Source: an optimization exercise on an open RTL-to-GDS flow (aim: small area, a short achievable clock period and few clock cycles). Production flows keep margins and buffers that such runs may drop.
Where RTL was checked, it was by simulation tests only, not by an equivalence proof against the original.
Not every run is shown, and edits may drop behaviour that the tests do not exercise.
No functional check of the RTL was part of runs 2 to 5.

==> flow/design.v <==
module fft8_ctrl #(
    parameter N        = 8,
    parameter WIDTH    = 12,
    parameter FRACTION = 8
)(
    input  wire clk,
    input  wire rst,
    input  wire start,
    output reg  done,
    output reg  [$clog2(N)-1:0] raddr1,
    output reg  [$clog2(N)-1:0] raddr2,
    output reg                  we1,
    output reg  [$clog2(N)-1:0] waddr1,
    output reg                  we2,
    output reg  [$clog2(N)-1:0] waddr2,
    output reg  [1:0]           tw_addr
);
    localparam IDLE  = 2'd0;
    localparam STAGE = 2'd1;
    localparam DONE  = 2'd2;
    reg [1:0] state;
    reg [1:0] stage;          
    reg [2:0] butterfly_idx;  
    always @(posedge clk or posedge rst) begin
        if (rst) begin
            state <= IDLE;
            stage <= 0;
            butterfly_idx <= 0;
            done <= 0;
        end else begin
            case (state)
                IDLE: begin
                    done <= 0;
                    if (start) begin
                        stage <= 0;
                        butterfly_idx <= 0;
                        state <= STAGE;
                    end
                end
                STAGE: begin
                    if (butterfly_idx == 3 ) begin      
                        butterfly_idx <= 0;
                        if (stage == 2) begin
                            state <= DONE;
                        end else begin
                            stage <= stage + 1;
                        end
                    end else begin
                        butterfly_idx <= butterfly_idx + 1;
                    end
                end
                DONE: begin
                    done <= 1;
                    state <= IDLE;
                end
            endcase
        end
    end
    always @(*) begin
        raddr1 = 0;
        raddr2 = 0;
        waddr1 = 0;
        waddr2 = 0;
        we1    = 0;
        we2    = 0;
        tw_addr = 0;
        if (state == STAGE) begin
            case (stage)
                2'd0: begin
                    raddr1  = {butterfly_idx[1:0], 1'b0};
                    raddr2  = {butterfly_idx[1:0], 1'b1};
                    tw_addr = 2'd0;
                end
                2'd1: begin
                    raddr1  = {butterfly_idx[1], 1'b0, butterfly_idx[0]};
                    raddr2  = {butterfly_idx[1], 1'b1, butterfly_idx[0]};
                    tw_addr = {butterfly_idx[0], 1'b0};
                end
                default: begin
                    raddr1  = {1'b0, butterfly_idx[1:0]};
                    raddr2  = {1'b1, butterfly_idx[1:0]};
                    tw_addr = butterfly_idx[1:0];
                end
            endcase
            waddr1 = raddr1;
            waddr2 = raddr2;
            we1 = 1;
            we2 = 1;
        end
    end
endmodule
module twiddle_rom #(
    parameter WIDTH    = 12,
    parameter FRACTION = 8
)(
    input  wire [1:0] addr,                   
    output reg  signed [WIDTH-1:0] w_re,      
    output reg  signed [WIDTH-1:0] w_im       
);
    always @(*) begin
        case (addr)
            2'd0: begin
                w_re = 12'sd256;    
                w_im = 12'sd0;      
            end
            2'd1: begin
                w_re = 12'sd181;    
                w_im = -12'sd181;   
            end
            2'd2: begin
                w_re = 12'sd0;      
                w_im = -12'sd256;   
            end
            2'd3: begin
                w_re = -12'sd181;   
                w_im = -12'sd181;   
            end
            default: begin
                w_re = 12'sd0;
                w_im = 12'sd0;
            end
        endcase
    end
endmodule
module regfile_fft #(
    parameter N        = 8,    
    parameter WIDTH    = 12,   
    parameter FRACTION = 8     
)(
    input  wire clk,
    input  wire rst,
    input  wire load,
    input  wire [$clog2(N)-1:0] load_addr,
    input  wire signed [WIDTH-1:0] load_re,
    input  wire signed [WIDTH-1:0] load_im,
    input  wire [$clog2(N)-1:0] raddr1,
    input  wire [$clog2(N)-1:0] raddr2,
    output reg  signed [WIDTH-1:0] rdata1_re,
    output reg  signed [WIDTH-1:0] rdata1_im,
    output reg  signed [WIDTH-1:0] rdata2_re,
    output reg  signed [WIDTH-1:0] rdata2_im,
    input  wire we1,
    input  wire [$clog2(N)-1:0] waddr1,
    input  wire signed [WIDTH-1:0] wdata1_re,
    input  wire signed [WIDTH-1:0] wdata1_im,
    input  wire we2,
    input  wire [$clog2(N)-1:0] waddr2,
    input  wire signed [WIDTH-1:0] wdata2_re,
    input  wire signed [WIDTH-1:0] wdata2_im,
    input  wire [$clog2(N)-1:0] out_addr,
    output reg  signed [WIDTH-1:0] out_data_re,
    output reg  signed [WIDTH-1:0] out_data_im
);
    reg signed [WIDTH-1:0] mem_re [0:N-1];
    reg signed [WIDTH-1:0] mem_im [0:N-1];
    integer i;
    always @(posedge clk or posedge rst) begin
        if (rst) begin
            for (i = 0; i < N; i = i + 1) begin
                mem_re[i] <= 0;
                mem_im[i] <= 0;
            end
        end else begin
            if (load) begin
                mem_re[load_addr] <= load_re;
                mem_im[load_addr] <= load_im;
            end else begin
                if (we1) begin
                    mem_re[waddr1] <= wdata1_re;
                    mem_im[waddr1] <= wdata1_im;
                end
                if (we2) begin
                    mem_re[waddr2] <= wdata2_re;
                    mem_im[waddr2] <= wdata2_im;
                end
            end
        end
    end
    always @(*) begin
        rdata1_re = mem_re[raddr1];
        rdata1_im = mem_im[raddr1];
        rdata2_re = mem_re[raddr2];
        rdata2_im = mem_im[raddr2];
        out_data_re = mem_re[out_addr];
        out_data_im = mem_im[out_addr];
    end
endmodule
module butterfly #(
    parameter WIDTH    = 12,  
    parameter FRACTION = 8    
)(
    input  signed [WIDTH-1:0] u_re,
    input  signed [WIDTH-1:0] u_im,
    input  signed [WIDTH-1:0] v_re,
    input  signed [WIDTH-1:0] v_im,
    input  signed [WIDTH-1:0] w_re,
    input  signed [WIDTH-1:0] w_im,
    output signed [WIDTH-1:0] out1_re,
    output signed [WIDTH-1:0] out1_im,
    output signed [WIDTH-1:0] out2_re,
    output signed [WIDTH-1:0] out2_im
);
    wire signed [2*WIDTH-1:0] mult_re = (v_re * w_re) - (v_im * w_im);
    wire signed [2*WIDTH-1:0] mult_im = (v_re * w_im) + (v_im * w_re);
    wire signed [WIDTH-1:0] t_re = mult_re >>> FRACTION;   
    wire signed [WIDTH-1:0] t_im = mult_im >>> FRACTION;
    assign out1_re = u_re + t_re;
    assign out1_im = u_im + t_im;
    assign out2_re = u_re - t_re;
    assign out2_im = u_im - t_im;
endmodule
module fft8_top #(
parameter N= 8,
parameter WIDTH= 12,
parameter FRACTION = 8
)(
input  wire clk,
input  wire rst,
input  wire start,
input  wire load,
input  wire [$clog2(N)-1:0] load_addr,
input  wire signed [WIDTH-1:0] data_in_re,
input  wire signed [WIDTH-1:0] data_in_im,
input  wire [$clog2(N)-1:0] out_addr,
output wire done,
output wire signed [WIDTH-1:0] data_out_re,
output wire signed [WIDTH-1:0] data_out_im
);
wire [$clog2(N)-1:0] raddr1, raddr2, waddr1, waddr2;
wire we1, we2;
wire signed [WIDTH-1:0] u_re, u_im, v_re, v_im;
wire signed [WIDTH-1:0] out1_re, out1_im, out2_re, out2_im;
wire [1:0] tw_addr;
wire signed [WIDTH-1:0] tw_re, tw_im;
fft8_ctrl #(.N(N)) ctrl (
.clk(clk), .rst(rst), .start(start), .done(done),
.raddr1(raddr1), .raddr2(raddr2),
.we1(we1), .waddr1(waddr1),
.we2(we2), .waddr2(waddr2),
.tw_addr(tw_addr)
);
twiddle_rom #(.WIDTH(WIDTH), .FRACTION(FRACTION)) rom (
.addr(tw_addr),
.w_re(tw_re),
.w_im(tw_im)
);
regfile_fft #(.N(N), .WIDTH(WIDTH), .FRACTION(FRACTION)) regs (
.clk(clk), .rst(rst),
.load(load), .load_addr(load_addr),
.load_re(data_in_re), .load_im(data_in_im),
.raddr1(raddr1), .raddr2(raddr2),
.rdata1_re(u_re), .rdata1_im(u_im),
.rdata2_re(v_re), .rdata2_im(v_im),
.we1(we1), .waddr1(waddr1),
.wdata1_re(out1_re), .wdata1_im(out1_im),
.we2(we2), .waddr2(waddr2),
.wdata2_re(out2_re), .wdata2_im(out2_im),
.out_addr(out_addr),
.out_data_re(data_out_re),
.out_data_im(data_out_im)
);
butterfly #(.WIDTH(WIDTH), .FRACTION(FRACTION)) bfly (
.u_re(u_re), .u_im(u_im),
.v_re(v_re), .v_im(v_im),
.w_re(tw_re), .w_im(tw_im),
.out1_re(out1_re), .out1_im(out1_im),
.out2_re(out2_re), .out2_im(out2_im)
);
endmodule
==> flow/run.sh <==
#!/bin/bash
# synth_recipe.tcl (not shown) runs the flow's synth.tcl, then flattens the netlist and writes it again
# the make line also repeats each setting of config.mk as NAME=value (left out here)
make -C /OpenROAD-flow-scripts/flow DESIGN_CONFIG=/design/flow/config.mk WORK_HOME=/design/flow/orfs CLKGATE_MAP_FILE= SYNTH_SCRIPT=/design/flow/synth_recipe.tcl finish
==> flow/config.mk <==
export PLATFORM = sky130hd
export DESIGN_NAME = fft8_top
export DESIGN_NICKNAME = fft8_top
export VERILOG_FILES = /design/flow/design.v
export SDC_FILE = /design/flow/constraint.sdc
export NUM_CORES = 4
export LEC_CHECK = 0
export CAP_MARGIN = 20
export CORE_MARGIN = 2
export CORE_UTILIZATION = 40
export SLEW_MARGIN = 20
==> flow/constraint.sdc <==
create_clock -name core_clock -period 15.0 [get_ports {clk}]
set_input_delay 3.0000 -clock core_clock [delete_from_list [all_inputs] [get_ports {clk}]]
set_output_delay 3.0000 -clock core_clock [all_outputs]
set_load 0.01 [all_outputs]
run_1/flops_by_reg.png
Bar = 100 µm.
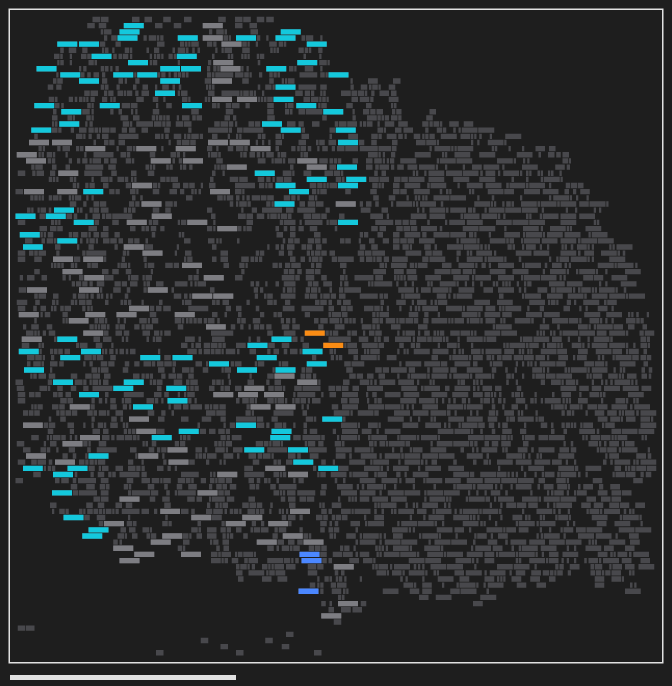
ctrl.butterfly_idx -> blue  # flops 3
ctrl.stage -> orange  # flops 2
regs.mem_re -> cyan  # flops 96
not colored = 99
register share of the cell area: 14.4%

run_1/clock_tree.png
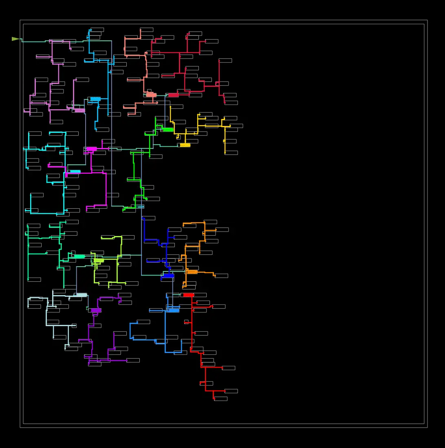
cts bufs inserted: 17
TritonCTS Sinks: 200
clk root buf: clkbuf_16

==> impl_metrics.tcl, run 1 <==
set metrics [dict create \
    setup_viol 0 \
    max_clock_freq_mhz 75.2 \
    cts_buffer_depth 2 \
    ys.warnings.count 5 \
    grt.total_usage_pct 31.2 \
    grt_antenna_before_repair 4 \
    grt-ovfl-total 0 \
    r2r_setup_slack_ns 1.70 \
    critical-path-top-delay-family "compound AO/OA/AOI/OAI gates" \
    core_mm2 0.0803 \
    route.detailed.wl_per_inst_um 27.4 \
    clk_pin_slew_worst_paths_ns 0.08 \
    grt_pass1_wl_um 192000 \
    setup_tns_ns 0 \
    rsz0062_at_grt "no" \
    status "finished clean" \
    max-slew-margin-rel_pct 16.6 \
    drive_gt1_share_pct 6.66 \
    m1WireLength_um 49600 \
    cts_setup_buffers 0 \
    path_class "reg -> reg" \
    synthMuxAreaShare_pct 3.71 \
    globalplace.congestion 0.998 \
    fin_ws_ns 1.70 \
    ys.flop_type "dfrtp_1" \
    hold_violations 0 \
    met2_length_um 56000 \
    htreeDepth 4 \
    ys_seq_elements 200 \
    crit_required_ns 15.39 \
    ys_async_sr_fraction_pct 100 \
    fin_util_pct 43.3 \
    drc 0 \
    grt_use_met1_pct 40.0 \
    rows 104 \
    multiInputGateArea_mm2 0.0241 \
    place_ws_ns 2.11 \
    wl_met3_um 15000 \
    grt_max_degree 81 \
]
Testbench counts for the RTL of run 1, summed over its fixed seeds: cycles 9,600.
run_1/layer_met3.png
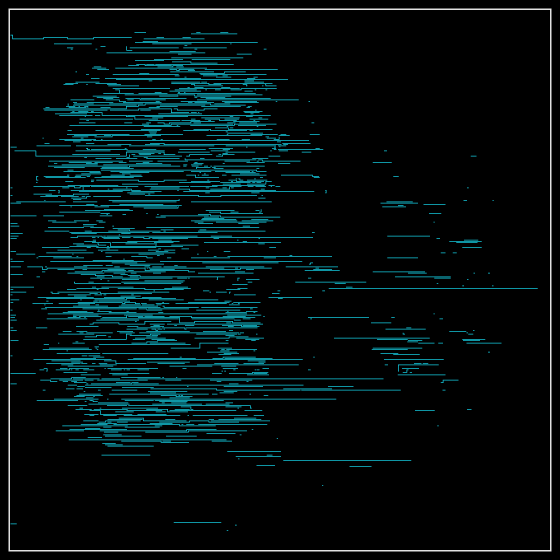
nets with wire on the layer = 466
share of all routed wire = 12%
longest straight run = 131 µm
Via Count: 29,100
DRT Wirelength: 129,000 µm
met3 usage: 8.37%

==> run 1: worst reg2reg max path: cells and delay by family (launching register included) <==
family	cells	cell delay, ns
flops	1	0.75
xor+xnor	3	1.27
simple gates	6	1.86
fa+ha+maj	10	4.02
buf+inv	7	1.04
compound gates	16	4.28
==> run 1: per-stage QoR <==
step                area [µm²]  instances
floorplan                32400       3670
global placement         34200       4675
detailed placement       34200       4675
CTS                      34700       4707
global route             34800       4709
finish                   34800       4710
==> run 1: sequential cells by signal (all words and copies together), names as in the netlist <==
register            cells
ctrl.stage              2
ctrl.state              2
ctrl.butterfly_idx      3
ctrl.done               1
regs.mem_re            96
regs.mem_im            96
==> run 1: final cells by class <==
class / count / share of cell area, %
clock inverter: 13 / 0.324
clock buffer: 19 / 1.24
multi-input combinational: 2604 / 69.4
inverter: 667 / 7.22
antenna: 1 / 0.00720
timing repair buffer: 146 / 3.57
sequential: 200 / 14.4
tap: 1060 / 3.81
==> run 1: cell usage after synthesis (all sizes together) (28+ instances only) <==
cell type | n | area share [%]
nor2 | 311 | 3.6
o21ai | 144 | 2.2
buf | 39 | 0.60
a211oi | 38 | 0.88
xor2 | 30 | 0.96
xnor2 | 87 | 2.5
fa | 396 | 24
o21bai | 34 | 0.79
a221o | 28 | 0.87
nand3 | 55 | 0.85
nand2 | 248 | 2.9
clkbuf | 160 | 1.9
a31oi | 49 | 0.95
ha | 292 | 11
a21oi | 171 | 2.6
nand2b | 38 | 0.73
dfrtp | 200 | 15
and2 | 30 | 0.58
a221oi | 51 | 1.4
inv | 667 | 7.7
o221ai | 32 | 0.87
o211ai | 53 | 1.2
mux2i | 48 | 1.5
a22oi | 48 | 1.1
a222oi | 55 | 1.7
==> run 1: worst paths after layout <==
path / startpoint / endpoint / depth (start not counted)
min in group asynchronous: rst / regs.mem_re[4][2] / 2
worst min-delay path: ctrl.done / ctrl.done / 1
max in group asynchronous: rst / regs.mem_re[0][6] / 3
worst max-delay path: ctrl.stage[1] / regs.mem_im[4][11] / 42
worst max register to register: ctrl.stage[1] / regs.mem_im[4][11] / 42
worst min register to register: ctrl.done / ctrl.done / 1
## Run 2: files that changed since run 1, shown whole
==> flow/design.v <==
module rca #(parameter W = 12) (
    input  wire [W-1:0] a,
    input  wire [W-1:0] b,
    input  wire         ci,
    output wire [W-1:0] s
);
    wire [W:0] c;
    assign c[0] = ci;
    genvar i;
    generate for (i = 0; i < W; i = i + 1) begin : g
        assign s[i]   = a[i] ^ b[i] ^ c[i];
        assign c[i+1] = (a[i] & b[i]) | (c[i] & (a[i] ^ b[i]));
    end endgenerate
endmodule
module accum (
    input  wire [11:0] acc,
    input  wire        clr,
    input  wire [11:0] op,
    input  wire        neg,
    output wire [11:0] nxt
);
    rca #(12) add (.a(acc & {12{~clr}}), .b(op ^ {12{neg}}), .ci(neg), .s(nxt));
endmodule
module tw_bfly (
    input  wire signed [11:0] ur, ui, vr, vi,
    input  wire               m,
    output wire [11:0]        ar, ai, br, bi
);
    wire signed [12:0] S = vr + vi;
    wire signed [12:0] D = vi - vr;
    wire signed [20:0] P1 = S * 181;
    wire signed [20:0] P2 = D * 181;
    wire [11:0] F1 = P1[19:8];
    wire [11:0] F2 = P2[19:8];
    wire nzS = m & (|S[7:0]);
    wire nzD = m & (|D[7:0]);
    rca #(12) a0 (.a(ur), .b(F1),  .ci(nzS),  .s(ar));
    rca #(12) a1 (.a(ur), .b(~F1), .ci(~nzS), .s(br));
    rca #(12) a2 (.a(ui), .b(F2),  .ci(nzD),  .s(ai));
    rca #(12) a3 (.a(ui), .b(~F2), .ci(~nzD), .s(bi));
endmodule
module fft8_top #(
parameter N= 8,
parameter WIDTH= 12,
parameter FRACTION = 8
)(
input  wire clk,
input  wire rst,
input  wire start,
input  wire load,
input  wire [$clog2(N)-1:0] load_addr,
input  wire signed [WIDTH-1:0] data_in_re,
input  wire signed [WIDTH-1:0] data_in_im,
input  wire [$clog2(N)-1:0] out_addr,
output reg  done,
output reg  signed [WIDTH-1:0] data_out_re,
output reg  signed [WIDTH-1:0] data_out_im
);
reg fresh;    
reg ph1;      
always @(posedge clk or posedge rst) begin
    if (rst) begin
        done  <= 1'b0;
        ph1   <= 1'b0;
        fresh <= 1'b1;
    end else begin
        ph1  <= start;
        done <= ph1;
        if (start) fresh <= 1'b1;
        else if (load) fresh <= 1'b0;
    end
end
wire [2:0]  e   = load_addr;
wire        clr = load & fresh;
wire [11:0] xr  = data_in_re & {12{load}};
wire [11:0] xi  = data_in_im & {12{load}};
wire [11:0] pr  = xr, pi_ = xi;
wire [11:0] ar_ = e[2] ? xi : xr, ai_ = e[2] ? xr : xi;
wire        lo  = ~e[2], hi = e[2];
wire [11:0] br_ = e[1] ? xi : xr, bi_ = e[1] ? xr : xi;
wire [11:0] blr = br_ & {12{lo}}, bli = bi_ & {12{lo}};
wire [11:0] bhr = br_ & {12{hi}}, bhi = bi_ & {12{hi}};
wire n4    = e[2];
wire n2r   = e[2] ? e[1]  : e[1];      
wire n2i   = e[2] ? ~e[1] : e[1];
wire n6r   = e[2] ? ~e[1] : e[1];      
wire n6i   = e[2] ? e[1]  : e[1];
wire nc1r  = e[0];
wire nc1i  = e[1] ? ~e[0] : e[0];
wire nc3r  = e[1] ? ~e[0] : e[0];
wire nc3i  = e[0];
reg [11:0] q0r, q0i, q2r, q2i, q4r, q4i, q6r, q6i;
reg [11:0] uar, uai, var_, vai, ucr, uci, vcr, vci;
wire [11:0] n0r, n0i, n2r_, n2i_, n4r, n4i, n6r_, n6i_;
wire [11:0] nuar, nuai, nvar, nvai, nucr, nuci, nvcr, nvci;
accum A0r (.acc(q0r), .clr(clr), .op(pr),  .neg(1'b0), .nxt(n0r));
accum A0i (.acc(q0i), .clr(clr), .op(pi_), .neg(1'b0), .nxt(n0i));
accum A4r (.acc(q4r), .clr(clr), .op(pr),  .neg(n4),   .nxt(n4r));
accum A4i (.acc(q4i), .clr(clr), .op(pi_), .neg(n4),   .nxt(n4i));
accum A2r (.acc(q2r), .clr(clr), .op(ar_), .neg(n2r),  .nxt(n2r_));
accum A2i (.acc(q2i), .clr(clr), .op(ai_), .neg(n2i),  .nxt(n2i_));
accum A6r (.acc(q6r), .clr(clr), .op(ar_), .neg(n6r),  .nxt(n6r_));
accum A6i (.acc(q6i), .clr(clr), .op(ai_), .neg(n6i),  .nxt(n6i_));
accum Aur (.acc(uar), .clr(clr), .op(blr), .neg(nc1r), .nxt(nuar));
accum Aui (.acc(uai), .clr(clr), .op(bli), .neg(nc1i), .nxt(nuai));
accum Avr (.acc(var_),.clr(clr), .op(bhr), .neg(nc1r), .nxt(nvar));
accum Avi (.acc(vai), .clr(clr), .op(bhi), .neg(nc1i), .nxt(nvai));
accum Acr (.acc(ucr), .clr(clr), .op(blr), .neg(nc3r), .nxt(nucr));
accum Aci (.acc(uci), .clr(clr), .op(bli), .neg(nc3i), .nxt(nuci));
accum Adr (.acc(vcr), .clr(clr), .op(bhr), .neg(nc3r), .nxt(nvcr));
accum Adi (.acc(vci), .clr(clr), .op(bhi), .neg(nc3i), .nxt(nvci));
wire [11:0] tar, tai, tbr, tbi;
tw_bfly tw (.ur(uar), .ui(uai), .vr(var_), .vi(vai), .m(ph1),
            .ar(tar), .ai(tai), .br(tbr), .bi(tbi));
always @(posedge clk) begin
    q0r <= n0r;  q0i <= n0i;
    q2r <= n2r_; q2i <= n2i_;
    q4r <= n4r;  q4i <= n4i;
    q6r <= n6r_; q6i <= n6i_;
    if (start) begin
        ucr <= tar;  uci <= tai;
        vcr <= tbr;  vci <= tbi;
        uar <= uci;  uai <= ucr;
        var_ <= vci; vai <= vcr;
    end else if (ph1) begin
        uar <= tbi;  uai <= tbr;
        var_ <= tai; vai <= tar;
        ucr <= nucr; uci <= nuci;
        vcr <= nvcr; vci <= nvci;
    end else begin
        uar <= nuar; uai <= nuai;
        var_ <= nvar; vai <= nvai;
        ucr <= nucr; uci <= nuci;
        vcr <= nvcr; vci <= nvci;
    end
end
always @(*) begin
    case (out_addr)
        3'd0: begin data_out_re = q0r;  data_out_im = q0i; end
        3'd1: begin data_out_re = ucr;  data_out_im = uci; end
        3'd2: begin data_out_re = q2r;  data_out_im = q2i; end
        3'd3: begin data_out_re = uar;  data_out_im = uai; end
        3'd4: begin data_out_re = q4r;  data_out_im = q4i; end
        3'd5: begin data_out_re = vcr;  data_out_im = vci; end
        3'd6: begin data_out_re = q6r;  data_out_im = q6i; end
        default: begin data_out_re = var_; data_out_im = vai; end
    endcase
end
endmodule
==> run 2 against run 1 <==
Effect of this change:
- clock-buffer cell count is 2 higher
- non-clock buffer count shrank 71
- core utilization increased by 0.26 points
- first-iteration DRC count down 65%
- die area shrank 36%
- global-route usage is 8.6 points lower
- design area down 36%
- final cell count is 38% lower
==> impl_metrics.tcl, run 2 <==
set metrics [dict create \
    fin_skew_ns 0.0164 \
    r2r-end "uai[10]" \
    grt-ovfl-total 0 \
    fin_area_mm2 0.0223 \
    core_mm2 0.0511 \
    end_kind "flop" \
    drive_gt1_share_pct 6.00 \
    drc 0 \
    hold_end "var_[7]" \
    final_cell_mix "nand2_1 (291), fa_1 (272), inv_1 (255), xnor2_1 (194), dfxtp_1 (192)" \
    holdPathStages 2 \
    rows 83 \
    max_clock_freq_mhz 94.9 \
    status "finished clean" \
    clk_pin_slew_worst_paths_ns 0.08 \
    ys.flop_type "dfxtp_1" \
    io_pins 59 \
    grt_max_degree 101 \
    path_class "reg -> reg" \
    cts_setup_buffers 0 \
    timing.critical_path.mode_cell "fa_1" \
    clk_latency_ns 0.47 \
    rsz0062_at_grt "no" \
    cts_tree "built" \
    grt_pass1_wl_um 91700 \
    routed-via-count 15400 \
    port_buffers 58 \
    clockRootBuffer "clkbuf_16" \
    synth.most_common_cell "nand2_1" \
    setup_viol 0 \
    dpl_cell_area_mm2 0.0216 \
    ys_async_sr_fraction_pct 1.54 \
    hp-start "vci[7]" \
    synth_area_leaders "fa_1 (26%), dfxtp_1 (19%), ha_1 (8.4%), xnor2_1 (8.3%), nand2_1 (5.3%)" \
    grt.total_usage_pct 22.6 \
    globalplace.congestion 0.903 \
    synth_top_area_cell "fa_1" \
    yosys.area.top_type_share_pct 26.5 \
    routed_wl_um 58700 \
    crit_required_ns 15.38 \
    hold_violations 0 \
    synthTopCellsByCount "nand2_1 (292), fa_1 (272), inv_1 (255), xnor2_1 (195), dfxtp_1 (192)" \
    drv_cap 0 \
    ys.warnings.count 1 \
    whs_ns 0.500 \
    nFillCells 5028 \
    r2r_setup_slack_ns 4.46 \
    route.detailed.wl_per_inst_um 20.1 \
    setup_tns_ns 0 \
    worstReg2RegStart "var_[2]" \
    grt_antenna_before_repair 0 \
    netlist_area_mm2 0.0206 \
    cts_buffers 17 \
    cts_buffer_depth 2 \
    max-slew-margin-rel_pct 27.3 \
    reg2reg_depth 38 \
    multiInputGateArea_mm2 0.0152 \
    ff_latch_area_mm2 0.00392 \
    ys_seq_elements 195 \
]
-- run 2: cell type report --
| class | instances | share of cell area, % |
|---|---|---|
| Tap cell | 680 | 3.82 |
| Timing Repair Buffer | 75 | 3.04 |
| Sequential cell | 195 | 17.6 |
| Antenna cell | 2 | 0.0225 |
| Multi-Input combinational cell | 1677 | 68.4 |
| Clock inverter | 10 | 0.708 |
| Inverter | 257 | 4.33 |
| Clock buffer | 21 | 2.07 |
-- run 2: routing by layer --
metal	track usage (%)	vias to the layer above	part of all wire, %
met2	35.8	494	46
met1	32.9	7614	46
met5	0	-	0
met4	5.52	0	1.8
met3	2.63	51	6.2
li1	-	7193	-
-- run 2: kinds of logic (layout without fill, tap and decap cells) --
group,count (synthesis),after routing,share of synthesized area (%)
multiplexers,113,113,6.25
AO/OA/AOI/OAI,364,364,10.8
buffers and inverters,380,363,6.98
other,0,2,0
flip-flops,195,195,19.1
XOR/XNOR,249,249,10.6
adder cells (fa/ha/maj),410,410,34.9
AND/OR/NAND/NOR,541,541,11.4
-- run 2: critical path: cells and delay by family, from the launching register on --
family	cells	cell delay [ns]
compound gates	6	1.21
xor+xnor	1	0.50
fa+ha+maj	17	6.72
buf+inv	7	0.57
flops	1	0.39
mux	1	0.25
simple gates	6	0.81
-- run 2: worst max-delay path by stage --
stage / from / to / depth (start not counted)
4_1_cts: var_[0] / uai[10] / 38
2_1_floorplan: var_[0] / uar[10] / 35
5_1_grt: var_[0] / uai[10] / 38
6_report: var_[2] / uai[10] / 38
3_3_place_gp: load_addr[1] / uar[11] / 23
3_5_place_dp: var_[0] / uai[10] / 38
-- run 2: metrics by stage --
step	worst slack (ns)	std cells	utilization [%]
after CTS	4.35	2915	43.6
after global routing	3.94	2915	43.6
after detailed placement	4.35	2884	42.4
final	4.46	2917	43.6
after floorplan	5.49	2252	-
after global placement	4.44	2884	42.4
run_2/logic_types.png
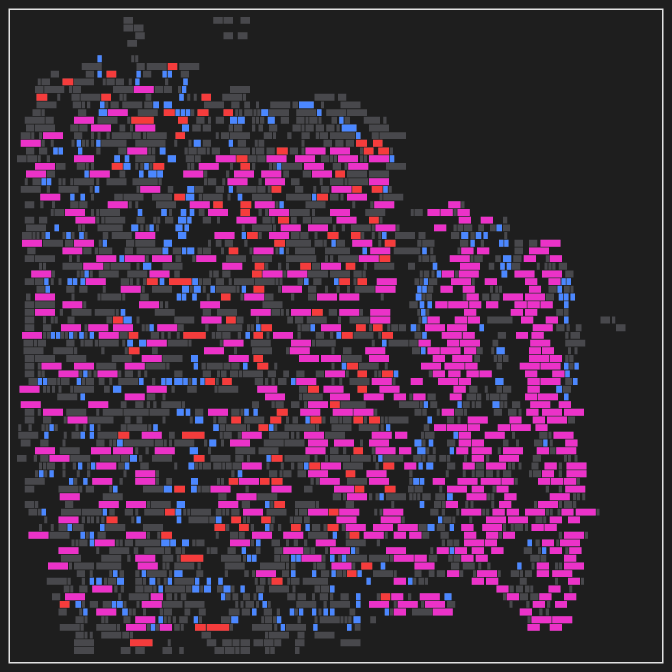
adder and majority cells -> magenta  # cells 410, most used fa_1
inverting AOI/OAI gates -> blue  # cells 315, most used o21ai_0
multiplexers -> red  # cells 113
commonest non-fill, non-tap cell in the layout: nand2_1
fin cells: 2,917
fraction of area in multi-input gates: 68.4%

run_2/clock_tree.png
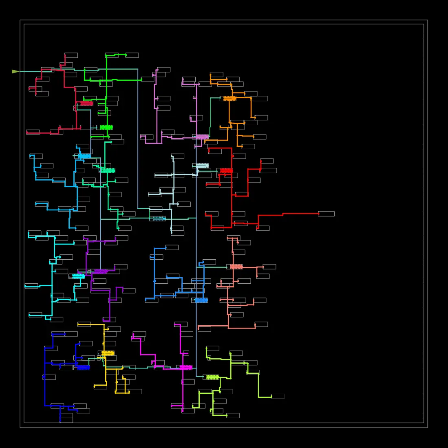
TritonCTS Sinks: 195
flip-flop and latch count: 195
H-tree depth: 4

==> run 3: a larger rewrite; changed files in full <==
==> flow/design.v <==
module rca #(parameter W = 6) (
    input  wire [W-1:0] a,
    input  wire [W-1:0] b,
    input  wire         ci,
    output wire [W-1:0] s,
    output wire         co
);
    wire [W:0] c;
    assign c[0] = ci;
    genvar i;
    generate for (i = 0; i < W; i = i + 1) begin : g
        assign s[i]   = a[i] ^ b[i] ^ c[i];
        assign c[i+1] = (a[i] & b[i]) | (c[i] & (a[i] ^ b[i]));
    end endgenerate
    assign co = c[W];
endmodule
module accum (
    input  wire [11:0] acc,
    input  wire        pend,
    input  wire        clr,
    input  wire [11:0] op,
    input  wire        neg,
    output wire [11:0] nxt,
    output wire        npend
);
    wire [11:0] a = acc & {12{~clr}};
    wire [11:0] b = op ^ {12{neg}};
    wire        unused;
    rca #(6) lo (.a(a[5:0]),  .b(b[5:0]),  .ci(neg),          .s(nxt[5:0]),  .co(npend));
    rca #(6) hi (.a(a[11:6]), .b(b[11:6]), .ci(pend & ~clr),  .s(nxt[11:6]), .co(unused));
endmodule
module resolve (
    input  wire [11:0] acc,
    input  wire        pend,
    output wire [11:0] v
);
    assign v = {acc[11:6] + {5'b0, pend}, acc[5:0]};
endmodule
function [11:0] f181;
    input [12:0] x;
    reg [19:0] p;
    begin
        p = ({7'b0, x} << 7) + ({7'b0, x} << 5) + ({7'b0, x} << 4) + ({7'b0, x} << 2) + {7'b0, x}
            + (x[12] ? 20'h96000 : 20'h0);
        f181 = p[19:8];
    end
endfunction
module tw_bfly (
    input  wire signed [11:0] ur, ui, vr, vi,
    input  wire               m,
    output wire [11:0]        ar, ai, br, bi
);
    wire signed [12:0] S = vr + vi;
    wire signed [12:0] D = vi - vr;
    wire [11:0] F1 = f181(S);
    wire [11:0] F2 = f181(D);
    wire nzS = m & (|S[7:0]);
    wire nzD = m & (|D[7:0]);
    assign ar = ur + F1 + nzS;
    assign br = ur + ~F1 + !nzS;
    assign ai = ui + F2 + nzD;
    assign bi = ui + ~F2 + !nzD;
endmodule
module fft8_top #(
parameter N= 8,
parameter WIDTH= 12,
parameter FRACTION = 8
)(
input  wire clk,
input  wire rst,
input  wire start,
input  wire load,
input  wire [$clog2(N)-1:0] load_addr,
input  wire signed [WIDTH-1:0] data_in_re,
input  wire signed [WIDTH-1:0] data_in_im,
input  wire [$clog2(N)-1:0] out_addr,
output reg  done,
output reg  signed [WIDTH-1:0] data_out_re,
output reg  signed [WIDTH-1:0] data_out_im
);
reg fresh;    
reg ph1;      
always @(posedge clk or posedge rst) begin
    if (rst) begin
        done  <= 1'b0;
        ph1   <= 1'b0;
        fresh <= 1'b1;
    end else begin
        ph1  <= start;
        done <= ph1;
        if (start) fresh <= 1'b1;
        else if (load) fresh <= 1'b0;
    end
end
wire [2:0]  e   = load_addr;
wire        clr = load & fresh;
wire [11:0] xr  = data_in_re & {12{load}};
wire [11:0] xi  = data_in_im & {12{load}};
wire [11:0] ar_ = e[2] ? xi : xr, ai_ = e[2] ? xr : xi;
wire [11:0] br_ = e[1] ? xi : xr, bi_ = e[1] ? xr : xi;
wire [11:0] blr = br_ & {12{~e[2]}}, bli = bi_ & {12{~e[2]}};
wire [11:0] bhr = br_ & {12{e[2]}},  bhi = bi_ & {12{e[2]}};
wire n4   = load & e[2];
wire n2r  = load & e[1];                    
wire n2i  = load & (e[2] ^ e[1]);
wire n6r  = load & (e[2] ^ e[1]);           
wire n6i  = load & e[1];
wire nc1r = load & e[0];
wire nc1i = load & (e[1] ^ e[0]);
wire nc3r = load & (e[1] ^ e[0]);
wire nc3i = load & e[0];
reg [11:0] q0r, q0i, q2r, q2i, q4r, q4i, q6r, q6i;
reg [11:0] uar, uai, var_, vai, ucr, uci, vcr, vci;
reg [15:0] pend;    
wire [11:0] n0r, n0i, n2r_, n2i_, n4r, n4i, n6r_, n6i_;
wire [11:0] nuar, nuai, nvar, nvai, nucr, nuci, nvcr, nvci;
wire [15:0] npend;
accum A0r (.acc(q0r), .pend(pend[0]),  .clr(clr), .op(xr),  .neg(1'b0), .nxt(n0r),  .npend(npend[0]));
accum A0i (.acc(q0i), .pend(pend[1]),  .clr(clr), .op(xi),  .neg(1'b0), .nxt(n0i),  .npend(npend[1]));
accum A4r (.acc(q4r), .pend(pend[2]),  .clr(clr), .op(xr),  .neg(n4),   .nxt(n4r),  .npend(npend[2]));
accum A4i (.acc(q4i), .pend(pend[3]),  .clr(clr), .op(xi),  .neg(n4),   .nxt(n4i),  .npend(npend[3]));
accum A2r (.acc(q2r), .pend(pend[4]),  .clr(clr), .op(ar_), .neg(n2r),  .nxt(n2r_), .npend(npend[4]));
accum A2i (.acc(q2i), .pend(pend[5]),  .clr(clr), .op(ai_), .neg(n2i),  .nxt(n2i_), .npend(npend[5]));
accum A6r (.acc(q6r), .pend(pend[6]),  .clr(clr), .op(ar_), .neg(n6r),  .nxt(n6r_), .npend(npend[6]));
accum A6i (.acc(q6i), .pend(pend[7]),  .clr(clr), .op(ai_), .neg(n6i),  .nxt(n6i_), .npend(npend[7]));
accum Aur (.acc(uar), .pend(pend[8]),  .clr(clr), .op(blr), .neg(nc1r), .nxt(nuar), .npend(npend[8]));
accum Aui (.acc(uai), .pend(pend[9]),  .clr(clr), .op(bli), .neg(nc1i), .nxt(nuai), .npend(npend[9]));
accum Avr (.acc(var_),.pend(pend[10]), .clr(clr), .op(bhr), .neg(nc1r), .nxt(nvar), .npend(npend[10]));
accum Avi (.acc(vai), .pend(pend[11]), .clr(clr), .op(bhi), .neg(nc1i), .nxt(nvai), .npend(npend[11]));
accum Acr (.acc(ucr), .pend(pend[12]), .clr(clr), .op(blr), .neg(nc3r), .nxt(nucr), .npend(npend[12]));
accum Aci (.acc(uci), .pend(pend[13]), .clr(clr), .op(bli), .neg(nc3i), .nxt(nuci), .npend(npend[13]));
accum Adr (.acc(vcr), .pend(pend[14]), .clr(clr), .op(bhr), .neg(nc3r), .nxt(nvcr), .npend(npend[14]));
accum Adi (.acc(vci), .pend(pend[15]), .clr(clr), .op(bhi), .neg(nc3i), .nxt(nvci), .npend(npend[15]));
wire [11:0] rur, rui, rvr, rvi;
resolve Rur (.acc(uar),  .pend(pend[8]),  .v(rur));
resolve Rui (.acc(uai),  .pend(pend[9]),  .v(rui));
resolve Rvr (.acc(var_), .pend(pend[10]), .v(rvr));
resolve Rvi (.acc(vai),  .pend(pend[11]), .v(rvi));
wire [11:0] tar, tai, tbr, tbi;
tw_bfly tw (.ur(rur), .ui(rui), .vr(rvr), .vi(rvi), .m(ph1),
            .ar(tar), .ai(tai), .br(tbr), .bi(tbi));
always @(posedge clk) begin
    pend <= npend;
    q0r <= n0r;  q0i <= n0i;
    q2r <= n2r_; q2i <= n2i_;
    q4r <= n4r;  q4i <= n4i;
    q6r <= n6r_; q6i <= n6i_;
    if (start) begin
        ucr <= tar;  uci <= tai;
        vcr <= tbr;  vci <= tbi;
        uar <= nuci; uai <= nucr;
        var_ <= nvci; vai <= nvcr;
    end else if (ph1) begin
        uar <= tbi;  uai <= tbr;
        var_ <= tai; vai <= tar;
        ucr <= nucr; uci <= nuci;
        vcr <= nvcr; vci <= nvci;
    end else begin
        uar <= nuar; uai <= nuai;
        var_ <= nvar; vai <= nvai;
        ucr <= nucr; uci <= nuci;
        vcr <= nvcr; vci <= nvci;
    end
end
always @(*) begin
    case (out_addr)
        3'd0: begin data_out_re = q0r;  data_out_im = q0i; end
        3'd1: begin data_out_re = ucr;  data_out_im = uci; end
        3'd2: begin data_out_re = q2r;  data_out_im = q2i; end
        3'd3: begin data_out_re = uar;  data_out_im = uai; end
        3'd4: begin data_out_re = q4r;  data_out_im = q4i; end
        3'd5: begin data_out_re = vcr;  data_out_im = vci; end
        3'd6: begin data_out_re = q6r;  data_out_im = q6i; end
        default: begin data_out_re = var_; data_out_im = vai; end
    endcase
end
endmodule
==> run 3 against run 2 <==
Effect of this change:
- design area up 5.3%
- non-clock buffer count increased by 3
- sequential cell count grew 16
- critical path depth decreased by 29
- maximum frequency rose by 19%
- sequential share of layout area up 0.47 points
- global-route usage down 0.64 points
- register-to-register slack improved by 2.8 ns
==> impl_metrics.tcl, run 3 <==
set metrics [dict create \
    synth.most_common_cell "nand2_1" \
    status "finished clean" \
    crit_required_ns 12.00 \
    die-area_mm2 0.0560 \
    largest_reg_flops 16 \
    setup_tns_ns 0 \
    synth_edf_count 0 \
    rsz0062_at_grt "no" \
    drive_gt1_share_pct 5.22 \
    max-slew-margin-rel_pct 32.3 \
    grt.total_usage_pct 22.0 \
    fin_skew_ns 0.0214 \
    final_cell_mix "nand2_1 (296), inv_1 (263), fa_1 (216), dfxtp_1 (208), xnor2_1 (188)" \
    nFillCells 5229 \
    ant_nets 0 \
    worstPathMaxFanout 54 \
    synthCells 2512 \
    cts_hold_buffers 0 \
    n_antenna_cell 0 \
    hold_class "reg -> reg" \
    hold_violations 0 \
    drv_slew 0 \
    grt_antenna_before_repair 0 \
    min_period_over_period_pct 59.1 \
    drtPass1Iterations 6 \
    grt_max_degree 84 \
    die_h_um 237 \
    fin_nets 2864 \
    tightest_slew_ns 1.00 \
    core_mm2 0.0537 \
    synth.avg_cell_area_um2 8.62 \
    synth_area_leaders "fa_1 (20%), dfxtp_1 (19%), ha_1 (8.1%), xnor2_1 (7.6%), nand2_1 (5.2%)" \
    cts_buffer_depth 3 \
    start_kind "input pin" \
    ys_seq_elements 211 \
    synthTopCellsByCount "nand2_1 (299), inv_1 (263), fa_1 (216), dfxtp_1 (208), xnor2_1 (188)" \
    port_buffers 58 \
    drv_cap 0 \
    fin_cells 3187 \
    viasPerCell 5.29 \
    grt_pass1_vias 17100 \
    numPlacedInstances 3145 \
    whs_ns 0.494 \
    multiInputGateArea_mm2 0.0159 \
    io_pins 59 \
    grt-ovfl-total 0 \
    htreeDepth 1 \
    max_clock_freq_mhz 113 \
    final_common_cell "nand2_1" \
    ff_latch_area_mm2 0.00424 \
    end_kind "primary output" \
    dp_hpwl_um 48100 \
    yosys.area.top_type_share_pct 20.0 \
    drtIter0Drc 1369 \
    grt_pass1_wl_um 97400 \
    setup_viol 0 \
    clk_pin_slew_worst_paths_ns 0.06 \
    synth_top_area_cell "fa_1" \
    cts_tree "built" \
    regMostFlops "pend" \
    start_util_pct 40.3 \
    period_minus_slack_ns 8.87 \
    ys.warnings.count 2 \
    dieWidth_um 237 \
    route.detailed.wl_per_inst_um 19.1 \
    clockRootBuffer "clkbuf_16" \
    ys_async_sr_fraction_pct 1.42 \
    globalplace.congestion 0.898 \
    netlist_area_mm2 0.0217 \
    area_delta_synth_final_pct 8.34 \
    clk_latency_ns 0.55 \
    synth_seq_area_share_pct 19.6 \
    arrival_ns 5.87 \
    path_class "in -> out" \
    drc 0 \
    yosysUniqueCellTypes 70 \
    cts_setup_buffers 0 \
    rows 85 \
    ys.flop_type "dfxtp_1" \
]
## run 3: cell types whose count changed after synthesis, moves of 14 or more
cell / previous run / this run
nor2_1: 121 / 181
nand3_1: 16 / 42
dfxtp_1: 192 / 208
nor2b_1: 11 / 33
a21oi_1: 110 / 146
xor2_1: 53 / 126
fa_1: 272 / 216
and2_1: 32 / 59
o21bai_1: 3 / 17
mux2_2: 53 / 23
a211oi_1: 5 / 26
a31oi_1: 25 / 7
## run 3: worst paths after layout
check / from / to / slack, ns / cells past startpoint
min in group asynchronous: rst / done / 2.69 / 2
setup / recovery: out_addr[0] / data_out_im[8] / 6.13 / 9
hold reg to reg: q2i[0] / q2i[0] / 0.49 / 2
max in group asynchronous: rst / fresh / 12.05 / 2
hold / removal: q2i[0] / q2i[0] / 0.49 / 2
setup reg to reg: var_[2] / vci[11] / 7.25 / 26
## run 3: critical path: stages
cell,delay (ns)
buf_2,0.10
buf_4,0.30
nand2b_1,0.56
nor2_1,0.53
a21oi_1,0.17
nand3_1,0.09
o21ai_0,0.08
a22oi_1,0.35
clkdlybuf4s50_1,0.61
## run 3: final cells by class
class / count / area share [%]
sequential: 211 / 18.1
multi-input combinational: 1895 / 67.6
clock buffer: 30 / 2.74
timing repair buffer: 78 / 3.00
tap: 696 / 3.71
clock inverter: 12 / 0.640
inverter: 265 / 4.25
## run 3: metrics by stage
stage / setup slack, ns / utilization, % / area, µm²
6_report: 6.13 / 43.7 / 23500
5_1_grt: 6.01 / 43.7 / 23500
4_1_cts: 6.20 / 43.7 / 23500
3_5_place_dp: 6.21 / 42.2 / 22700
3_3_place_gp: 6.17 / 42.2 / 22700
2_1_floorplan: 7.39 / - / 21700
## run 3: cells by family after synthesis
group / synth area share (%)
flip-flops: 19.6
XOR/XNOR: 13.1
adder cells (fa/ha/maj): 28.1
buffers and inverters: 7.25
AND/OR/NAND/NOR: 14.4
AO/OA/AOI/OAI: 12.0
multiplexers: 5.70
## run 3: layer usage
metal	up-vias	track usage [%]	share of wire, %
li1	8038	-	-
met5	-	0	0
met3	55	2.15	5.2
met2	478	36.7	47
met1	8284	31.0	46
met4	0	4.26	1.6
run_3/clock_tree.png
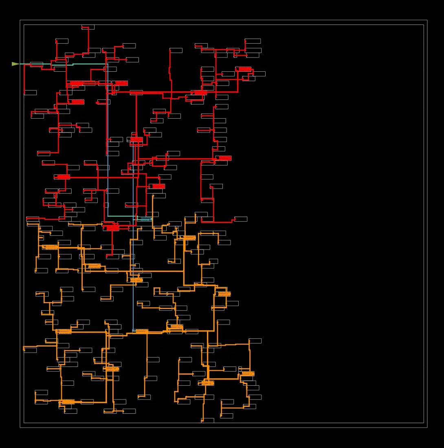
TritonCTS Sinks: 211
cts bufs inserted: 23

run_3/layer_met3.png
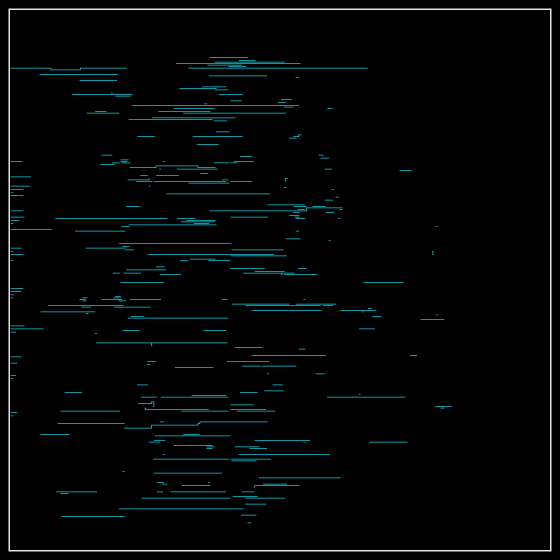
wire length on this layer = 3,170 µm
nets with wire on the layer = 181
longest straight run = 78.2 µm
met3 usage: 2.15%
DRT Wirelength: 61,000 µm
Via Count: 16,900

==> inputs of run 4 (changes only) <==
==> flow/flow/run.sh (new file) <==
#!/bin/bash
# Standard layout (standard.sh: standard synthesis, floorplan, place,
# CTS, route, finish), with the timing repair asked to leave 6.5 ns of setup
# slack at the design's clock period.  The constraints are unchanged.
set -euo pipefail
bash standard.sh SETUP_SLACK_MARGIN=6.5 finish > standard_flow.log 2>&1
==> flow/standard.sh (new file) <==
#!/bin/bash
# synth_recipe.tcl (not shown) runs the flow's synth.tcl, then flattens the netlist and writes it again
# the make line also repeats each setting of config.mk as NAME=value (left out here)
make -C /OpenROAD-flow-scripts/flow DESIGN_CONFIG=/design/flow/config.mk WORK_HOME=/design/flow/orfs CLKGATE_MAP_FILE= SYNTH_SCRIPT=/design/flow/synth_recipe.tcl "${@:-finish}"
removed: flow/run.sh
==> run 4 against run 3 <==
Effect of this change:
- wire length is 0.15% higher
- synthesized cell count stayed put
- largest cell class unchanged
- setup slack better by 0.49 ns
- clock skew is 0.0033 ns lower
- final cell count stayed put
- global-route usage hardly changed
- non-clock buffer count stayed put
- critical path type unchanged
- synthesized area stayed put
- still clean on timing, DRC and antenna
- sequential share of layout area hardly changed
- die area stayed put
- via count is 0.16% lower
==> impl_metrics.tcl, run 4 <==
set metrics [dict create \
    die_h_um 237 \
    ys.flop_type "dfxtp_1" \
    crit_required_ns 12.00 \
    cts_buffers 23 \
    rows 85 \
    fin_nets 2864 \
    timing.critical_path.mode_cell "a22oi_1" \
    hold_violations 0 \
    grt_antenna_before_repair 0 \
    max_clock_freq_mhz 119 \
    top_layer "met4" \
    drv_cap 0 \
    largest_reg_flops 16 \
    final_common_cell "nand2_1" \
    fin_skew_ns 0.0181 \
    core_mm2 0.0537 \
    synthAdderAreaFrac_pct 28.1 \
    yosysUniqueCellTypes 70 \
    globalplace.congestion 0.898 \
    viasPerCell 5.28 \
    drive_gt1_share_pct 5.38 \
    drtPass1Iterations 7 \
    dp_hpwl_um 48100 \
    clock-sinks 211 \
    setup_tns_ns 0 \
    dieWidth_um 237 \
    end_kind "primary output" \
    fin_cells 3187 \
    path_cells "buf_2 -> buf_6 -> nor2b_1 -> buf_4 -> a22oi_1 -> nor2_1 -> a21oi_1 -> nand3_1 -> o21ai_0 -> a22oi_1 -> clkdlybuf4s50_1" \
    grt_pass1_wl_um 97500 \
    synth.avg_cell_area_um2 8.62 \
    die-area_mm2 0.0560 \
    ys_async_sr_fraction_pct 1.42 \
    critical-path-top-delay-family "buffers and inverters" \
    numPlacedInstances 3145 \
    critPathSlowestCell "clkdlybuf4s50_1" \
    synthSimpleGateAreaFrac_pct 14.4 \
    clk_pin_slew_worst_paths_ns 0.06 \
    synthCells 2512 \
    grt.total_usage_pct 22.0 \
    yosys.area.top_type_share_pct 20.0 \
    worstPathMaxFanout 69 \
    arrival_ns 5.38 \
    max-slew-margin-rel_pct 37.8 \
    synth_compound_area_share_pct 12.0 \
    clockRootBuffer "clkbuf_16" \
    synthTopCellsByCount "nand2_1 (299), inv_1 (263), fa_1 (216), dfxtp_1 (208), xnor2_1 (188)" \
    area_delta_synth_final_pct 8.47 \
    regMostFlops "pend" \
    synthMuxAreaShare_pct 5.70 \
    ant_nets 0 \
    m1WireLength_um 28100 \
    synth_edf_count 0 \
    grt_max_degree 84 \
    synth_top_family_by_area "adder cells" \
    netlist_area_mm2 0.0217 \
    synth_seq_area_share_pct 19.6 \
    synth_area_leaders "fa_1 (20%), dfxtp_1 (19%), ha_1 (8.1%), xnor2_1 (7.6%), nand2_1 (5.2%)" \
    drv_slew 0 \
    drtIter0Drc 1346 \
    start_util_pct 40.3 \
    period_minus_slack_ns 8.38 \
    start_kind "input pin" \
    ys.warnings.count 2 \
    hold_class "reg -> reg" \
    drc 0 \
    n_antenna_cell 0 \
    htreeDepth 1 \
    port_buffers 58 \
    met2_length_um 28900 \
    wl_met3_um 3020 \
    status "finished clean" \
    cts_buffer_depth 3 \
    synth.most_common_cell "nand2_1" \
    tightest_slew_ns 0.921 \
    place_ws_ns 6.21 \
    slowest_delay_ns 0.61 \
    fin_util_pct 43.7 \
    worst-path-buf-inv 4 \
    grt-ovfl-total 0 \
    final_cell_mix "nand2_1 (295), inv_1 (263), fa_1 (216), dfxtp_1 (208), xnor2_1 (188)" \
    ys_seq_elements 211 \
    clk_latency_ns 0.55 \
    fin_ws_ns 6.62 \
    cts_tree "built" \
    min_period_over_period_pct 55.8 \
]
## run 4: timing repair
item	4_1_cts	5_1_grt
gates cloned	0	0
setup endpoints to repair	19	2
gates resized for setup	6	2
buffers inserted	0	0
pin swaps	0	0
hold buffers	0	0
## run 4: worst paths after layout
check | end | cells after the start | slack [ns] | from
min | q2i[0] | 2 | 0.49 | q2i[0]
max | data_out_im[8] | 11 | 6.62 | out_addr[1]
max reg2reg | vci[11] | 26 | 7.26 | var_[2]
min in group asynchronous | done | 2 | 2.69 | rst
max in group asynchronous | fresh | 2 | 12.04 | rst
min reg2reg | q2i[0] | 2 | 0.49 | q2i[0]
## run 4: worst reg2reg max path, stage by stage (launching register included)
cell and delay, ns:
dfxtp_1 0.45, inv_1 0.08, ha_1 0.39, nor2b_1 0.17, o21ai_0 0.20, a21oi_1 0.16, o21ai_0 0.35, nand2b_1 0.12
xnor2_1 0.68, fa_1 0.55, ha_1 0.31, xnor2_1 0.22, fa_1 0.46, ha_1 0.22, or3_1 0.41, o2111ai_1 0.24
a21oi_1 0.19, o21ai_0 0.16, nor2b_1 0.30, xnor2_1 0.14, ha_1 0.47, nor4_1 0.09, a211oi_1 0.48, nand2_1 0.12
a21oi_1 0.22, xor2_1 0.30, o21ai_0 0.13
## run 4: per-stage QoR
stage                     hold WS, ns  cell area [µm²]
after floorplan                 0.352            21700
after global placement          0.489            22700
after detailed placement        0.485            22700
after CTS                       0.494            23500
after global routing            0.527            23500
final                           0.495            23500
## run 4: cells by family (layout without fill, tap and decap cells)
kind of cell    after synthesis  in the layout
fa+ha+maj                   356            356
xor+xnor                    318            318
simple gates                700            700
buf+inv                     406            385
flops                       211            211
compound gates              418            418
mux                         103            103
## run 4: final cells by class
type	instances	area, µm²
fillers	5227	30200
repair buffers	78	711
multi-input cells	1895	15900
well taps	696	871
clock buffers	30	642
clock inverters	12	150
flip-flops and latches	211	4240
inverters	265	997
## run 4: metal layers
metal  GRT usage [%]  vias up
li1                -     8031
met1            31.1     8270
met2            36.7      473
met3            2.15       54
met4            4.26        0
met5               0        -
run_4/layer_met3.png
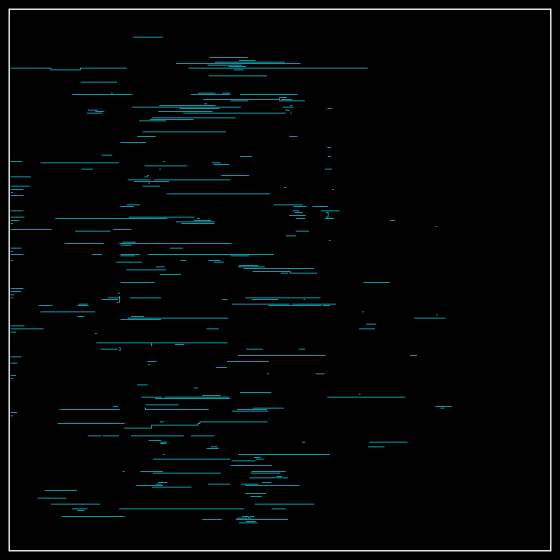
longest straight run = 78.2 µm
share of all routed wire = 4.9%
Via Count: 16,800
DRT Wirelength: 61,100 µm

run_4/detail.png
Window x 106 to 131, y 106 to 131 µm. Cells in gray, sequential cells in the stronger gray; small squares are vias.
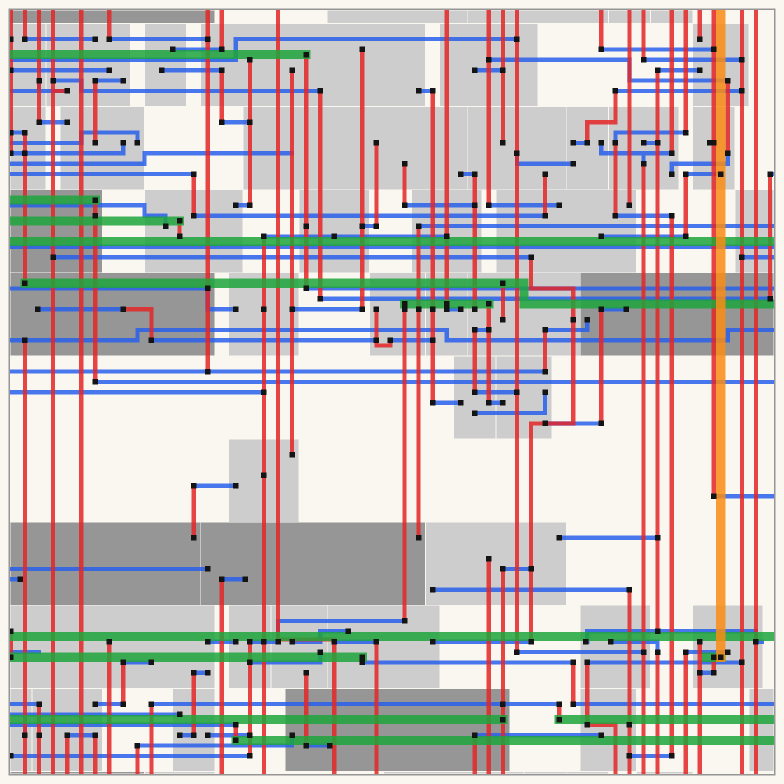
metal 4 -> orange
metal 3 -> green
metal 1 -> blue
metal 2 -> red
cells with their middle in the window = 37
sequential cells in the window = 5
netlist names of flops here include = pend (2), vai (2)
most frequent = and2_1 (5), dfxtp_1 (5)

==> inputs of run 5 (changes only) <==
==> flow/flow/run.sh (replaced) <==
#!/bin/bash
# Standard layout (standard.sh: standard synthesis, floorplan, place,
# CTS, route, finish), with the timing repair asked to leave 7.5 ns of setup
# slack at the design's clock period.  The constraints are unchanged.
set -euo pipefail
bash standard.sh SETUP_SLACK_MARGIN=7.5 finish > standard_flow.log 2>&1
==> run 5 against run 4 <==
Effect of this change:
- clock-buffer cell count is 4 higher
- wire length up 3.8%
- design area is 4.1% higher
- synthesized area unchanged
- core utilization up 1.8 points
- hold slack better by 0.010 ns
- non-clock buffer count grew 41
==> impl_metrics.tcl, run 5 <==
set metrics [dict create \
    hold_violations 0 \
    cts_hold_buffers 0 \
    synth_area_leaders "fa_1 (20%), dfxtp_1 (19%), ha_1 (8.1%), xnor2_1 (7.6%), nand2_1 (5.2%)" \
    core_mm2 0.0537 \
    drtPass1Iterations 5 \
    ys_async_sr_fraction_pct 1.42 \
    drv_cap 0 \
    synth_seq_area_share_pct 19.6 \
    clockRootBuffer "clkbuf_16" \
    hold_class "reg -> reg" \
    min_period_over_period_pct 50.1 \
    ant_nets 0 \
    yosys.area.top_type_share_pct 20.0 \
    ys.flop_type "dfxtp_1" \
    start_kind "input pin" \
    status "finished clean" \
    grt_pass1_wl_um 99100 \
    dp_hpwl_um 47900 \
    grt-ovfl-total 0 \
    grt_max_degree 92 \
    dieWidth_um 237 \
    fin_skew_ns 0.0109 \
    cts_tree "built" \
    fin_nets 2906 \
    route.detailed.wl_per_inst_um 19.6 \
    grt_pass1_vias 17300 \
    largest_reg_flops 16 \
    rsz0062_at_grt "yes" \
    synth_edf_count 0 \
    synth.most_common_cell "nand2_1" \
    cts_buffer_depth 3 \
    final_cell_mix "nand2_1 (295), inv_1 (263), fa_1 (216), dfxtp_1 (207), xnor2_1 (181)" \
    place_ws_ns 6.21 \
    tightest_slew_ns 0.941 \
    max-slew-margin-rel_pct 37.2 \
    path_class "in -> out" \
    worstPathMaxFanout 5 \
    drtIter0Drc 1214 \
    viasPerCell 5.31 \
    regMostFlops "pend" \
    arrival_ns 4.51 \
    setup_viol 0 \
    fin_ws_ns 7.49 \
    cts_buffers 24 \
    period_minus_slack_ns 7.51 \
    synth.avg_cell_area_um2 8.62 \
    whs_ns 0.505 \
    htreeDepth 1 \
    synthTopCellsByCount "nand2_1 (299), inv_1 (263), fa_1 (216), dfxtp_1 (208), xnor2_1 (188)" \
    drv_slew 0 \
    n_antenna_cell 0 \
    ys.warnings.count 2 \
    netlist_area_mm2 0.0217 \
    clk_latency_ns 0.54 \
    die_h_um 237 \
    drive_gt1_share_pct 9.08 \
    ys_seq_elements 211 \
    clk_pin_slew_worst_paths_ns 0.06 \
    nFillCells 5083 \
    grt.total_usage_pct 22.6 \
    port_buffers 58 \
]
==> run 5: cell counts after synthesis <==
No cell type changed its count.
==> run 5: kinds of logic after synthesis <==
group	synth area share, %
adder cells (fa/ha/maj)	28.1
buffers and inverters	7.25
multiplexers	5.70
flip-flops	19.6
AND/OR/NAND/NOR	14.4
XOR/XNOR	13.1
AO/OA/AOI/OAI	12.0
==> run 5: final timing paths <==
check	start	endpoint	slack, ns	cells past startpoint
max	out_addr[1]	data_out_re[8]	7.49	6
min	q2i[0]	q2i[0]	0.50	2
max reg2reg	var_[1]	vcr[10]	7.82	27
min reg2reg	q2i[0]	q2i[0]	0.50	2
max in group asynchronous	rst	fresh	12.05	2
min in group asynchronous	rst	done	2.69	2
==> run 5: final cells by class <==
type / count / area, µm² / share of cell area (%)
clock buffers: 34 / 709 / 2.90
clock inverters: 10 / 179 / 0.732
inverters: 265 / 997 / 4.08
multi-input cells: 1895 / 16200 / 66.3
flip-flops and latches: 211 / 4240 / 17.4
well taps: 696 / 871 / 3.56
repair buffers: 119 / 1250 / 5.11
==> run 5: critical path, stage by stage <==
cell	delay, ns
buf_6	0.14
clkbuf_16	0.17
buf_4	0.11
mux4_2	0.48
mux2_2	0.31
dlygate4sd2_1	0.29
==> run 5: layer usage <==
| metal | GRT usage, % | vias up | share of wire, % |
|---|---|---|---|
| li1 | - | 8121 | - |
| met1 | 31.2 | 8393 | 45 |
| met2 | 37.6 | 542 | 48 |
| met3 | 1.85 | 97 | 4.9 |
| met4 | 6.83 | 2 | 2.8 |
| met5 | 0 | - | 0.021 |
==> run 5: per-stage QoR <==
step	utilization, %	instance area, µm²
after floorplan	-	21700
after global placement	42.2	22700
after detailed placement	42.2	22700
after CTS	44.8	24100
after global routing	45.5	24400
final	45.5	24400
==> run 5: repair_timing <==
action | in CTS | in global routing
resized for setup | 84 | 55
setup buffers | 17 | 16
setup endpoints to repair | 34 | 50
cloned | 7 | 2
pin swaps | 4 | 14
run_5/layer_met3.png
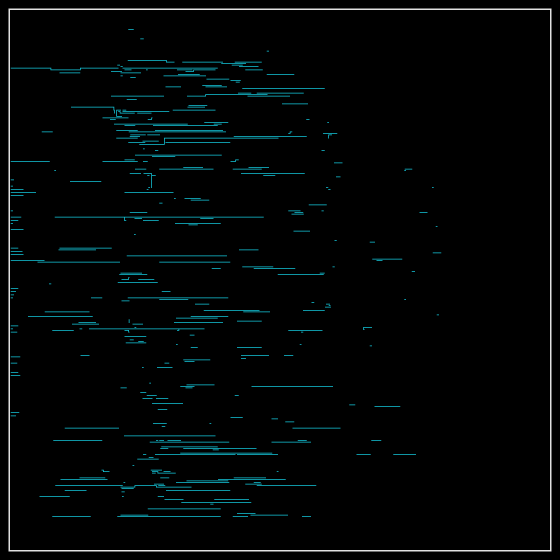
met3 usage: 1.85%
DRT Wirelength: 63,400 µm
Via Count: 17,200

run_5/detail.png
Window x 106 to 131, y 106 to 131 µm. Cells in gray, sequential cells in the stronger gray; small squares are vias.
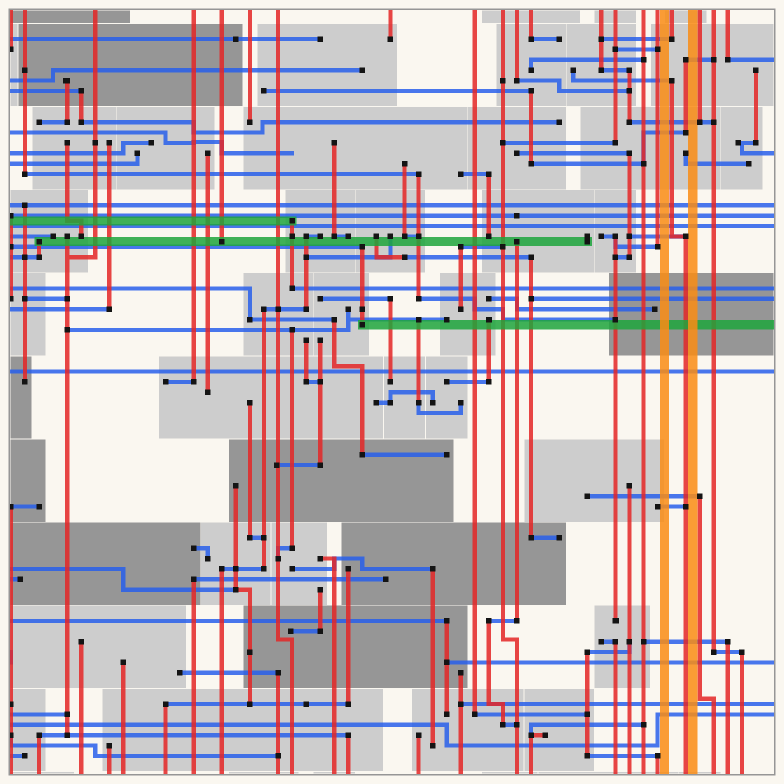
metal 3 -> green
metal 1 -> blue
metal 2 -> red
metal 4 -> orange
most frequent = dfxtp_1 (6), and2_1 (4), ha_1 (4)
cells with their middle in the window = 36
netlist names of flops here include = pend (2), vai (2)
sequential cells in the window = 6

==> run 6: too many edits to list; what changed since run 5 <==
flow/design.v: 177 -> 514 lines; modules unchanged: 0
  fa1: new, 4 lines
  ha1: new, 4 lines
  fft8_top: edited, 114 -> 506 lines
  removed: rca, accum, resolve, tw_bfly
==> module ha1 as of run 6 <==
module ha1 (input wire a, input wire b, output wire s, output wire co);
    assign s  = a ^ b;
    assign co = a & b;
endmodule
==> module fa1 as of run 6 <==
module fa1 (input wire a, input wire b, input wire c, output wire s, output wire co);
    assign s  = a ^ b ^ c;
    assign co = (a & b) | (c & (a ^ b));
endmodule
==> flow/flow/run.sh (replaced) <==
#!/bin/bash
# Standard layout (standard.sh: standard synthesis, floorplan, place,
# CTS, route, finish), with the timing repair asked to leave 8.0 ns of setup
# slack at the design's clock period.  The constraints are unchanged.
set -euo pipefail
bash standard.sh SETUP_SLACK_MARGIN=8.0 finish > standard_flow.log 2>&1
--- a/flow/config.mk
+++ b/flow/config.mk
@@ -10,2 +10,4 @@
 export CORE_UTILIZATION = 40
 export SLEW_MARGIN = 20
+export SYNTH_HIERARCHICAL = 1
+export SYNTH_MINIMUM_KEEP_SIZE = 0
==> run 6 against run 5 <==
Effect of this change:
- still clean
- clock-buffer cell count grew 7
- register-to-register slack improved by 0.40 ns
- first-iteration DRC count down 19%
- wire length increased by 0.85%
- via count fell by 9.1%
- synthesized area shrank 2.5%
- setup slack improved by 0.22 ns
- synthesized cell count is 16% lower
- largest cell class unchanged
==> impl_metrics.tcl, run 6 <==
set metrics [dict create \
    ys.flop_type "dfxtp_1" \
    start_util_pct 40.3 \
    setup_tns_ns 0 \
    place_ws_ns 6.20 \
    drtIter0Drc 981 \
    ys_seq_elements 211 \
    tightest_slew_ns 1.06 \
    io_pins 59 \
    grt_pass1_wl_um 98200 \
    fin_nets 2612 \
    top_usage_layer "met2" \
    met2_length_um 30000 \
    slowest_delay_ns 0.24 \
    numPlacedInstances 2791 \
    max-slew-margin-rel_pct 29.0 \
    final_common_cell "fa_1" \
    drc 0 \
    start_kind "input pin" \
    drv_cap 0 \
    ys.warnings.count 8 \
    grt_use_met1_pct 33.6 \
    core_mm2 0.0523 \
    n_antenna_cell 0 \
    grt_antenna_before_repair 3 \
    drv_slew 0 \
    die-area_mm2 0.0546 \
    status "finished clean" \
    dp_hpwl_um 47600 \
    fin_ws_ns 7.71 \
    rows 84 \
    route.detailed.wl_per_inst_um 22.1 \
    path_class "in -> out" \
    dieWidth_um 234 \
    final_cell_mix "fa_1 (306), xnor2_1 (211), dfxtp_1 (206), and2_1 (202), nand2_1 (170)" \
    synth.most_common_cell "fa_1" \
    yosys.area.top_type_share_pct 29.0 \
    cts_tree "built" \
    synthCells 2120 \
    grt_use_met3_pct 2.61 \
    wl_met3_um 3450 \
    synthTopCellsByCount "fa_1 (306), xnor2_1 (214), dfxtp_1 (208), and2_1 (202), nand2_1 (183)" \
    worstPathMaxFanout 7 \
    drive_gt1_share_pct 13.9 \
    synth_top_area_cell "fa_1" \
    largest_registers "acc: 192 flops, pend: 16 flops" \
    clk_pin_slew_worst_paths_ns 0.06 \
    ant_nets 0 \
]
Testbench counts for the RTL of run 6, summed over its fixed seeds: cycles 5,760.
-- run 6: cell count changes after synthesis, sizes merged, moves of 26 or more --
cell and delta:
and2 +144, inv -138, nand2 -116, xor2 -99, fa +90, a21oi -79
nor2 -74, ha -55, mux2i -31, buf -28, mux2 +26
-- run 6: area by class of cell --
class / instances / area [µm²] / share of cell area (%)
Clock buffer: 41 / 798 / 3.25
Clock inverter: 6 / 80.1 / 0.326
Inverter: 129 / 515 / 2.10
Multi-Input combinational cell: 1679 / 16400 / 66.7
Sequential cell: 211 / 4240 / 17.3
Tap cell: 688 / 861 / 3.50
Timing Repair Buffer: 139 / 1680 / 6.84
-- run 6: per-stage QoR --
| step | instance area (µm²) | hold WS, ns |
|---|---|---|
| after floorplan | 21200 | 0.352 |
| after global placement | 22300 | 0.583 |
| after detailed placement | 22300 | 0.583 |
| after CTS | 24300 | 0.576 |
| after global routing | 24600 | 0.624 |
| final | 24600 | 0.593 |
-- run 6: cell families (layout without fill, tap and decap cells) --
| family | count (synthesis) | count (layout) | share of synthesized area [%] |
|---|---|---|---|
| AOI/OAI and AO/OA | 312 | 312 | 9.29 |
| buffers and inverters | 238 | 315 | 4.35 |
| other | 2 | 10 | 0.0356 |
| DFF | 211 | 211 | 20.1 |
| xor gates and xnor gates | 243 | 243 | 10.1 |
| adders and majority gates | 391 | 391 | 34.0 |
| and+or+nand+nor | 607 | 607 | 14.4 |
| muxes | 116 | 116 | 7.68 |
-- run 6: critical path, delay by kind of cell --
| kind | cells | cell delay [ns] |
|---|---|---|
| buffers and inverters | 5 | 0.63 |
| AO/OA/AOI/OAI | 3 | 0.51 |
| AND/OR/NAND/NOR | 2 | 0.14 |
-- run 6: worst paths after layout --
kind / slack (ns) / start / endpoint / depth (start not counted)
min in group asynchronous: 2.67 / rst / done / 2
hold / removal: 0.59 / pend[0] / acc[0][6] / 2
max in group asynchronous: 12.06 / rst / fresh / 2
hold reg to reg: 0.59 / pend[0] / acc[0][6] / 2
setup / recovery: 7.71 / out_addr[1] / data_out_re[2] / 10
setup reg to reg: 8.22 / acc[11][6] / acc[14][9] / 19
-- run 6: repair_timing --
item / in CTS / in global routing
cloned: 13 / 0
setup endpoints to repair: 119 / 72
pin swaps: 35 / 13
hold buffers: 0 / 0
resized for setup: 217 / 54
setup buffers: 29 / 13
run_6/flops_by_reg.png
Bar = 50 µm.
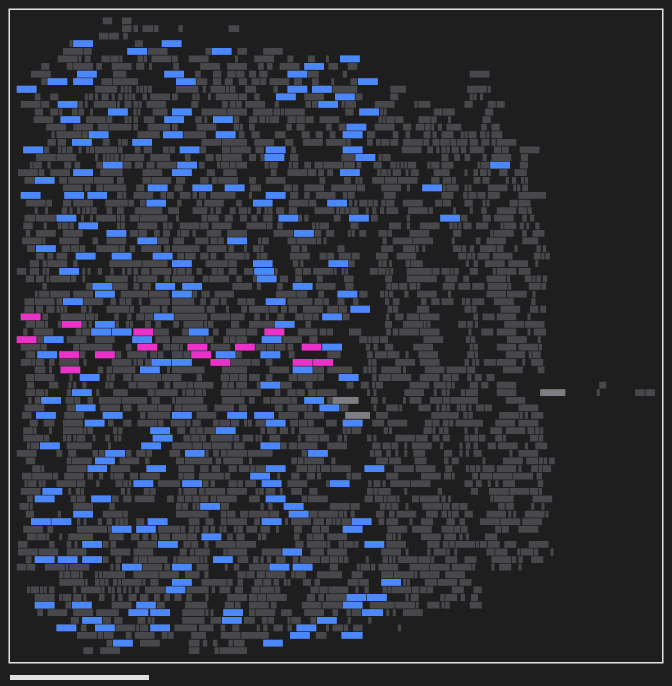
pend -> magenta  # flops 16
acc -> blue  # flops 192
not colored = 3
Post-Route Utilization: 46.9%

run_6/clock_tree.png
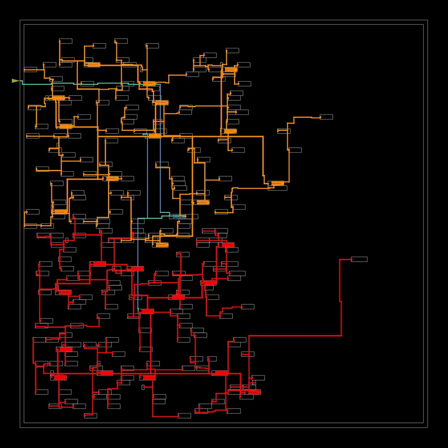
cts bufs inserted: 27
H-tree depth: 1
flip-flop and latch count: 211

==> inputs of run 7 (changes only) <==
--- a/flow/config.mk
+++ b/flow/config.mk
@@ -7,2 +7,3 @@
 export LEC_CHECK = 0
+export ABC_AREA = 1
 export CAP_MARGIN = 20
==> run 7 against run 6 <==
Effect of this change:
- design area up 0.43%
- sequential share of layout area down 0.079 points
- via count up 22%
- setup slack better by 0.035 ns
- synthesized cell count up 31%
- core utilization down 0.27 points
- synthesized area up 1.8%
- maximum frequency up 0.48%
- wire length up 26%
==> impl_metrics.tcl, run 7 <==
set metrics [dict create \
    arrival_ns 4.26 \
    drtPass1Iterations 6 \
    worst-path-buf-inv 2 \
    clock-sinks 211 \
    clk_pin_slew_worst_paths_ns 0.06 \
    synthMuxAreaShare_pct 0 \
    critPathSlowestCell "o211ai_1" \
    hold_class "reg -> reg" \
    synth.most_common_cell "nand2_1" \
    ant_nets 0 \
    synth_top_area_cell "fa_1" \
    largest_reg_flops 192 \
    synthCells 2768 \
    clockRootBuffer "clkbuf_16" \
    fin_area_mm2 0.0247 \
    fin_nets 3241 \
    n_antenna_cell 0 \
    final_common_cell "nand2_1" \
    synth_edf_count 0 \
    max_clock_freq_mhz 138 \
    drv_slew 0 \
    area_delta_synth_final_pct 14.7 \
    grt_max_degree 83 \
    synthSimpleGateAreaFrac_pct 19.2 \
    netlist_area_mm2 0.0215 \
    dpl_cell_area_mm2 0.0226 \
    grt_antenna_before_repair 3 \
    critical-path-top-delay-family "simple AND/OR/NAND/NOR gates" \
    tightest_slew_ns 0.860 \
    regMostFlops "acc" \
    grt-ovfl-total 0 \
    grt_pass1_wl_um 119000 \
    start_kind "input pin" \
    status "finished clean" \
    globalplace.congestion 0.979 \
    synth_compound_area_share_pct 9.72 \
    min_period_over_period_pct 48.4 \
    dp_hpwl_um 62200 \
    core_mm2 0.0529 \
    worstPathMaxFanout 24 \
    start_util_pct 40.7 \
    nFillCells 5217 \
    synthTopCellsByCount "nand2_1 (548), inv_1 (462), nor2_1 (365), fa_1 (306), dfxtp_1 (208)" \
    synth_seq_area_share_pct 19.7 \
    htreeDepth 1 \
    rsz0062_at_grt "yes" \
    port_buffers 58 \
    die_h_um 236 \
    fin_skew_ns 0.0234 \
    rows 84 \
    grt_pass1_vias 19000 \
    yosysUniqueCellTypes 38 \
    multiInputGateArea_mm2 0.0155 \
    die-area_mm2 0.0556 \
    yosys.area.top_type_share_pct 28.5 \
    period_minus_slack_ns 7.26 \
    setup_viol 0 \
    ys_async_sr_fraction_pct 1.42 \
    cts_buffer_depth 3 \
    final_cell_mix "nand2_1 (545), inv_1 (456), nor2_1 (364), fa_1 (306), dfxtp_1 (208)" \
    route.detailed.wl_per_inst_um 22.9 \
    drc 0 \
    ys.warnings.count 8 \
    cts_buffers 24 \
    drv_cap 0 \
    synth.avg_cell_area_um2 7.77 \
    synthXorXnorAreaFrac_pct 7.41 \
]
## run 7: changes by cell type after synthesis, moves of 49 or more
cell / delta
nand2_1: +365
inv_1: +338
nor2_1: +257
and2_1: -202
xnor2_1: -181
xor2_1: +120
nand3_1: +82
o22ai_1: +70
mux2_2: -49
## run 7: area by class of cell
cell class | instances | area share, %
clock buffers | 39 | 2.95
clock inverters | 4 | 0.183
inverters | 466 | 7.39
multi-input cells | 1998 | 63.0
flip-flops and latches | 211 | 17.2
well taps | 688 | 3.49
repair buffers | 112 | 5.70
repair inverters | 3 | 0.101
## run 7: per-layer routing
layer / GRT usage (%) / wire, µm / vias to the layer above
met3: 3.93 / 6760 / 256
met2: 45.5 / 36500 / 910
met4: 11.6 / 4330 / 2
met1: 38.6 / 33000 / 9280
li1: - / - / 8632
met5: 0 / 11 / -
## run 7: path summary, 6_finish.rpt
check,startpoint,to,cells after the start
min reg2reg,fresh,fresh,2
min in group asynchronous,rst,done,2
max reg2reg,pend[10],acc[8][4],22
min,fresh,fresh,2
max in group asynchronous,rst,fresh,2
max,out_addr[0],data_out_im[8],7
## run 7: per-stage QoR
step                      std cells  utilization, %  setup slack (ns)  hold slack, ns
after floorplan                2776               -              8.17           0.352
after global placement         3429            42.8              6.11           0.457
after detailed placement       3429            42.8              6.06           0.475
after CTS                      3510            46.0              7.80           0.484
after global routing           3521            46.7              7.74           0.514
final                          3521            46.7              7.74           0.480
## run 7: tightest hold or removal path: cells and delay by family (launching register included)
family / cells / cell delay, ns
buf+inv: 1 / 0.04
flops: 1 / 0.38
compound gates: 1 / 0.06
## run 7: cells by family after synthesis
| family | after synthesis |
|---|---|
| flip-flops | 211 |
| buffers and inverters | 576 |
| XOR/XNOR | 182 |
| adder cells (fa/ha/maj) | 391 |
| other | 2 |
| AO/OA/AOI/OAI | 360 |
| AND/OR/NAND/NOR | 1046 |
## run 7: per-module statistics from Yosys, one instance, submodules excluded
module,copies in the design,area (µm²),cells inside
fft8_top,1,15500,2466
fa1,296,20.0,1
ha1,6,12.5,1
## run 7: what timing repair did
action,CTS,global route
setup endpoints to repair,108,58
hold buffers,0,0
cloned,15,6
setup buffers,23,5
pin swaps,21,16
resized for setup,197,62
hold endpoints to repair,0,0
run_7/layer_met3.png
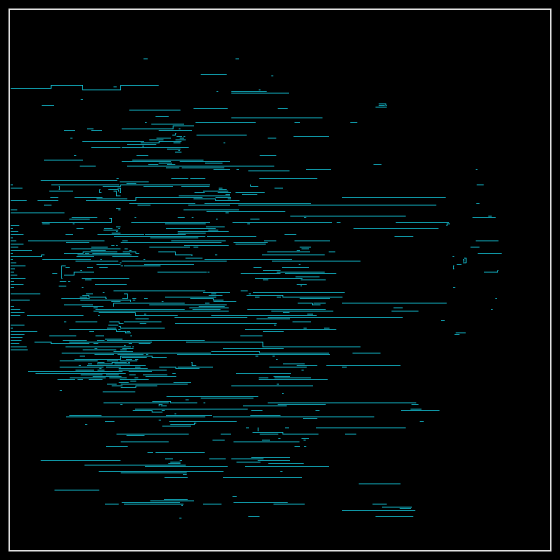
share of all routed wire = 8.4%
longest straight run = 86.3 µm
Via Count: 19,100
DRT Wirelength: 80,600 µm
met3 usage: 3.93%

run_7/flops_by_reg.png
Bar = 50 µm.
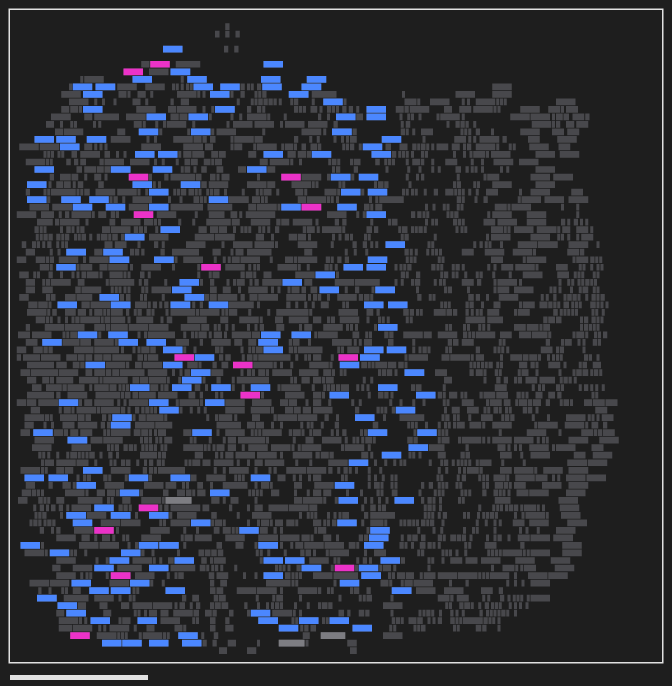
pend -> magenta  # flops 16
acc -> blue  # flops 192
not colored = 3
Storage cell area: 0.00424 mm²
Post-Route Utilization: 46.7%
register share of the cell area: 17.2%

==> inputs of run 8 (changes only) <==
==> flow/flow/run.sh (replaced) <==
#!/bin/bash
# Standard layout (standard.sh: standard synthesis, floorplan, place,
# CTS, route, finish), with the timing repair asked to leave 7.5 ns of setup
# slack at the design's clock period.  The constraints are unchanged.
set -euo pipefail
bash standard.sh SETUP_SLACK_MARGIN=7.5 finish > standard_flow.log 2>&1
--- a/flow/config.mk
+++ b/flow/config.mk
@@ -7,3 +7,2 @@
 export LEC_CHECK = 0
-export ABC_AREA = 1
 export CAP_MARGIN = 20
@@ -11,2 +10,4 @@
 export CORE_UTILIZATION = 40
+export CTS_BUF_LIST = sky130_fd_sc_hd__clkbuf_4 sky130_fd_sc_hd__clkbuf_8
+export CTS_CLUSTER_SIZE = 30
 export SLEW_MARGIN = 20
==> run 8 against run 7 <==
Effect of this change:
- sequential cell count is the same
- die area down 1.8%
- synthesized area shrank 1.8%
- register-to-register slack lost 0.62 ns
- global-route usage shrank 4.8 points
- setup slack got worse by 0.23 ns
- maximum frequency is 3.1% lower
- sequential share of layout area is 0.55 points higher
- wire length is 23% lower
- critical path type unchanged
==> impl_metrics.tcl, run 8 <==
set metrics [dict create \
    status "finished clean" \
    period_minus_slack_ns 7.49 \
    synth.avg_cell_area_um2 9.96 \
    worstPathMaxFanout 4 \
    path_cells "buf_6 -> bufbuf_16 -> buf_4 -> nand2b_4 -> o22ai_2 -> a221oi_2 -> nor2_1 -> dlygate4sd2_1" \
    grt_pass1_vias 16500 \
    drive_gt1_share_pct 11.4 \
    synthCells 2120 \
    grt_antenna_before_repair 2 \
    holdPathStages 2 \
    ys.warnings.count 8 \
    cts_tree "built" \
    largest_registers "acc: 192 flops, pend: 16 flops" \
    synth_area_leaders "fa_1 (29%), dfxtp_1 (20%), xnor2_1 (8.9%), and2_1 (6.0%), ha_1 (5.0%)" \
    tightest_slew_ns 1.03 \
    regMostFlops "acc" \
    largest_reg_flops 192 \
    cts_buffer_depth 3 \
    synth_compound_area_share_pct 9.29 \
    netlist_area_mm2 0.0211 \
    dieWidth_um 234 \
    final_common_cell "fa_1" \
    fin_skew_ns 0.0284 \
    grt-ovfl-total 0 \
    fin_nets 2598 \
    grt_pass1_wl_um 97300 \
    ys.flop_type "dfxtp_1" \
    core_mm2 0.0523 \
    rows 84 \
    hold_end "acc[5][6]" \
    area_delta_synth_final_pct 13.2 \
    max-slew-margin-rel_pct 30.9 \
    arrival_ns 4.49 \
    setup_tns_ns 0 \
    route.detailed.wl_per_inst_um 21.5 \
    grt_max_degree 106 \
    port_buffers 58 \
    die-area_mm2 0.0546 \
]
[run 8: cell types whose count changed in the layout (fill, tap and decap cells not counted), moves of 77 or more]
cell,before,now
xor2_1,145,29
nand2_1,545,182
inv_1,456,124
and2_1,0,202
xnor2_1,32,211
nor2_1,364,105
nand3_1,95,18
[run 8: worst max-delay path by stage]
| stage | to | slack (ns) | cells after the start |
|---|---|---|---|
| 3_3_place_gp | data_out_re[2] | 6.44 | 9 |
| 6_report | data_out_im[1] | 7.51 | 8 |
| 3_5_place_dp | data_out_re[2] | 6.45 | 9 |
| 2_1_floorplan | data_out_re[1] | 7.62 | 4 |
| 4_1_cts | data_out_re[6] | 7.26 | 7 |
| 5_1_grt | data_out_im[1] | 7.50 | 8 |
[run 8: metrics by stage]
| stage | setup WS (ns) | cells | cell area (µm²) |
|---|---|---|---|
| 2_1_floorplan | 7.62 | 2128 | 21100 |
| 3_3_place_gp | 6.44 | 2790 | 22300 |
| 3_5_place_dp | 6.45 | 2790 | 22300 |
| 4_1_cts | 7.26 | 2886 | 23700 |
| 5_1_grt | 7.50 | 2893 | 23900 |
| 6_report | 7.51 | 2893 | 23900 |
[run 8: timing repair]
item	CTS	global route
gates resized for setup	60	31
setup endpoints to repair	48	36
pin swaps	2	7
gates cloned	9	1
buffers inserted	11	6
[run 8: per-layer routing]
metal | vias up | GRT usage, % | part of all wire, %
met5 | - | 0 | 0.032
met2 | 459 | 37.9 | 46
li1 | 7031 | - | -
met1 | 7700 | 33.5 | 46
met3 | 105 | 2.77 | 5.5
met4 | 2 | 7.20 | 3.0
[run 8: Yosys stat by module (local to each module, per instance)]
module    flops+latches  cells inside
fft8_top            211          1818
fa1                   0             1
ha1                   0             1
[run 8: layout make-up]
type	count	area (µm²)	area share [%]
clock buffers	66	846	3.54
inverters	129	499	2.09
flip-flops and latches	211	4240	17.7
clock inverters	10	55.1	0.230
repair buffers	110	1260	5.29
multi-input cells	1679	16100	67.5
well taps	688	861	3.60
[run 8: critical path, delay by kind of cell]
family | cells | cell delay [ns]
AOI/OAI and AO/OA | 2 | 0.37
buffers and inverters | 4 | 0.83
and+or+nand+nor | 2 | 0.28
run_8/clock_tree.png
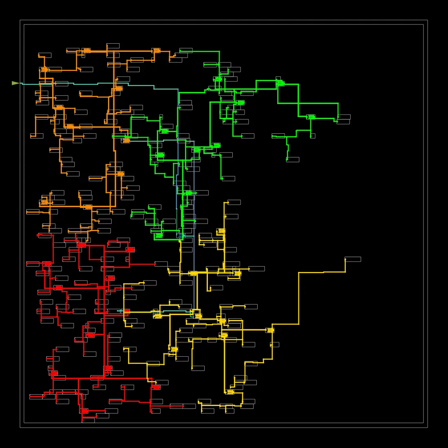
H-tree depth: 2
clk root buf: clkbuf_8

run_8/layer_met3.png
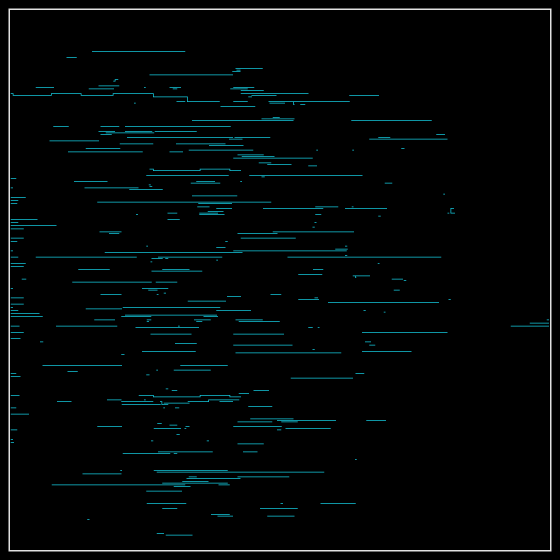
nets with wire on the layer = 177
share of all routed wire = 5.5%
DRT Wirelength: 62,300 µm
Via Count: 15,300
met3 usage: 2.77%

==> inputs of run 9 (changes only) <==
--- a/flow/config.mk
+++ b/flow/config.mk
@@ -10,3 +10,3 @@
 export CORE_UTILIZATION = 40
-export CTS_BUF_LIST = sky130_fd_sc_hd__clkbuf_4 sky130_fd_sc_hd__clkbuf_8
+export CTS_CLUSTER_DIAMETER = 60
 export CTS_CLUSTER_SIZE = 30
==> run 9 against run 8 <==
Effect of this change:
- highest routed layer is now met4
- global-route usage decreased by 0.070 points
- synthesized area did not move
- core utilization about the same
- critical path type unchanged
- hold slack better by 0.00058 ns
- wire length rose by 0.11%
- clock skew shrank 0.011 ns
- design area hardly changed
- non-clock buffer count down 4
- final cell count fell by 1.1%
==> impl_metrics.tcl, run 9 <==
set metrics [dict create \
    dpl_cell_area_mm2 0.0223 \
    critPathSlowestCell "dlygate4sd2_1" \
    drc 0 \
    grt_pass1_vias 16300 \
    route.detailed.wl_per_inst_um 21.8 \
    die-area_mm2 0.0546 \
    max-slew-margin-rel_pct 32.2 \
    grt_use_met1_pct 33.5 \
    grt_pass1_wl_um 97100 \
    ant_nets 0 \
    grt_max_degree 106 \
    grt-ovfl-total 0 \
    yosysUniqueCellTypes 60 \
    synth_edf_count 0 \
    dp_hpwl_um 47300 \
    globalRouteMet2Util_pct 38.5 \
    fin_nets 2579 \
    drv_slew 0 \
    fin_skew_ns 0.0177 \
    synthCells 2120 \
    holdPathStages 2 \
    synth.avg_cell_area_um2 9.96 \
    drv_cap 0 \
    reg2reg_depth 22 \
    final_cell_mix "fa_1 (306), xnor2_1 (211), dfxtp_1 (208), and2_1 (202), nand2_1 (182)" \
    synth_area_leaders "fa_1 (29%), dfxtp_1 (20%), xnor2_1 (8.9%), and2_1 (6.0%), ha_1 (5.0%)" \
    cts_buffers 27 \
    largest_registers "acc: 192 flops, pend: 16 flops" \
    viasPerCell 5.33 \
    cts_tree "built" \
    whs_ns 0.601 \
    grt_antenna_before_repair 2 \
    setup_tns_ns 0 \
    hold_class "reg -> reg" \
    start_kind "input pin" \
    end_kind "primary output" \
    globalplace.congestion 0.893 \
    min_period_over_period_pct 50.0 \
    area_delta_synth_final_pct 13.1 \
    grt_use_met3_pct 2.43 \
    status "finished clean" \
    cts_hold_buffers 0 \
    fin_ws_ns 7.51 \
    path_cells "buf_6 -> bufbuf_16 -> buf_4 -> nand2b_4 -> o22ai_2 -> a221oi_2 -> nor2_1 -> dlygate4sd2_1" \
    regMostFlops "acc" \
    nFillCells 4933 \
    hold_violations 0 \
    period_minus_slack_ns 7.49 \
    path_class "in -> out" \
    routed_wl_um 62300 \
    place_ws_ns 6.45 \
    fin_util_pct 45.6 \
    die_h_um 234 \
    routed-via-count 15300 \
]
-- run 9: cell types whose count changed in the layout (fill, tap and decap cells not counted), moves of 3 or more --
cell       delta
clkbuf_16    +27
buf_4         -5
clkbuf_4     -10
clkinv_4      +4
clkbuf_8     -54
clkinv_2      -3
-- run 9: modules after synthesis (local to each module, per instance) --
| module | cells inside | flops+latches | copies in the design | cell area, µm² |
|---|---|---|---|---|
| fa1 | 1 | 0 | 296 | 20.0 |
| ha1 | 1 | 0 | 6 | 12.5 |
| fft8_top | 1818 | 211 | 1 | 15100 |
-- run 9: area by class of cell --
type | instances | area share [%]
multi-input combinational | 1679 | 67.6
sequential | 211 | 17.7
clock inverter | 18 | 0.786
inverter | 129 | 2.09
clock buffer | 30 | 2.96
timing repair buffer | 106 | 5.25
antenna | 1 | 0.0105
tap | 688 | 3.60
-- run 9: logic make-up after synthesis --
kind of cell               after synthesis  share of synthesized area, %
AOI/OAI and AO/OA                      312                          9.29
DFF                                    211                          20.1
adders and majority gates              391                          34.0
other                                    2                        0.0356
buffers and inverters                  238                          4.35
and+or+nand+nor                        607                          14.4
muxes                                  116                          7.68
xor gates and xnor gates               243                          10.1
-- run 9: critical path: cells and delay by family --
kind / cells / cell delay, ns
AO/OA/AOI/OAI: 2 / 0.37
buffers and inverters: 4 / 0.83
AND/OR/NAND/NOR: 2 / 0.29
-- run 9: timing repair --
item                                    4_1_cts  5_1_grt
endpoints found under the setup margin       51       37
endpoints found under the hold margin         0        0
pin swaps                                     2        7
resized for setup                            60       33
setup buffers                                11        1
cloned                                       10        1
-- run 9: worst paths after layout --
path,from,endpoint,slack (ns)
hold reg to reg,pend[5],acc[5][6],0.60
max in group asynchronous,rst,fresh,12.06
setup reg to reg,acc[10][0],acc[14][10],7.77
hold / removal,pend[5],acc[5][6],0.60
min in group asynchronous,rst,done,2.69
setup / recovery,out_addr[2],data_out_im[1],7.51
-- run 9: per-layer routing --
layer	vias up	routed length, µm
met1	7753	28700
met4	0	1670
li1	6995	-
met2	427	28700
met3	88	3200
met5	-	0
run_9/logic_types.png
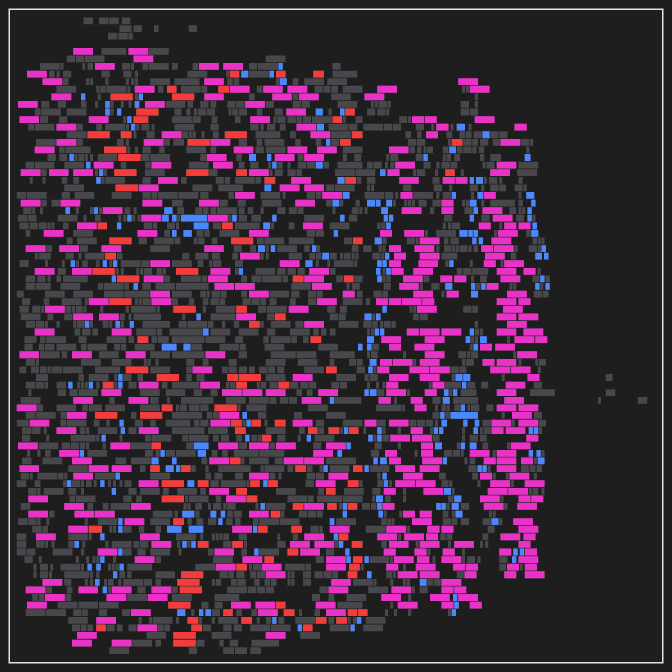
fraction of area in multi-input gates: 67.6%
commonest non-fill, non-tap cell in the layout: fa_1
fin cells: 2,862

run_9/clock_tree.png
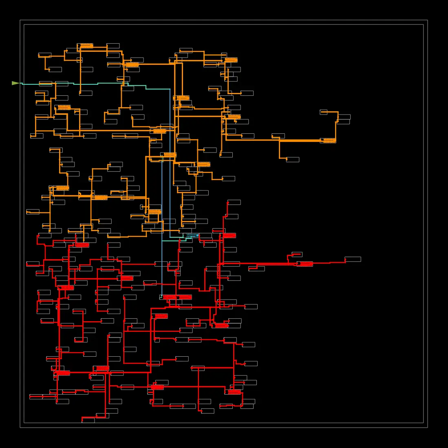
clk root buf: clkbuf_16
H-tree depth: 1

==> inputs of run 10 (changes only) <==
--- a/flow/config.mk
+++ b/flow/config.mk
@@ -7,2 +7,3 @@
 export LEC_CHECK = 0
+export ABC_AREA = 1
 export CAP_MARGIN = 20
@@ -10,4 +11,2 @@
 export CORE_UTILIZATION = 40
-export CTS_CLUSTER_DIAMETER = 60
-export CTS_CLUSTER_SIZE = 30
 export SLEW_MARGIN = 20
==> run 10 against run 9 <==
Effect of this change:
- still clean on timing, DRC and antenna
- core utilization is 0.76 points lower
- clock-buffer cell count is 9 higher
- setup slack better by 0.024 ns
- critical endpoint is now data_out_im[8]
==> impl_metrics.tcl, run 10 <==
set metrics [dict create \
    status "finished clean" \
    tightest_slew_ns 0.896 \
    clk_pin_slew_worst_paths_ns 0.06 \
    drive_gt1_share_pct 3.61 \
    grt_pass1_vias 18700 \
    fin_util_pct 44.9 \
    dieWidth_um 236 \
    clk_latency_ns 0.56 \
    setup_viol 0 \
    dp_hpwl_um 62200 \
    viasPerCell 5.33 \
    grt.total_usage_pct 27.5 \
    globalplace.congestion 0.979 \
    io_pins 59 \
    arrival_ns 4.47 \
    synth_area_leaders "fa_1 (28%), dfxtp_1 (19%), nand2_1 (9.6%), inv_1 (8.1%), nor2_1 (6.4%)" \
    hold_class "reg -> reg" \
    hold_violations 0 \
    rsz0062_at_grt "yes" \
    routed_wl_um 76600 \
    netlist_area_mm2 0.0215 \
    ant_nets 0 \
    largest_registers "acc: 192 flops, pend: 16 flops" \
    synth_seq_area_share_pct 19.7 \
    synth_edf_count 0 \
    end_kind "primary output" \
    critical-path-top-delay-family "buffers and inverters" \
    top_usage_layer "met2" \
    ys.warnings.count 8 \
    fin_skew_ns 0.0253 \
    largest_reg_flops 192 \
    slowest_delay_ns 0.36 \
    route.detailed.wl_per_inst_um 21.9 \
    worstPathMaxFanout 24 \
    period_minus_slack_ns 7.47 \
    grt_pass1_wl_um 116000 \
    crit_required_ns 12.00 \
    die_h_um 236 \
    rows 84 \
    synth_top_family_by_area "adder cells" \
    fin_ws_ns 7.53 \
    synthMuxAreaShare_pct 0 \
    yosys.area.top_type_share_pct 28.5 \
    start_util_pct 40.7 \
    m1WireLength_um 32400 \
    die-area_mm2 0.0556 \
    clockRootBuffer "clkbuf_16" \
    cts_buffer_depth 3 \
    htreeDepth 1 \
    synthTopCellsByCount "nand2_1 (548), inv_1 (462), nor2_1 (365), fa_1 (306), dfxtp_1 (208)" \
    place_ws_ns 6.06 \
    synth_top_area_cell "fa_1" \
    globalRouteMet2Util_pct 44.2 \
    port_buffers 58 \
    start_kind "input pin" \
    max_clock_freq_mhz 134 \
    drtIter0Drc 1810 \
    top_layer "met5" \
    ys_seq_elements 211 \
    clock-sinks 211 \
    synth_compound_area_share_pct 9.72 \
    regMostFlops "acc" \
    drc 0 \
    path_cells "buf_6 -> inv_2 -> nand3_1 -> buf_12 -> o22ai_1 -> a21oi_1 -> o211ai_1 -> dlygate4sd2_1" \
    fin_nets 3209 \
    grt_use_met1_pct 38.2 \
    met2_length_um 35100 \
    synthCells 2768 \
    min_period_over_period_pct 49.8 \
]
## run 10: cell types whose count changed in the layout (fill, tap and decap cells not counted), moves of 27 or more
cell | previous run | this run
and2_1 | 202 | 0
inv_1 | 124 | 458
mux2_2 | 48 | 0
mux2i_1 | 34 | 0
mux4_2 | 32 | 0
nand2_1 | 182 | 546
nand3_1 | 18 | 96
nor2_1 | 105 | 364
nor2b_1 | 33 | 0
o211ai_1 | 4 | 31
o22ai_1 | 1 | 72
xnor2_1 | 211 | 33
xor2_1 | 29 | 149
## run 10: worst min-delay path: cells and delay by family (launching register included)
| kind | cells | cell delay, ns |
|---|---|---|
| flip-flops | 1 | 0.37 |
| AO/OA/AOI/OAI | 1 | 0.06 |
| buffers and inverters | 1 | 0.04 |
## run 10: per-stage QoR
| stage | std cells | hold WS [ns] | cell area (µm²) |
|---|---|---|---|
| floorplan | 2776 | 0.352 | 21500 |
| global placement | 3429 | 0.457 | 22600 |
| detailed placement | 3429 | 0.475 | 22600 |
| CTS | 3484 | 0.477 | 23600 |
| global route | 3489 | 0.507 | 23700 |
| finish | 3489 | 0.476 | 23700 |
## run 10: path summary, 6_finish.rpt
path | depth (start not counted) | end | startpoint | slack [ns]
max in group asynchronous | 2 | fresh | rst | 12.10
min reg2reg | 2 | fresh | fresh | 0.48
min | 2 | fresh | fresh | 0.48
max reg2reg | 22 | acc[11][4] | acc[10][3] | 8.00
min in group asynchronous | 2 | done | rst | 2.65
max | 8 | data_out_im[8] | out_addr[0] | 7.53
## run 10: what timing repair did
action,in CTS,in global routing
setup buffers,7,3
hold buffers,0,0
gates cloned,5,2
gates resized for setup,79,15
pin swaps,2,0
endpoints found under the setup margin,63,24
## run 10: layout make-up
type                            count  area, µm²
Inverter                          466       1790
Timing Repair inverter              2       16.3
Tap cell                          688        861
Sequential cell                   211       4240
Clock buffer                       39        728
Multi-Input combinational cell   1993      15200
Timing Repair Buffer               86        850
Clock inverter                      4       45.0
Fill cell                        5347      29100
run_10/logic_types.png
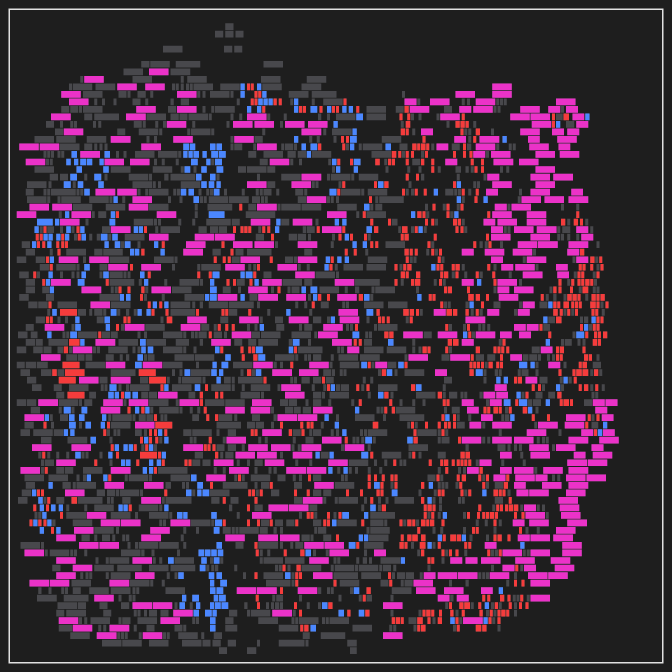
commonest non-fill, non-tap cell in the layout: nand2_1
fraction of area in multi-input gates: 64.0%

run_10/clock_tree.png
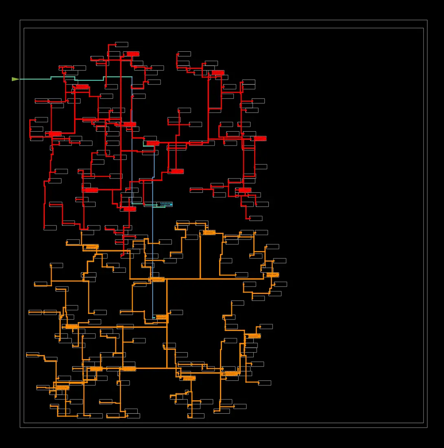
cts bufs inserted: 24

==> inputs of run 11 (changes only) <==
--- a/flow/config.mk
+++ b/flow/config.mk
@@ -7,3 +7,2 @@
 export LEC_CHECK = 0
-export ABC_AREA = 1
 export CAP_MARGIN = 20
==> run 11 against run 10 <==
Effect of this change:
- wire length down 19%
- setup slack worse by 0.026 ns
- critical endpoint is now data_out_im[1]
- die area down 1.8%
==> impl_metrics.tcl, run 11 <==
set metrics [dict create \
    drive_gt1_share_pct 9.89 \
    setup.worst_path.end "data_out_im[1]" \
    fin_nets 2579 \
    clk_latency_ns 0.56 \
    dieWidth_um 234 \
    htreeDepth 1 \
    max_clock_freq_mhz 133 \
    drtIter0Drc 978 \
    hold_class "reg -> reg" \
    final_cell_mix "fa_1 (306), xnor2_1 (211), dfxtp_1 (208), and2_1 (202), nand2_1 (182)" \
    drv_cap 0 \
    regMostFlops "acc" \
    clockRootBuffer "clkbuf_16" \
    synth_seq_area_share_pct 20.1 \
    critical_path_depth 8 \
    period_minus_slack_ns 7.50 \
    routed-via-count 15200 \
    synth_area_leaders "fa_1 (29%), dfxtp_1 (20%), xnor2_1 (8.9%), and2_1 (6.0%), ha_1 (5.0%)" \
    port_buffers 58 \
    end_kind "primary output" \
    max-slew-margin-rel_pct 33.7 \
    grt-ovfl-total 0 \
    netlist_area_mm2 0.0211 \
    cts_buffer_depth 3 \
    reg2reg_depth 22 \
    start_kind "input pin" \
    arrival_ns 4.50 \
    fin_cells 2862 \
    ys_seq_elements 211 \
    fin_ws_ns 7.50 \
    status "finished clean" \
    synth_top_family_by_area "adder cells" \
    cp-startpoint "out_addr[2]" \
    nFillCells 4925 \
    grt_pass1_vias 16300 \
    grt_pass1_wl_um 97200 \
    crit_required_ns 12.00 \
    holdPathStages 2 \
    worst-path-buf-inv 4 \
    whs_ns 0.599 \
    globalplace.congestion 0.893 \
    dpl_cell_area_mm2 0.0223 \
    place_ws_ns 6.45 \
    route.detailed.wl_per_inst_um 21.7 \
    dp_hpwl_um 47300 \
    worstPathMaxFanout 4 \
    die_h_um 234 \
    grt_max_degree 106 \
    setup_viol 0 \
    die-area_mm2 0.0546 \
    synth.avg_cell_area_um2 9.96 \
    path_class "in -> out" \
    final_common_cell "fa_1" \
    fin_area_mm2 0.0239 \
    largest_reg_flops 192 \
    r2r-end "acc[14][10]" \
    critPathSlowestCell "dlygate4sd2_1" \
    synthSimpleGateAreaFrac_pct 14.4 \
    io_pins 59 \
    setup_tns_ns 0 \
    path_cells "buf_6 -> bufbuf_16 -> buf_4 -> nand2b_4 -> o22ai_2 -> a221oi_2 -> nor2_1 -> dlygate4sd2_1" \
    drv_slew 0 \
    viasPerCell 5.31 \
    core_mm2 0.0523 \
    critical-path-top-delay-family "buffers and inverters" \
    tightest_slew_ns 0.990 \
    yosys.area.top_type_share_pct 29.0 \
    cts_hold_buffers 0 \
    yosysUniqueCellTypes 60 \
    hold_violations 0 \
    drc 0 \
    min_period_over_period_pct 50.0 \
    fin_skew_ns 0.0193 \
]
[run 11: cell count changes in the layout (fill, tap and decap cells not counted), sizes merged, moves of 70 or more]
cell,previous run,this run
o22ai,72,2
nor2,365,108
inv,465,129
xor2,149,29
and2,0,203
nand2,550,183
nand3,104,18
xnor2,33,214
[run 11: layout make-up]
cell class / count / area [µm²] / share of cell area [%]
flip-flops and latches: 211 / 4240 / 17.7
clock buffers: 41 / 818 / 3.42
clock inverters: 8 / 93.8 / 0.393
multi-input cells: 1679 / 16100 / 67.5
well taps: 688 / 861 / 3.60
repair buffers: 106 / 1250 / 5.25
inverters: 129 / 499 / 2.09
[run 11: worst min path at each step]
stage	start	end	slack [ns]
finish	pend[5]	acc[5][6]	0.60
global route	pend[5]	acc[5][6]	0.63
CTS	pend[0]	acc[0][6]	0.58
detailed placement	pend[5]	acc[5][6]	0.58
global placement	pend[6]	acc[6][6]	0.59
floorplan	ph1	done	0.35
[run 11: per-layer routing]
metal / vias up / GRT usage [%] / part of all wire [%]
li1: 6984 / - / -
met3: 87 / 2.20 / 5.0
met2: 434 / 38.4 / 46
met5: - / 0 / 0
met4: 0 / 6.69 / 2.8
met1: 7683 / 33.5 / 46
[run 11: worst register-to-register path, cell delays in order (launching register included)]
cell	delay, ns
dfxtp_1	0.55
ha_1	0.25
inv_1	0.06
fa_1	0.40
o21bai_1	0.23
nand2_1	0.12
a211oi_1	0.46
nor2_1	0.14
xnor2_2	0.44
fa_1	0.53
fa_1	0.50
fa_1	0.57
inv_1	0.06
fa_1	0.48
inv_1	0.06
fa_1	0.46
fa_1	0.42
nor2b_1	0.19
o31a_1	0.22
nor2_1	0.07
o31ai_1	0.40
xor2_1	0.24
mux2_2	0.32
[run 11: what timing repair did]
| item | CTS | global route |
|---|---|---|
| buffers inserted | 11 | 1 |
| gates cloned | 10 | 1 |
| resized for setup | 60 | 32 |
| pin swaps | 2 | 7 |
| setup endpoints to repair | 52 | 44 |
| hold endpoints to repair | 0 | 0 |
[run 11: Yosys stat by module (local to each module, per instance)]
module | area (µm²) | cells inside | copies in the design
ha1 | 12.5 | 1 | 6
fft8_top | 15100 | 1818 | 1
fa1 | 20.0 | 1 | 296
run_11/clock_tree.png
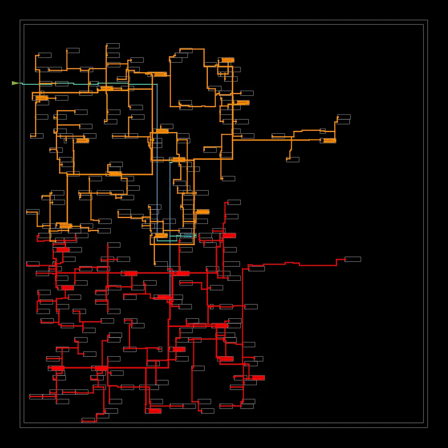
cts bufs inserted: 27

run_11/detail.png
Window x 104 to 129, y 104 to 129 µm. Cells in gray, sequential cells in the stronger gray; small squares are vias.
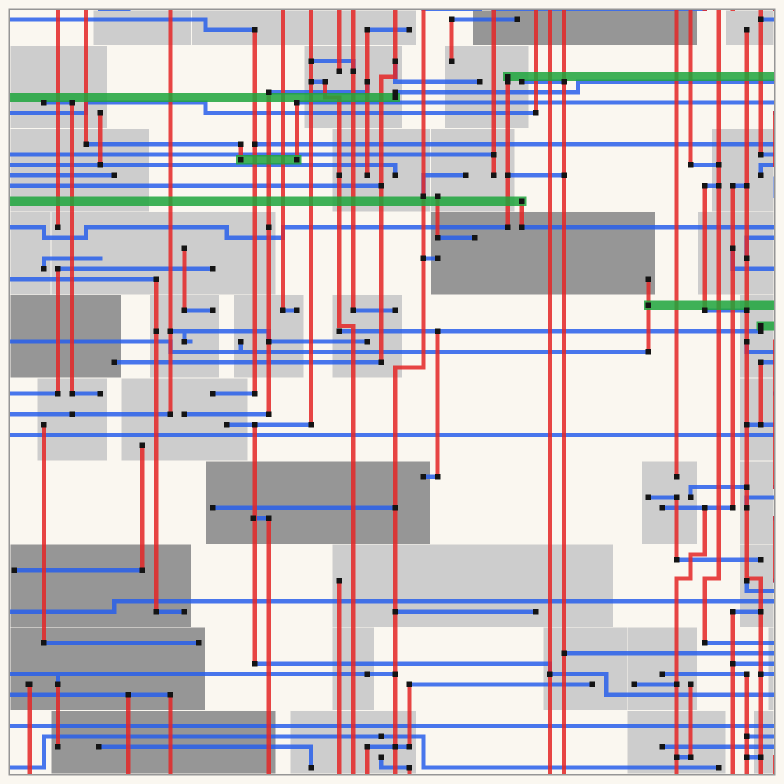
metal 2 -> red
metal 1 -> blue
metal 3 -> green
cells with their middle in the window = 27
sequential cells in the window = 5
netlist names of flops here include = acc (3), pend (2)
most frequent = dfxtp_1 (5), and2_1 (4)

==> inputs of run 12 (changes only) <==
--- a/flow/config.mk
+++ b/flow/config.mk
@@ -7,6 +7,6 @@
 export LEC_CHECK = 0
-export CAP_MARGIN = 20
+export CAP_MARGIN = 10
 export CORE_MARGIN = 2
-export CORE_UTILIZATION = 40
-export SLEW_MARGIN = 20
+export CORE_UTILIZATION = 55
+export SLEW_MARGIN = 10
 export SYNTH_HIERARCHICAL = 1
==> run 12 against run 11 <==
Effect of this change:
- still clean
- setup slack lost 0.13 ns
- global-route usage grew 8.3 points
- design area fell by 1.8%
- die area is 27% lower
- via count increased by 0.80%
- sequential share of layout area is 0.32 points higher
- clock-buffer cell count fell by 3
- sequential cell count is the same
- critical path depth decreased by 1
- synthesized area stayed put
- critical path type unchanged
==> impl_metrics.tcl, run 12 <==
set metrics [dict create \
    status "finished clean" \
    clk_pin_slew_worst_paths_ns 0.06 \
    hold_class "reg -> reg" \
    synthAdderAreaFrac_pct 34.0 \
    setup_viol 0 \
    drc 0 \
    ant_nets 0 \
    grt_pass1_wl_um 94200 \
    n_antenna_cell 0 \
    synth_area_leaders "fa_1 (29%), dfxtp_1 (20%), xnor2_1 (8.9%), and2_1 (6.0%), ha_1 (5.0%)" \
    globalplace.congestion 0.946 \
    dpl_cell_area_mm2 0.0221 \
    regMostFlops "acc" \
    drv_cap 0 \
    ys.flop_type "dfxtp_1" \
    arrival_ns 4.63 \
    largest_registers "acc: 192 flops, pend: 16 flops" \
    final_cell_mix "fa_1 (306), xnor2_1 (214), dfxtp_1 (208), and2_1 (202), nand2_1 (182)" \
    setup_tns_ns 0 \
    ys_async_sr_fraction_pct 1.42 \
    dp_hpwl_um 46600 \
    rows 71 \
    synthCells 2120 \
    start_util_pct 55.9 \
    nFillCells 3241 \
    die-area_mm2 0.0400 \
    fin_nets 2580 \
    dieWidth_um 200 \
    numPlacedInstances 2618 \
    area_delta_synth_final_pct 11.2 \
    synth.most_common_cell "fa_1" \
    reg2reg_depth 23 \
    path_class "in -> out" \
    multiInputGateArea_mm2 0.0161 \
    die_h_um 200 \
    grt-ovfl-total 0 \
    synth_top_area_cell "fa_1" \
    start_kind "input pin" \
    drtPass1Iterations 6 \
    max_clock_freq_mhz 131 \
    synthXorXnorAreaFrac_pct 10.1 \
    max-slew-margin-rel_pct 34.5 \
    rsz0062_at_grt "yes" \
    cts_tree "built" \
    hold_violations 0 \
    core_mm2 0.0378 \
    grt_max_degree 105 \
    yosys.area.top_type_share_pct 29.0 \
    grt_pass1_vias 15800 \
    drtIter0Drc 1278 \
    yosysUniqueCellTypes 60 \
    routed-via-count 15300 \
    tightest_slew_ns 0.977 \
    drv_slew 0 \
    synthTopCellsByCount "fa_1 (306), xnor2_1 (214), dfxtp_1 (208), and2_1 (202), nand2_1 (183)" \
    fin_area_mm2 0.0235 \
    period_minus_slack_ns 7.63 \
    ys.warnings.count 8 \
    port_buffers 58 \
    synth.avg_cell_area_um2 9.96 \
    holdPathStages 2 \
    routed_wl_um 60700 \
    route.detailed.wl_per_inst_um 22.6 \
    synth_seq_area_share_pct 20.1 \
    clock-sinks 211 \
    crit_required_ns 12.00 \
    end_kind "primary output" \
]
==> run 12: cell families after synthesis <==
kind of cell    count (synthesis)
fa+ha+maj                     391
other cells                     2
simple gates                  607
buf+inv                       238
mux                           116
compound gates                312
flops                         211
xor+xnor                      243
==> run 12: final cells by class <==
cell class | count | area share, %
Sequential cell | 211 | 18.1
Timing Repair Buffer | 107 | 5.23
Tap cell | 511 | 2.72
Clock buffer | 38 | 3.22
Clock inverter | 7 | 0.277
Inverter | 129 | 2.12
Multi-Input combinational cell | 1679 | 68.4
==> run 12: what timing repair did <==
action                                  4_1_cts  5_1_grt
hold endpoints to repair                      0        0
setup buffers                                 6        3
pin swaps                                     2        1
resized for setup                            46       22
gates cloned                                  9        1
endpoints found under the setup margin       47       32
==> run 12: worst paths after layout <==
check	startpoint	to	slack, ns
setup reg to reg	acc[10][0]	acc[14][6]	7.81
hold reg to reg	pend[0]	acc[0][6]	0.59
hold / removal	pend[0]	acc[0][6]	0.59
setup / recovery	out_addr[2]	data_out_re[6]	7.37
max in group asynchronous	rst	fresh	12.11
min in group asynchronous	rst	ph1	2.65
==> run 12: per-stage QoR <==
step / util, % / worst slack, ns
after floorplan: - / 7.62
after global placement: 58.7 / 6.56
after detailed placement: 58.7 / 6.54
after CTS: 61.9 / 7.30
after global routing: 62.2 / 7.35
final: 62.2 / 7.37
==> run 12: worst max-delay path: stages <==
cell and delay (ns):
buf_6 0.13, bufbuf_16 0.29, mux2_2 0.34, a221oi_2 0.26
a31oi_1 0.08, o22a_1 0.22, dlygate4sd2_1 0.31
==> run 12: Yosys stat by module (local to each module, per instance) <==
module	flops+latches	times used	cell area (µm²)
ha1	0	6	12.5
fa1	0	296	20.0
fft8_top	211	1	15100
==> run 12: layer usage <==
metal / vias up / track usage [%] / wire length, µm
met5: - / 0 / 23
met4: 4 / 7.96 / 1670
met3: 92 / 3.46 / 3830
met2: 510 / 49.8 / 27000
met1: 7704 / 47.6 / 28200
li1: 6999 / - / -
run_12/detail.png
Window x 87 to 112, y 87 to 112 µm. Cells in gray, sequential cells in the stronger gray; small squares are vias.
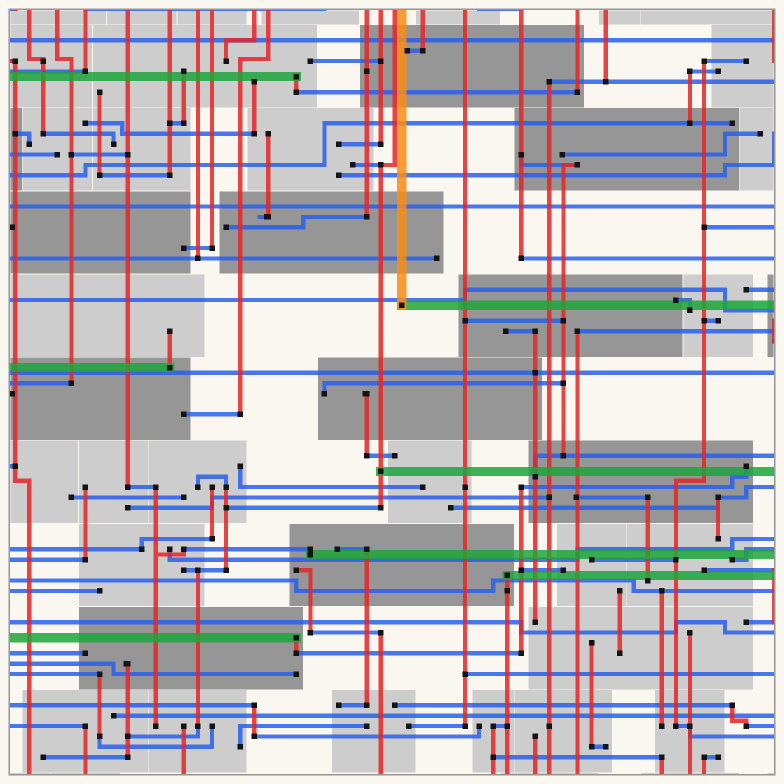

run_12/logic_types.png
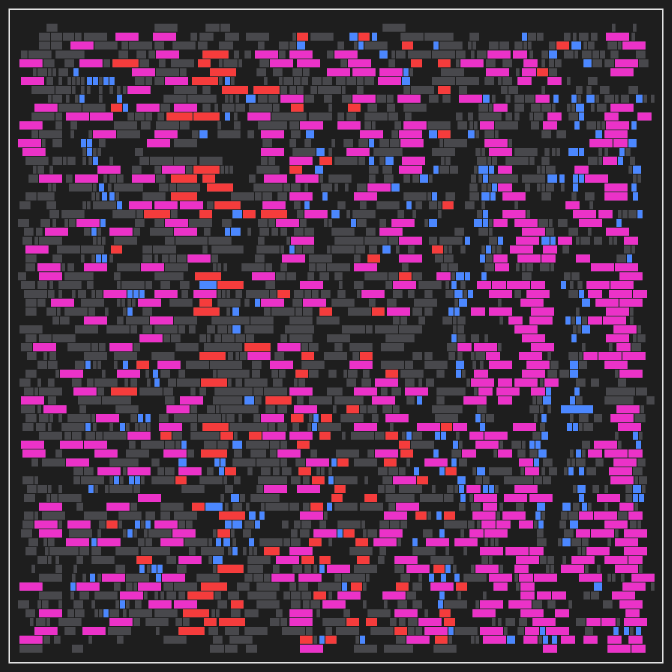
fin cells: 2,682
fraction of area in multi-input gates: 68.4%
commonest non-fill, non-tap cell in the layout: fa_1

==> inputs of run 13 (changes only) <==
==> flow/flow/run.sh (replaced) <==
#!/bin/bash
# Standard layout (standard.sh: standard synthesis, floorplan, place,
# CTS, route, finish), with the timing repair asked to leave 7.75 ns of setup
# slack at the design's clock period.  The constraints are unchanged.
set -euo pipefail
bash standard.sh SETUP_SLACK_MARGIN=7.75 finish > standard_flow.log 2>&1
--- a/flow/config.mk
+++ b/flow/config.mk
@@ -7,6 +7,6 @@
 export LEC_CHECK = 0
-export CAP_MARGIN = 10
+export CAP_MARGIN = 20
 export CORE_MARGIN = 2
-export CORE_UTILIZATION = 55
-export SLEW_MARGIN = 10
+export CORE_UTILIZATION = 40
+export SLEW_MARGIN = 20
 export SYNTH_HIERARCHICAL = 1
==> run 13 against run 12 <==
Effect of this change:
- highest routed layer is now met4
- synthesized cell count unchanged
- first-iteration DRC count down 16%
- wire length grew 2.3%
- critical path type unchanged
- final cell count increased by 6.9%
- largest cell class unchanged
- setup slack better by 0.38 ns
- global-route usage fell by 8.7 points
- clock-buffer cell count is 3 lower
==> impl_metrics.tcl, run 13 <==
set metrics [dict create \
    io_pins 59 \
    htreeDepth 1 \
    clk_pin_slew_worst_paths_ns 0.07 \
    synthTopCellsByCount "fa_1 (306), xnor2_1 (214), dfxtp_1 (208), and2_1 (202), nand2_1 (183)" \
    largest_reg_flops 192 \
    drtIter0Drc 1076 \
    path_class "in -> out" \
    cts_buffers 27 \
    ant_nets 0 \
    cts_tree "built" \
    period_minus_slack_ns 7.25 \
    synth.avg_cell_area_um2 9.96 \
    cts_hold_buffers 0 \
    clock-sinks 211 \
    n_antenna_cell 0 \
    hold_class "reg -> reg" \
    grt_max_degree 102 \
    crit_required_ns 12.00 \
    largest_registers "acc: 192 flops, pend: 16 flops" \
    start_util_pct 40.3 \
    cts_buffer_depth 3 \
    ys.flop_type "dfxtp_1" \
    core_mm2 0.0523 \
    start_kind "input pin" \
    clockRootBuffer "clkbuf_16" \
    drv_slew 0 \
    grt_pass1_vias 16200 \
    max-slew-margin-rel_pct 22.7 \
    final_cell_mix "fa_1 (306), xnor2_1 (210), dfxtp_1 (208), and2_1 (202), nand2_1 (180)" \
    fin_nets 2585 \
    drtPass1Iterations 4 \
    setup_tns_ns 0 \
    area_delta_synth_final_pct 14.3 \
    synth.most_common_cell "fa_1" \
    synthCells 2120 \
    clk_latency_ns 0.56 \
    synth_edf_count 0 \
    synth_area_leaders "fa_1 (29%), dfxtp_1 (20%), xnor2_1 (8.9%), and2_1 (6.0%), ha_1 (5.0%)" \
    ys.warnings.count 8 \
    setup_viol 0 \
    routed_wl_um 62100 \
    drc 0 \
    tightest_slew_ns 1.15 \
    regMostFlops "acc" \
    dieWidth_um 234 \
    yosysUniqueCellTypes 60 \
    end_kind "primary output" \
    ys_seq_elements 211 \
    synth_seq_area_share_pct 20.1 \
    viasPerCell 5.38 \
    die-area_mm2 0.0546 \
    reg2reg_depth 19 \
    fin_skew_ns 0.0232 \
    fin_util_pct 46.1 \
    status "finished clean" \
    rsz0062_at_grt "yes" \
    grt.total_usage_pct 23.2 \
    min_period_over_period_pct 48.3 \
    netlist_area_mm2 0.0211 \
    arrival_ns 4.25 \
    globalplace.congestion 0.928 \
    route.detailed.wl_per_inst_um 21.6 \
    drv_cap 0 \
    synth_top_area_cell "fa_1" \
    max_clock_freq_mhz 138 \
    yosys.area.top_type_share_pct 29.0 \
]
==> run 13: cell counts after synthesis <==
No cell type changed its count.
==> run 13: cell type report <==
type / count / area, µm²
Clock buffer: 35 / 746
Clock inverter: 14 / 139
Fill cell: 4950 / 28200
Inverter: 129 / 512
Multi-Input combinational cell: 1679 / 16300
Sequential cell: 211 / 4240
Tap cell: 688 / 861
Timing Repair Buffer: 112 / 1380
==> run 13: logic make-up after synthesis <==
kind of cell,share of synthesized area (%)
and+or+nand+nor,14.4
adders and majority gates,34.0
AOI/OAI and AO/OA,9.29
xor gates and xnor gates,10.1
buffers and inverters,4.35
DFF,20.1
muxes,7.68
other,0.0356
==> run 13: per-layer routing <==
layer  vias up  routed length, µm  global-route usage, %
met5         -                  0                      0
met4         0               1370                   5.02
met3        81               2770                   2.01
met2       402              29100                   38.2
met1      7922              28900                   33.3
li1       7022                  -                      -
==> run 13: repair_timing <==
action	4_1_cts	5_1_grt
cloned	13	2
gates resized for setup	154	48
setup endpoints to repair	84	57
buffers inserted	12	5
pin swaps	11	12
==> run 13: final timing paths <==
kind | from | to | slack, ns
worst min-delay path | ph1 | done | 0.43
worst max register to register | acc[10][1] | acc[14][10] | 7.93
max in group asynchronous | rst | fresh | 12.10
worst min register to register | ph1 | done | 0.43
worst max-delay path | out_addr[2] | data_out_re[6] | 7.75
min in group asynchronous | rst | done | 2.64
==> run 13: Yosys stat by module (local to each module, per instance) <==
module    copies in the design  flip-flops and latches  cell area (µm²)  cells inside
fft8_top                     1                     211            15100          1818
fa1                        296                       0             20.0             1
ha1                          6                       0             12.5             1
==> run 13: per-stage QoR <==
step | hold WS (ns) | cell area (µm²) | cells | setup slack (ns)
final | 0.433 | 24100 | 2868 | 7.75
after global routing | 0.472 | 24100 | 2868 | 7.71
after CTS | 0.436 | 23900 | 2861 | 7.70
after detailed placement | 0.419 | 22300 | 2787 | 6.35
after global placement | 0.428 | 22300 | 2787 | 6.38
after floorplan | 0.352 | 21200 | 2128 | 7.71
==> run 13: worst max-delay path, cell delays in order <==
cell,delay [ns]
buf_16,0.13
buf_16,0.15
mux2_4,0.30
a221oi_2,0.21
a31oi_1,0.06
o22a_1,0.22
buf_2,0.16
run_13/detail.png
Window x 104 to 129, y 104 to 129 µm. Cells in gray, sequential cells in the stronger gray; small squares are vias.
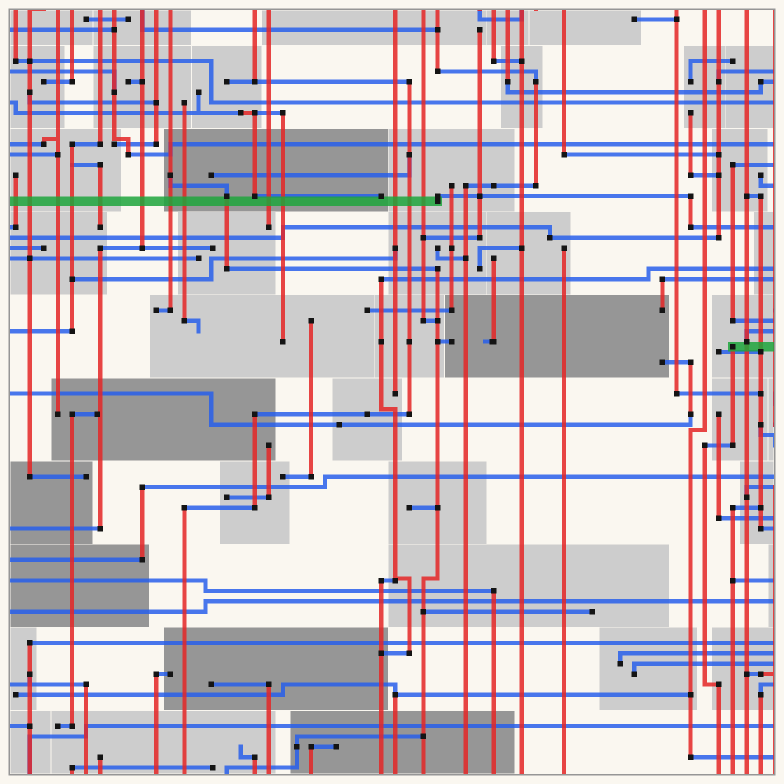
metal 3 -> green
metal 2 -> red
metal 1 -> blue
cells with their middle in the window = 29
sequential cells in the window = 6
netlist names of flops here include = acc (4), pend (2)
most frequent = dfxtp_1 (6), xnor2_1 (4), and2_1 (4)

run_13/layer_met3.png
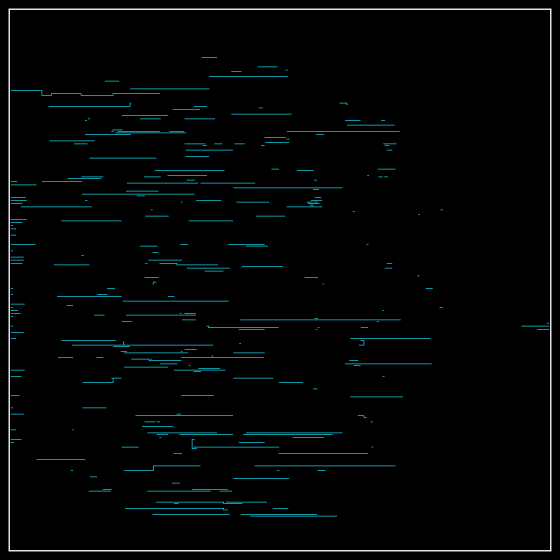
Via Count: 15,400
met3 usage: 2.01%

-- port drivers added, routing unchanged --
No port has a modelled driver above. Below, the same layouts with a new extraction and two added sets of constraints. Step 1, drivers: a clkbuf_16 drives clk and a buf_2 each remaining input, both assumed. Step 2, shift: input delay + t, output delay - t, t = (earliest + latest rising clock arrival at the registers) / 2. This alone moves slack from input paths to output paths. Three values: no drivers, after step 1, after step 2; two values: the first two.
| run | shift t [ns] | setup WS [ns] | hold slack, ns | worst setup path after step 2 | pins driven straight from the clock port |
|---|---|---|---|---|---|
| run 1 | 0.538 | 1.705 / 1.705 / 1.705 | 0.485 / 0.485 / 0.485 | register to register | 1 |
| run 2 | 0.514 | 4.465 / 4.465 / 4.391 | 0.500 / 0.500 / 0.500 | input to register | 1 |
| run 3 | 0.589 | 6.129 / 6.107 / 6.107 | 0.494 / 0.494 / 0.494 | input to output | 1 |
| run 4 | 0.590 | 6.623 / 6.598 / 6.598 | 0.495 / 0.495 / 0.495 | input to output | 1 |
| run 5 | 0.591 | 7.487 / 7.386 / 7.248 | 0.505 / 0.505 / 0.505 | input to register | 1 |
| run 6 | 0.603 | 7.709 / 7.573 / 7.526 | 0.593 / 0.593 / 0.593 | input to register | 1 |
| run 7 | 0.605 | 7.743 / 7.664 / 7.490 | 0.480 / 0.480 / 0.480 | input to register | 1 |
| run 8 | 0.615 | 7.512 / 7.476 / 7.104 | 0.600 / 0.600 / 0.600 | input to register | 1 |
| run 9 | 0.611 | 7.506 / 7.469 / 7.076 | 0.601 / 0.601 / 0.601 | input to register | 1 |
| run 10 | 0.597 | 7.530 / 7.488 / 7.049 | 0.476 / 0.476 / 0.476 | input to register | 1 |
| run 11 | 0.607 | 7.505 / 7.468 / 7.082 | 0.599 / 0.599 / 0.599 | input to register | 1 |
| run 12 | 0.601 | 7.370 / 7.332 / 7.060 | 0.593 / 0.593 / 0.593 | input to register | 1 |
| run 13 | 0.605 | 7.750 / 7.622 / 7.349 | 0.433 / 0.433 / 0.433 | input to register | 1 |
After both steps every run listed still meets setup and hold. The setup slack of run 10, which loses most, moves by -0.042 ns with the drivers and by -0.481 ns with both steps.
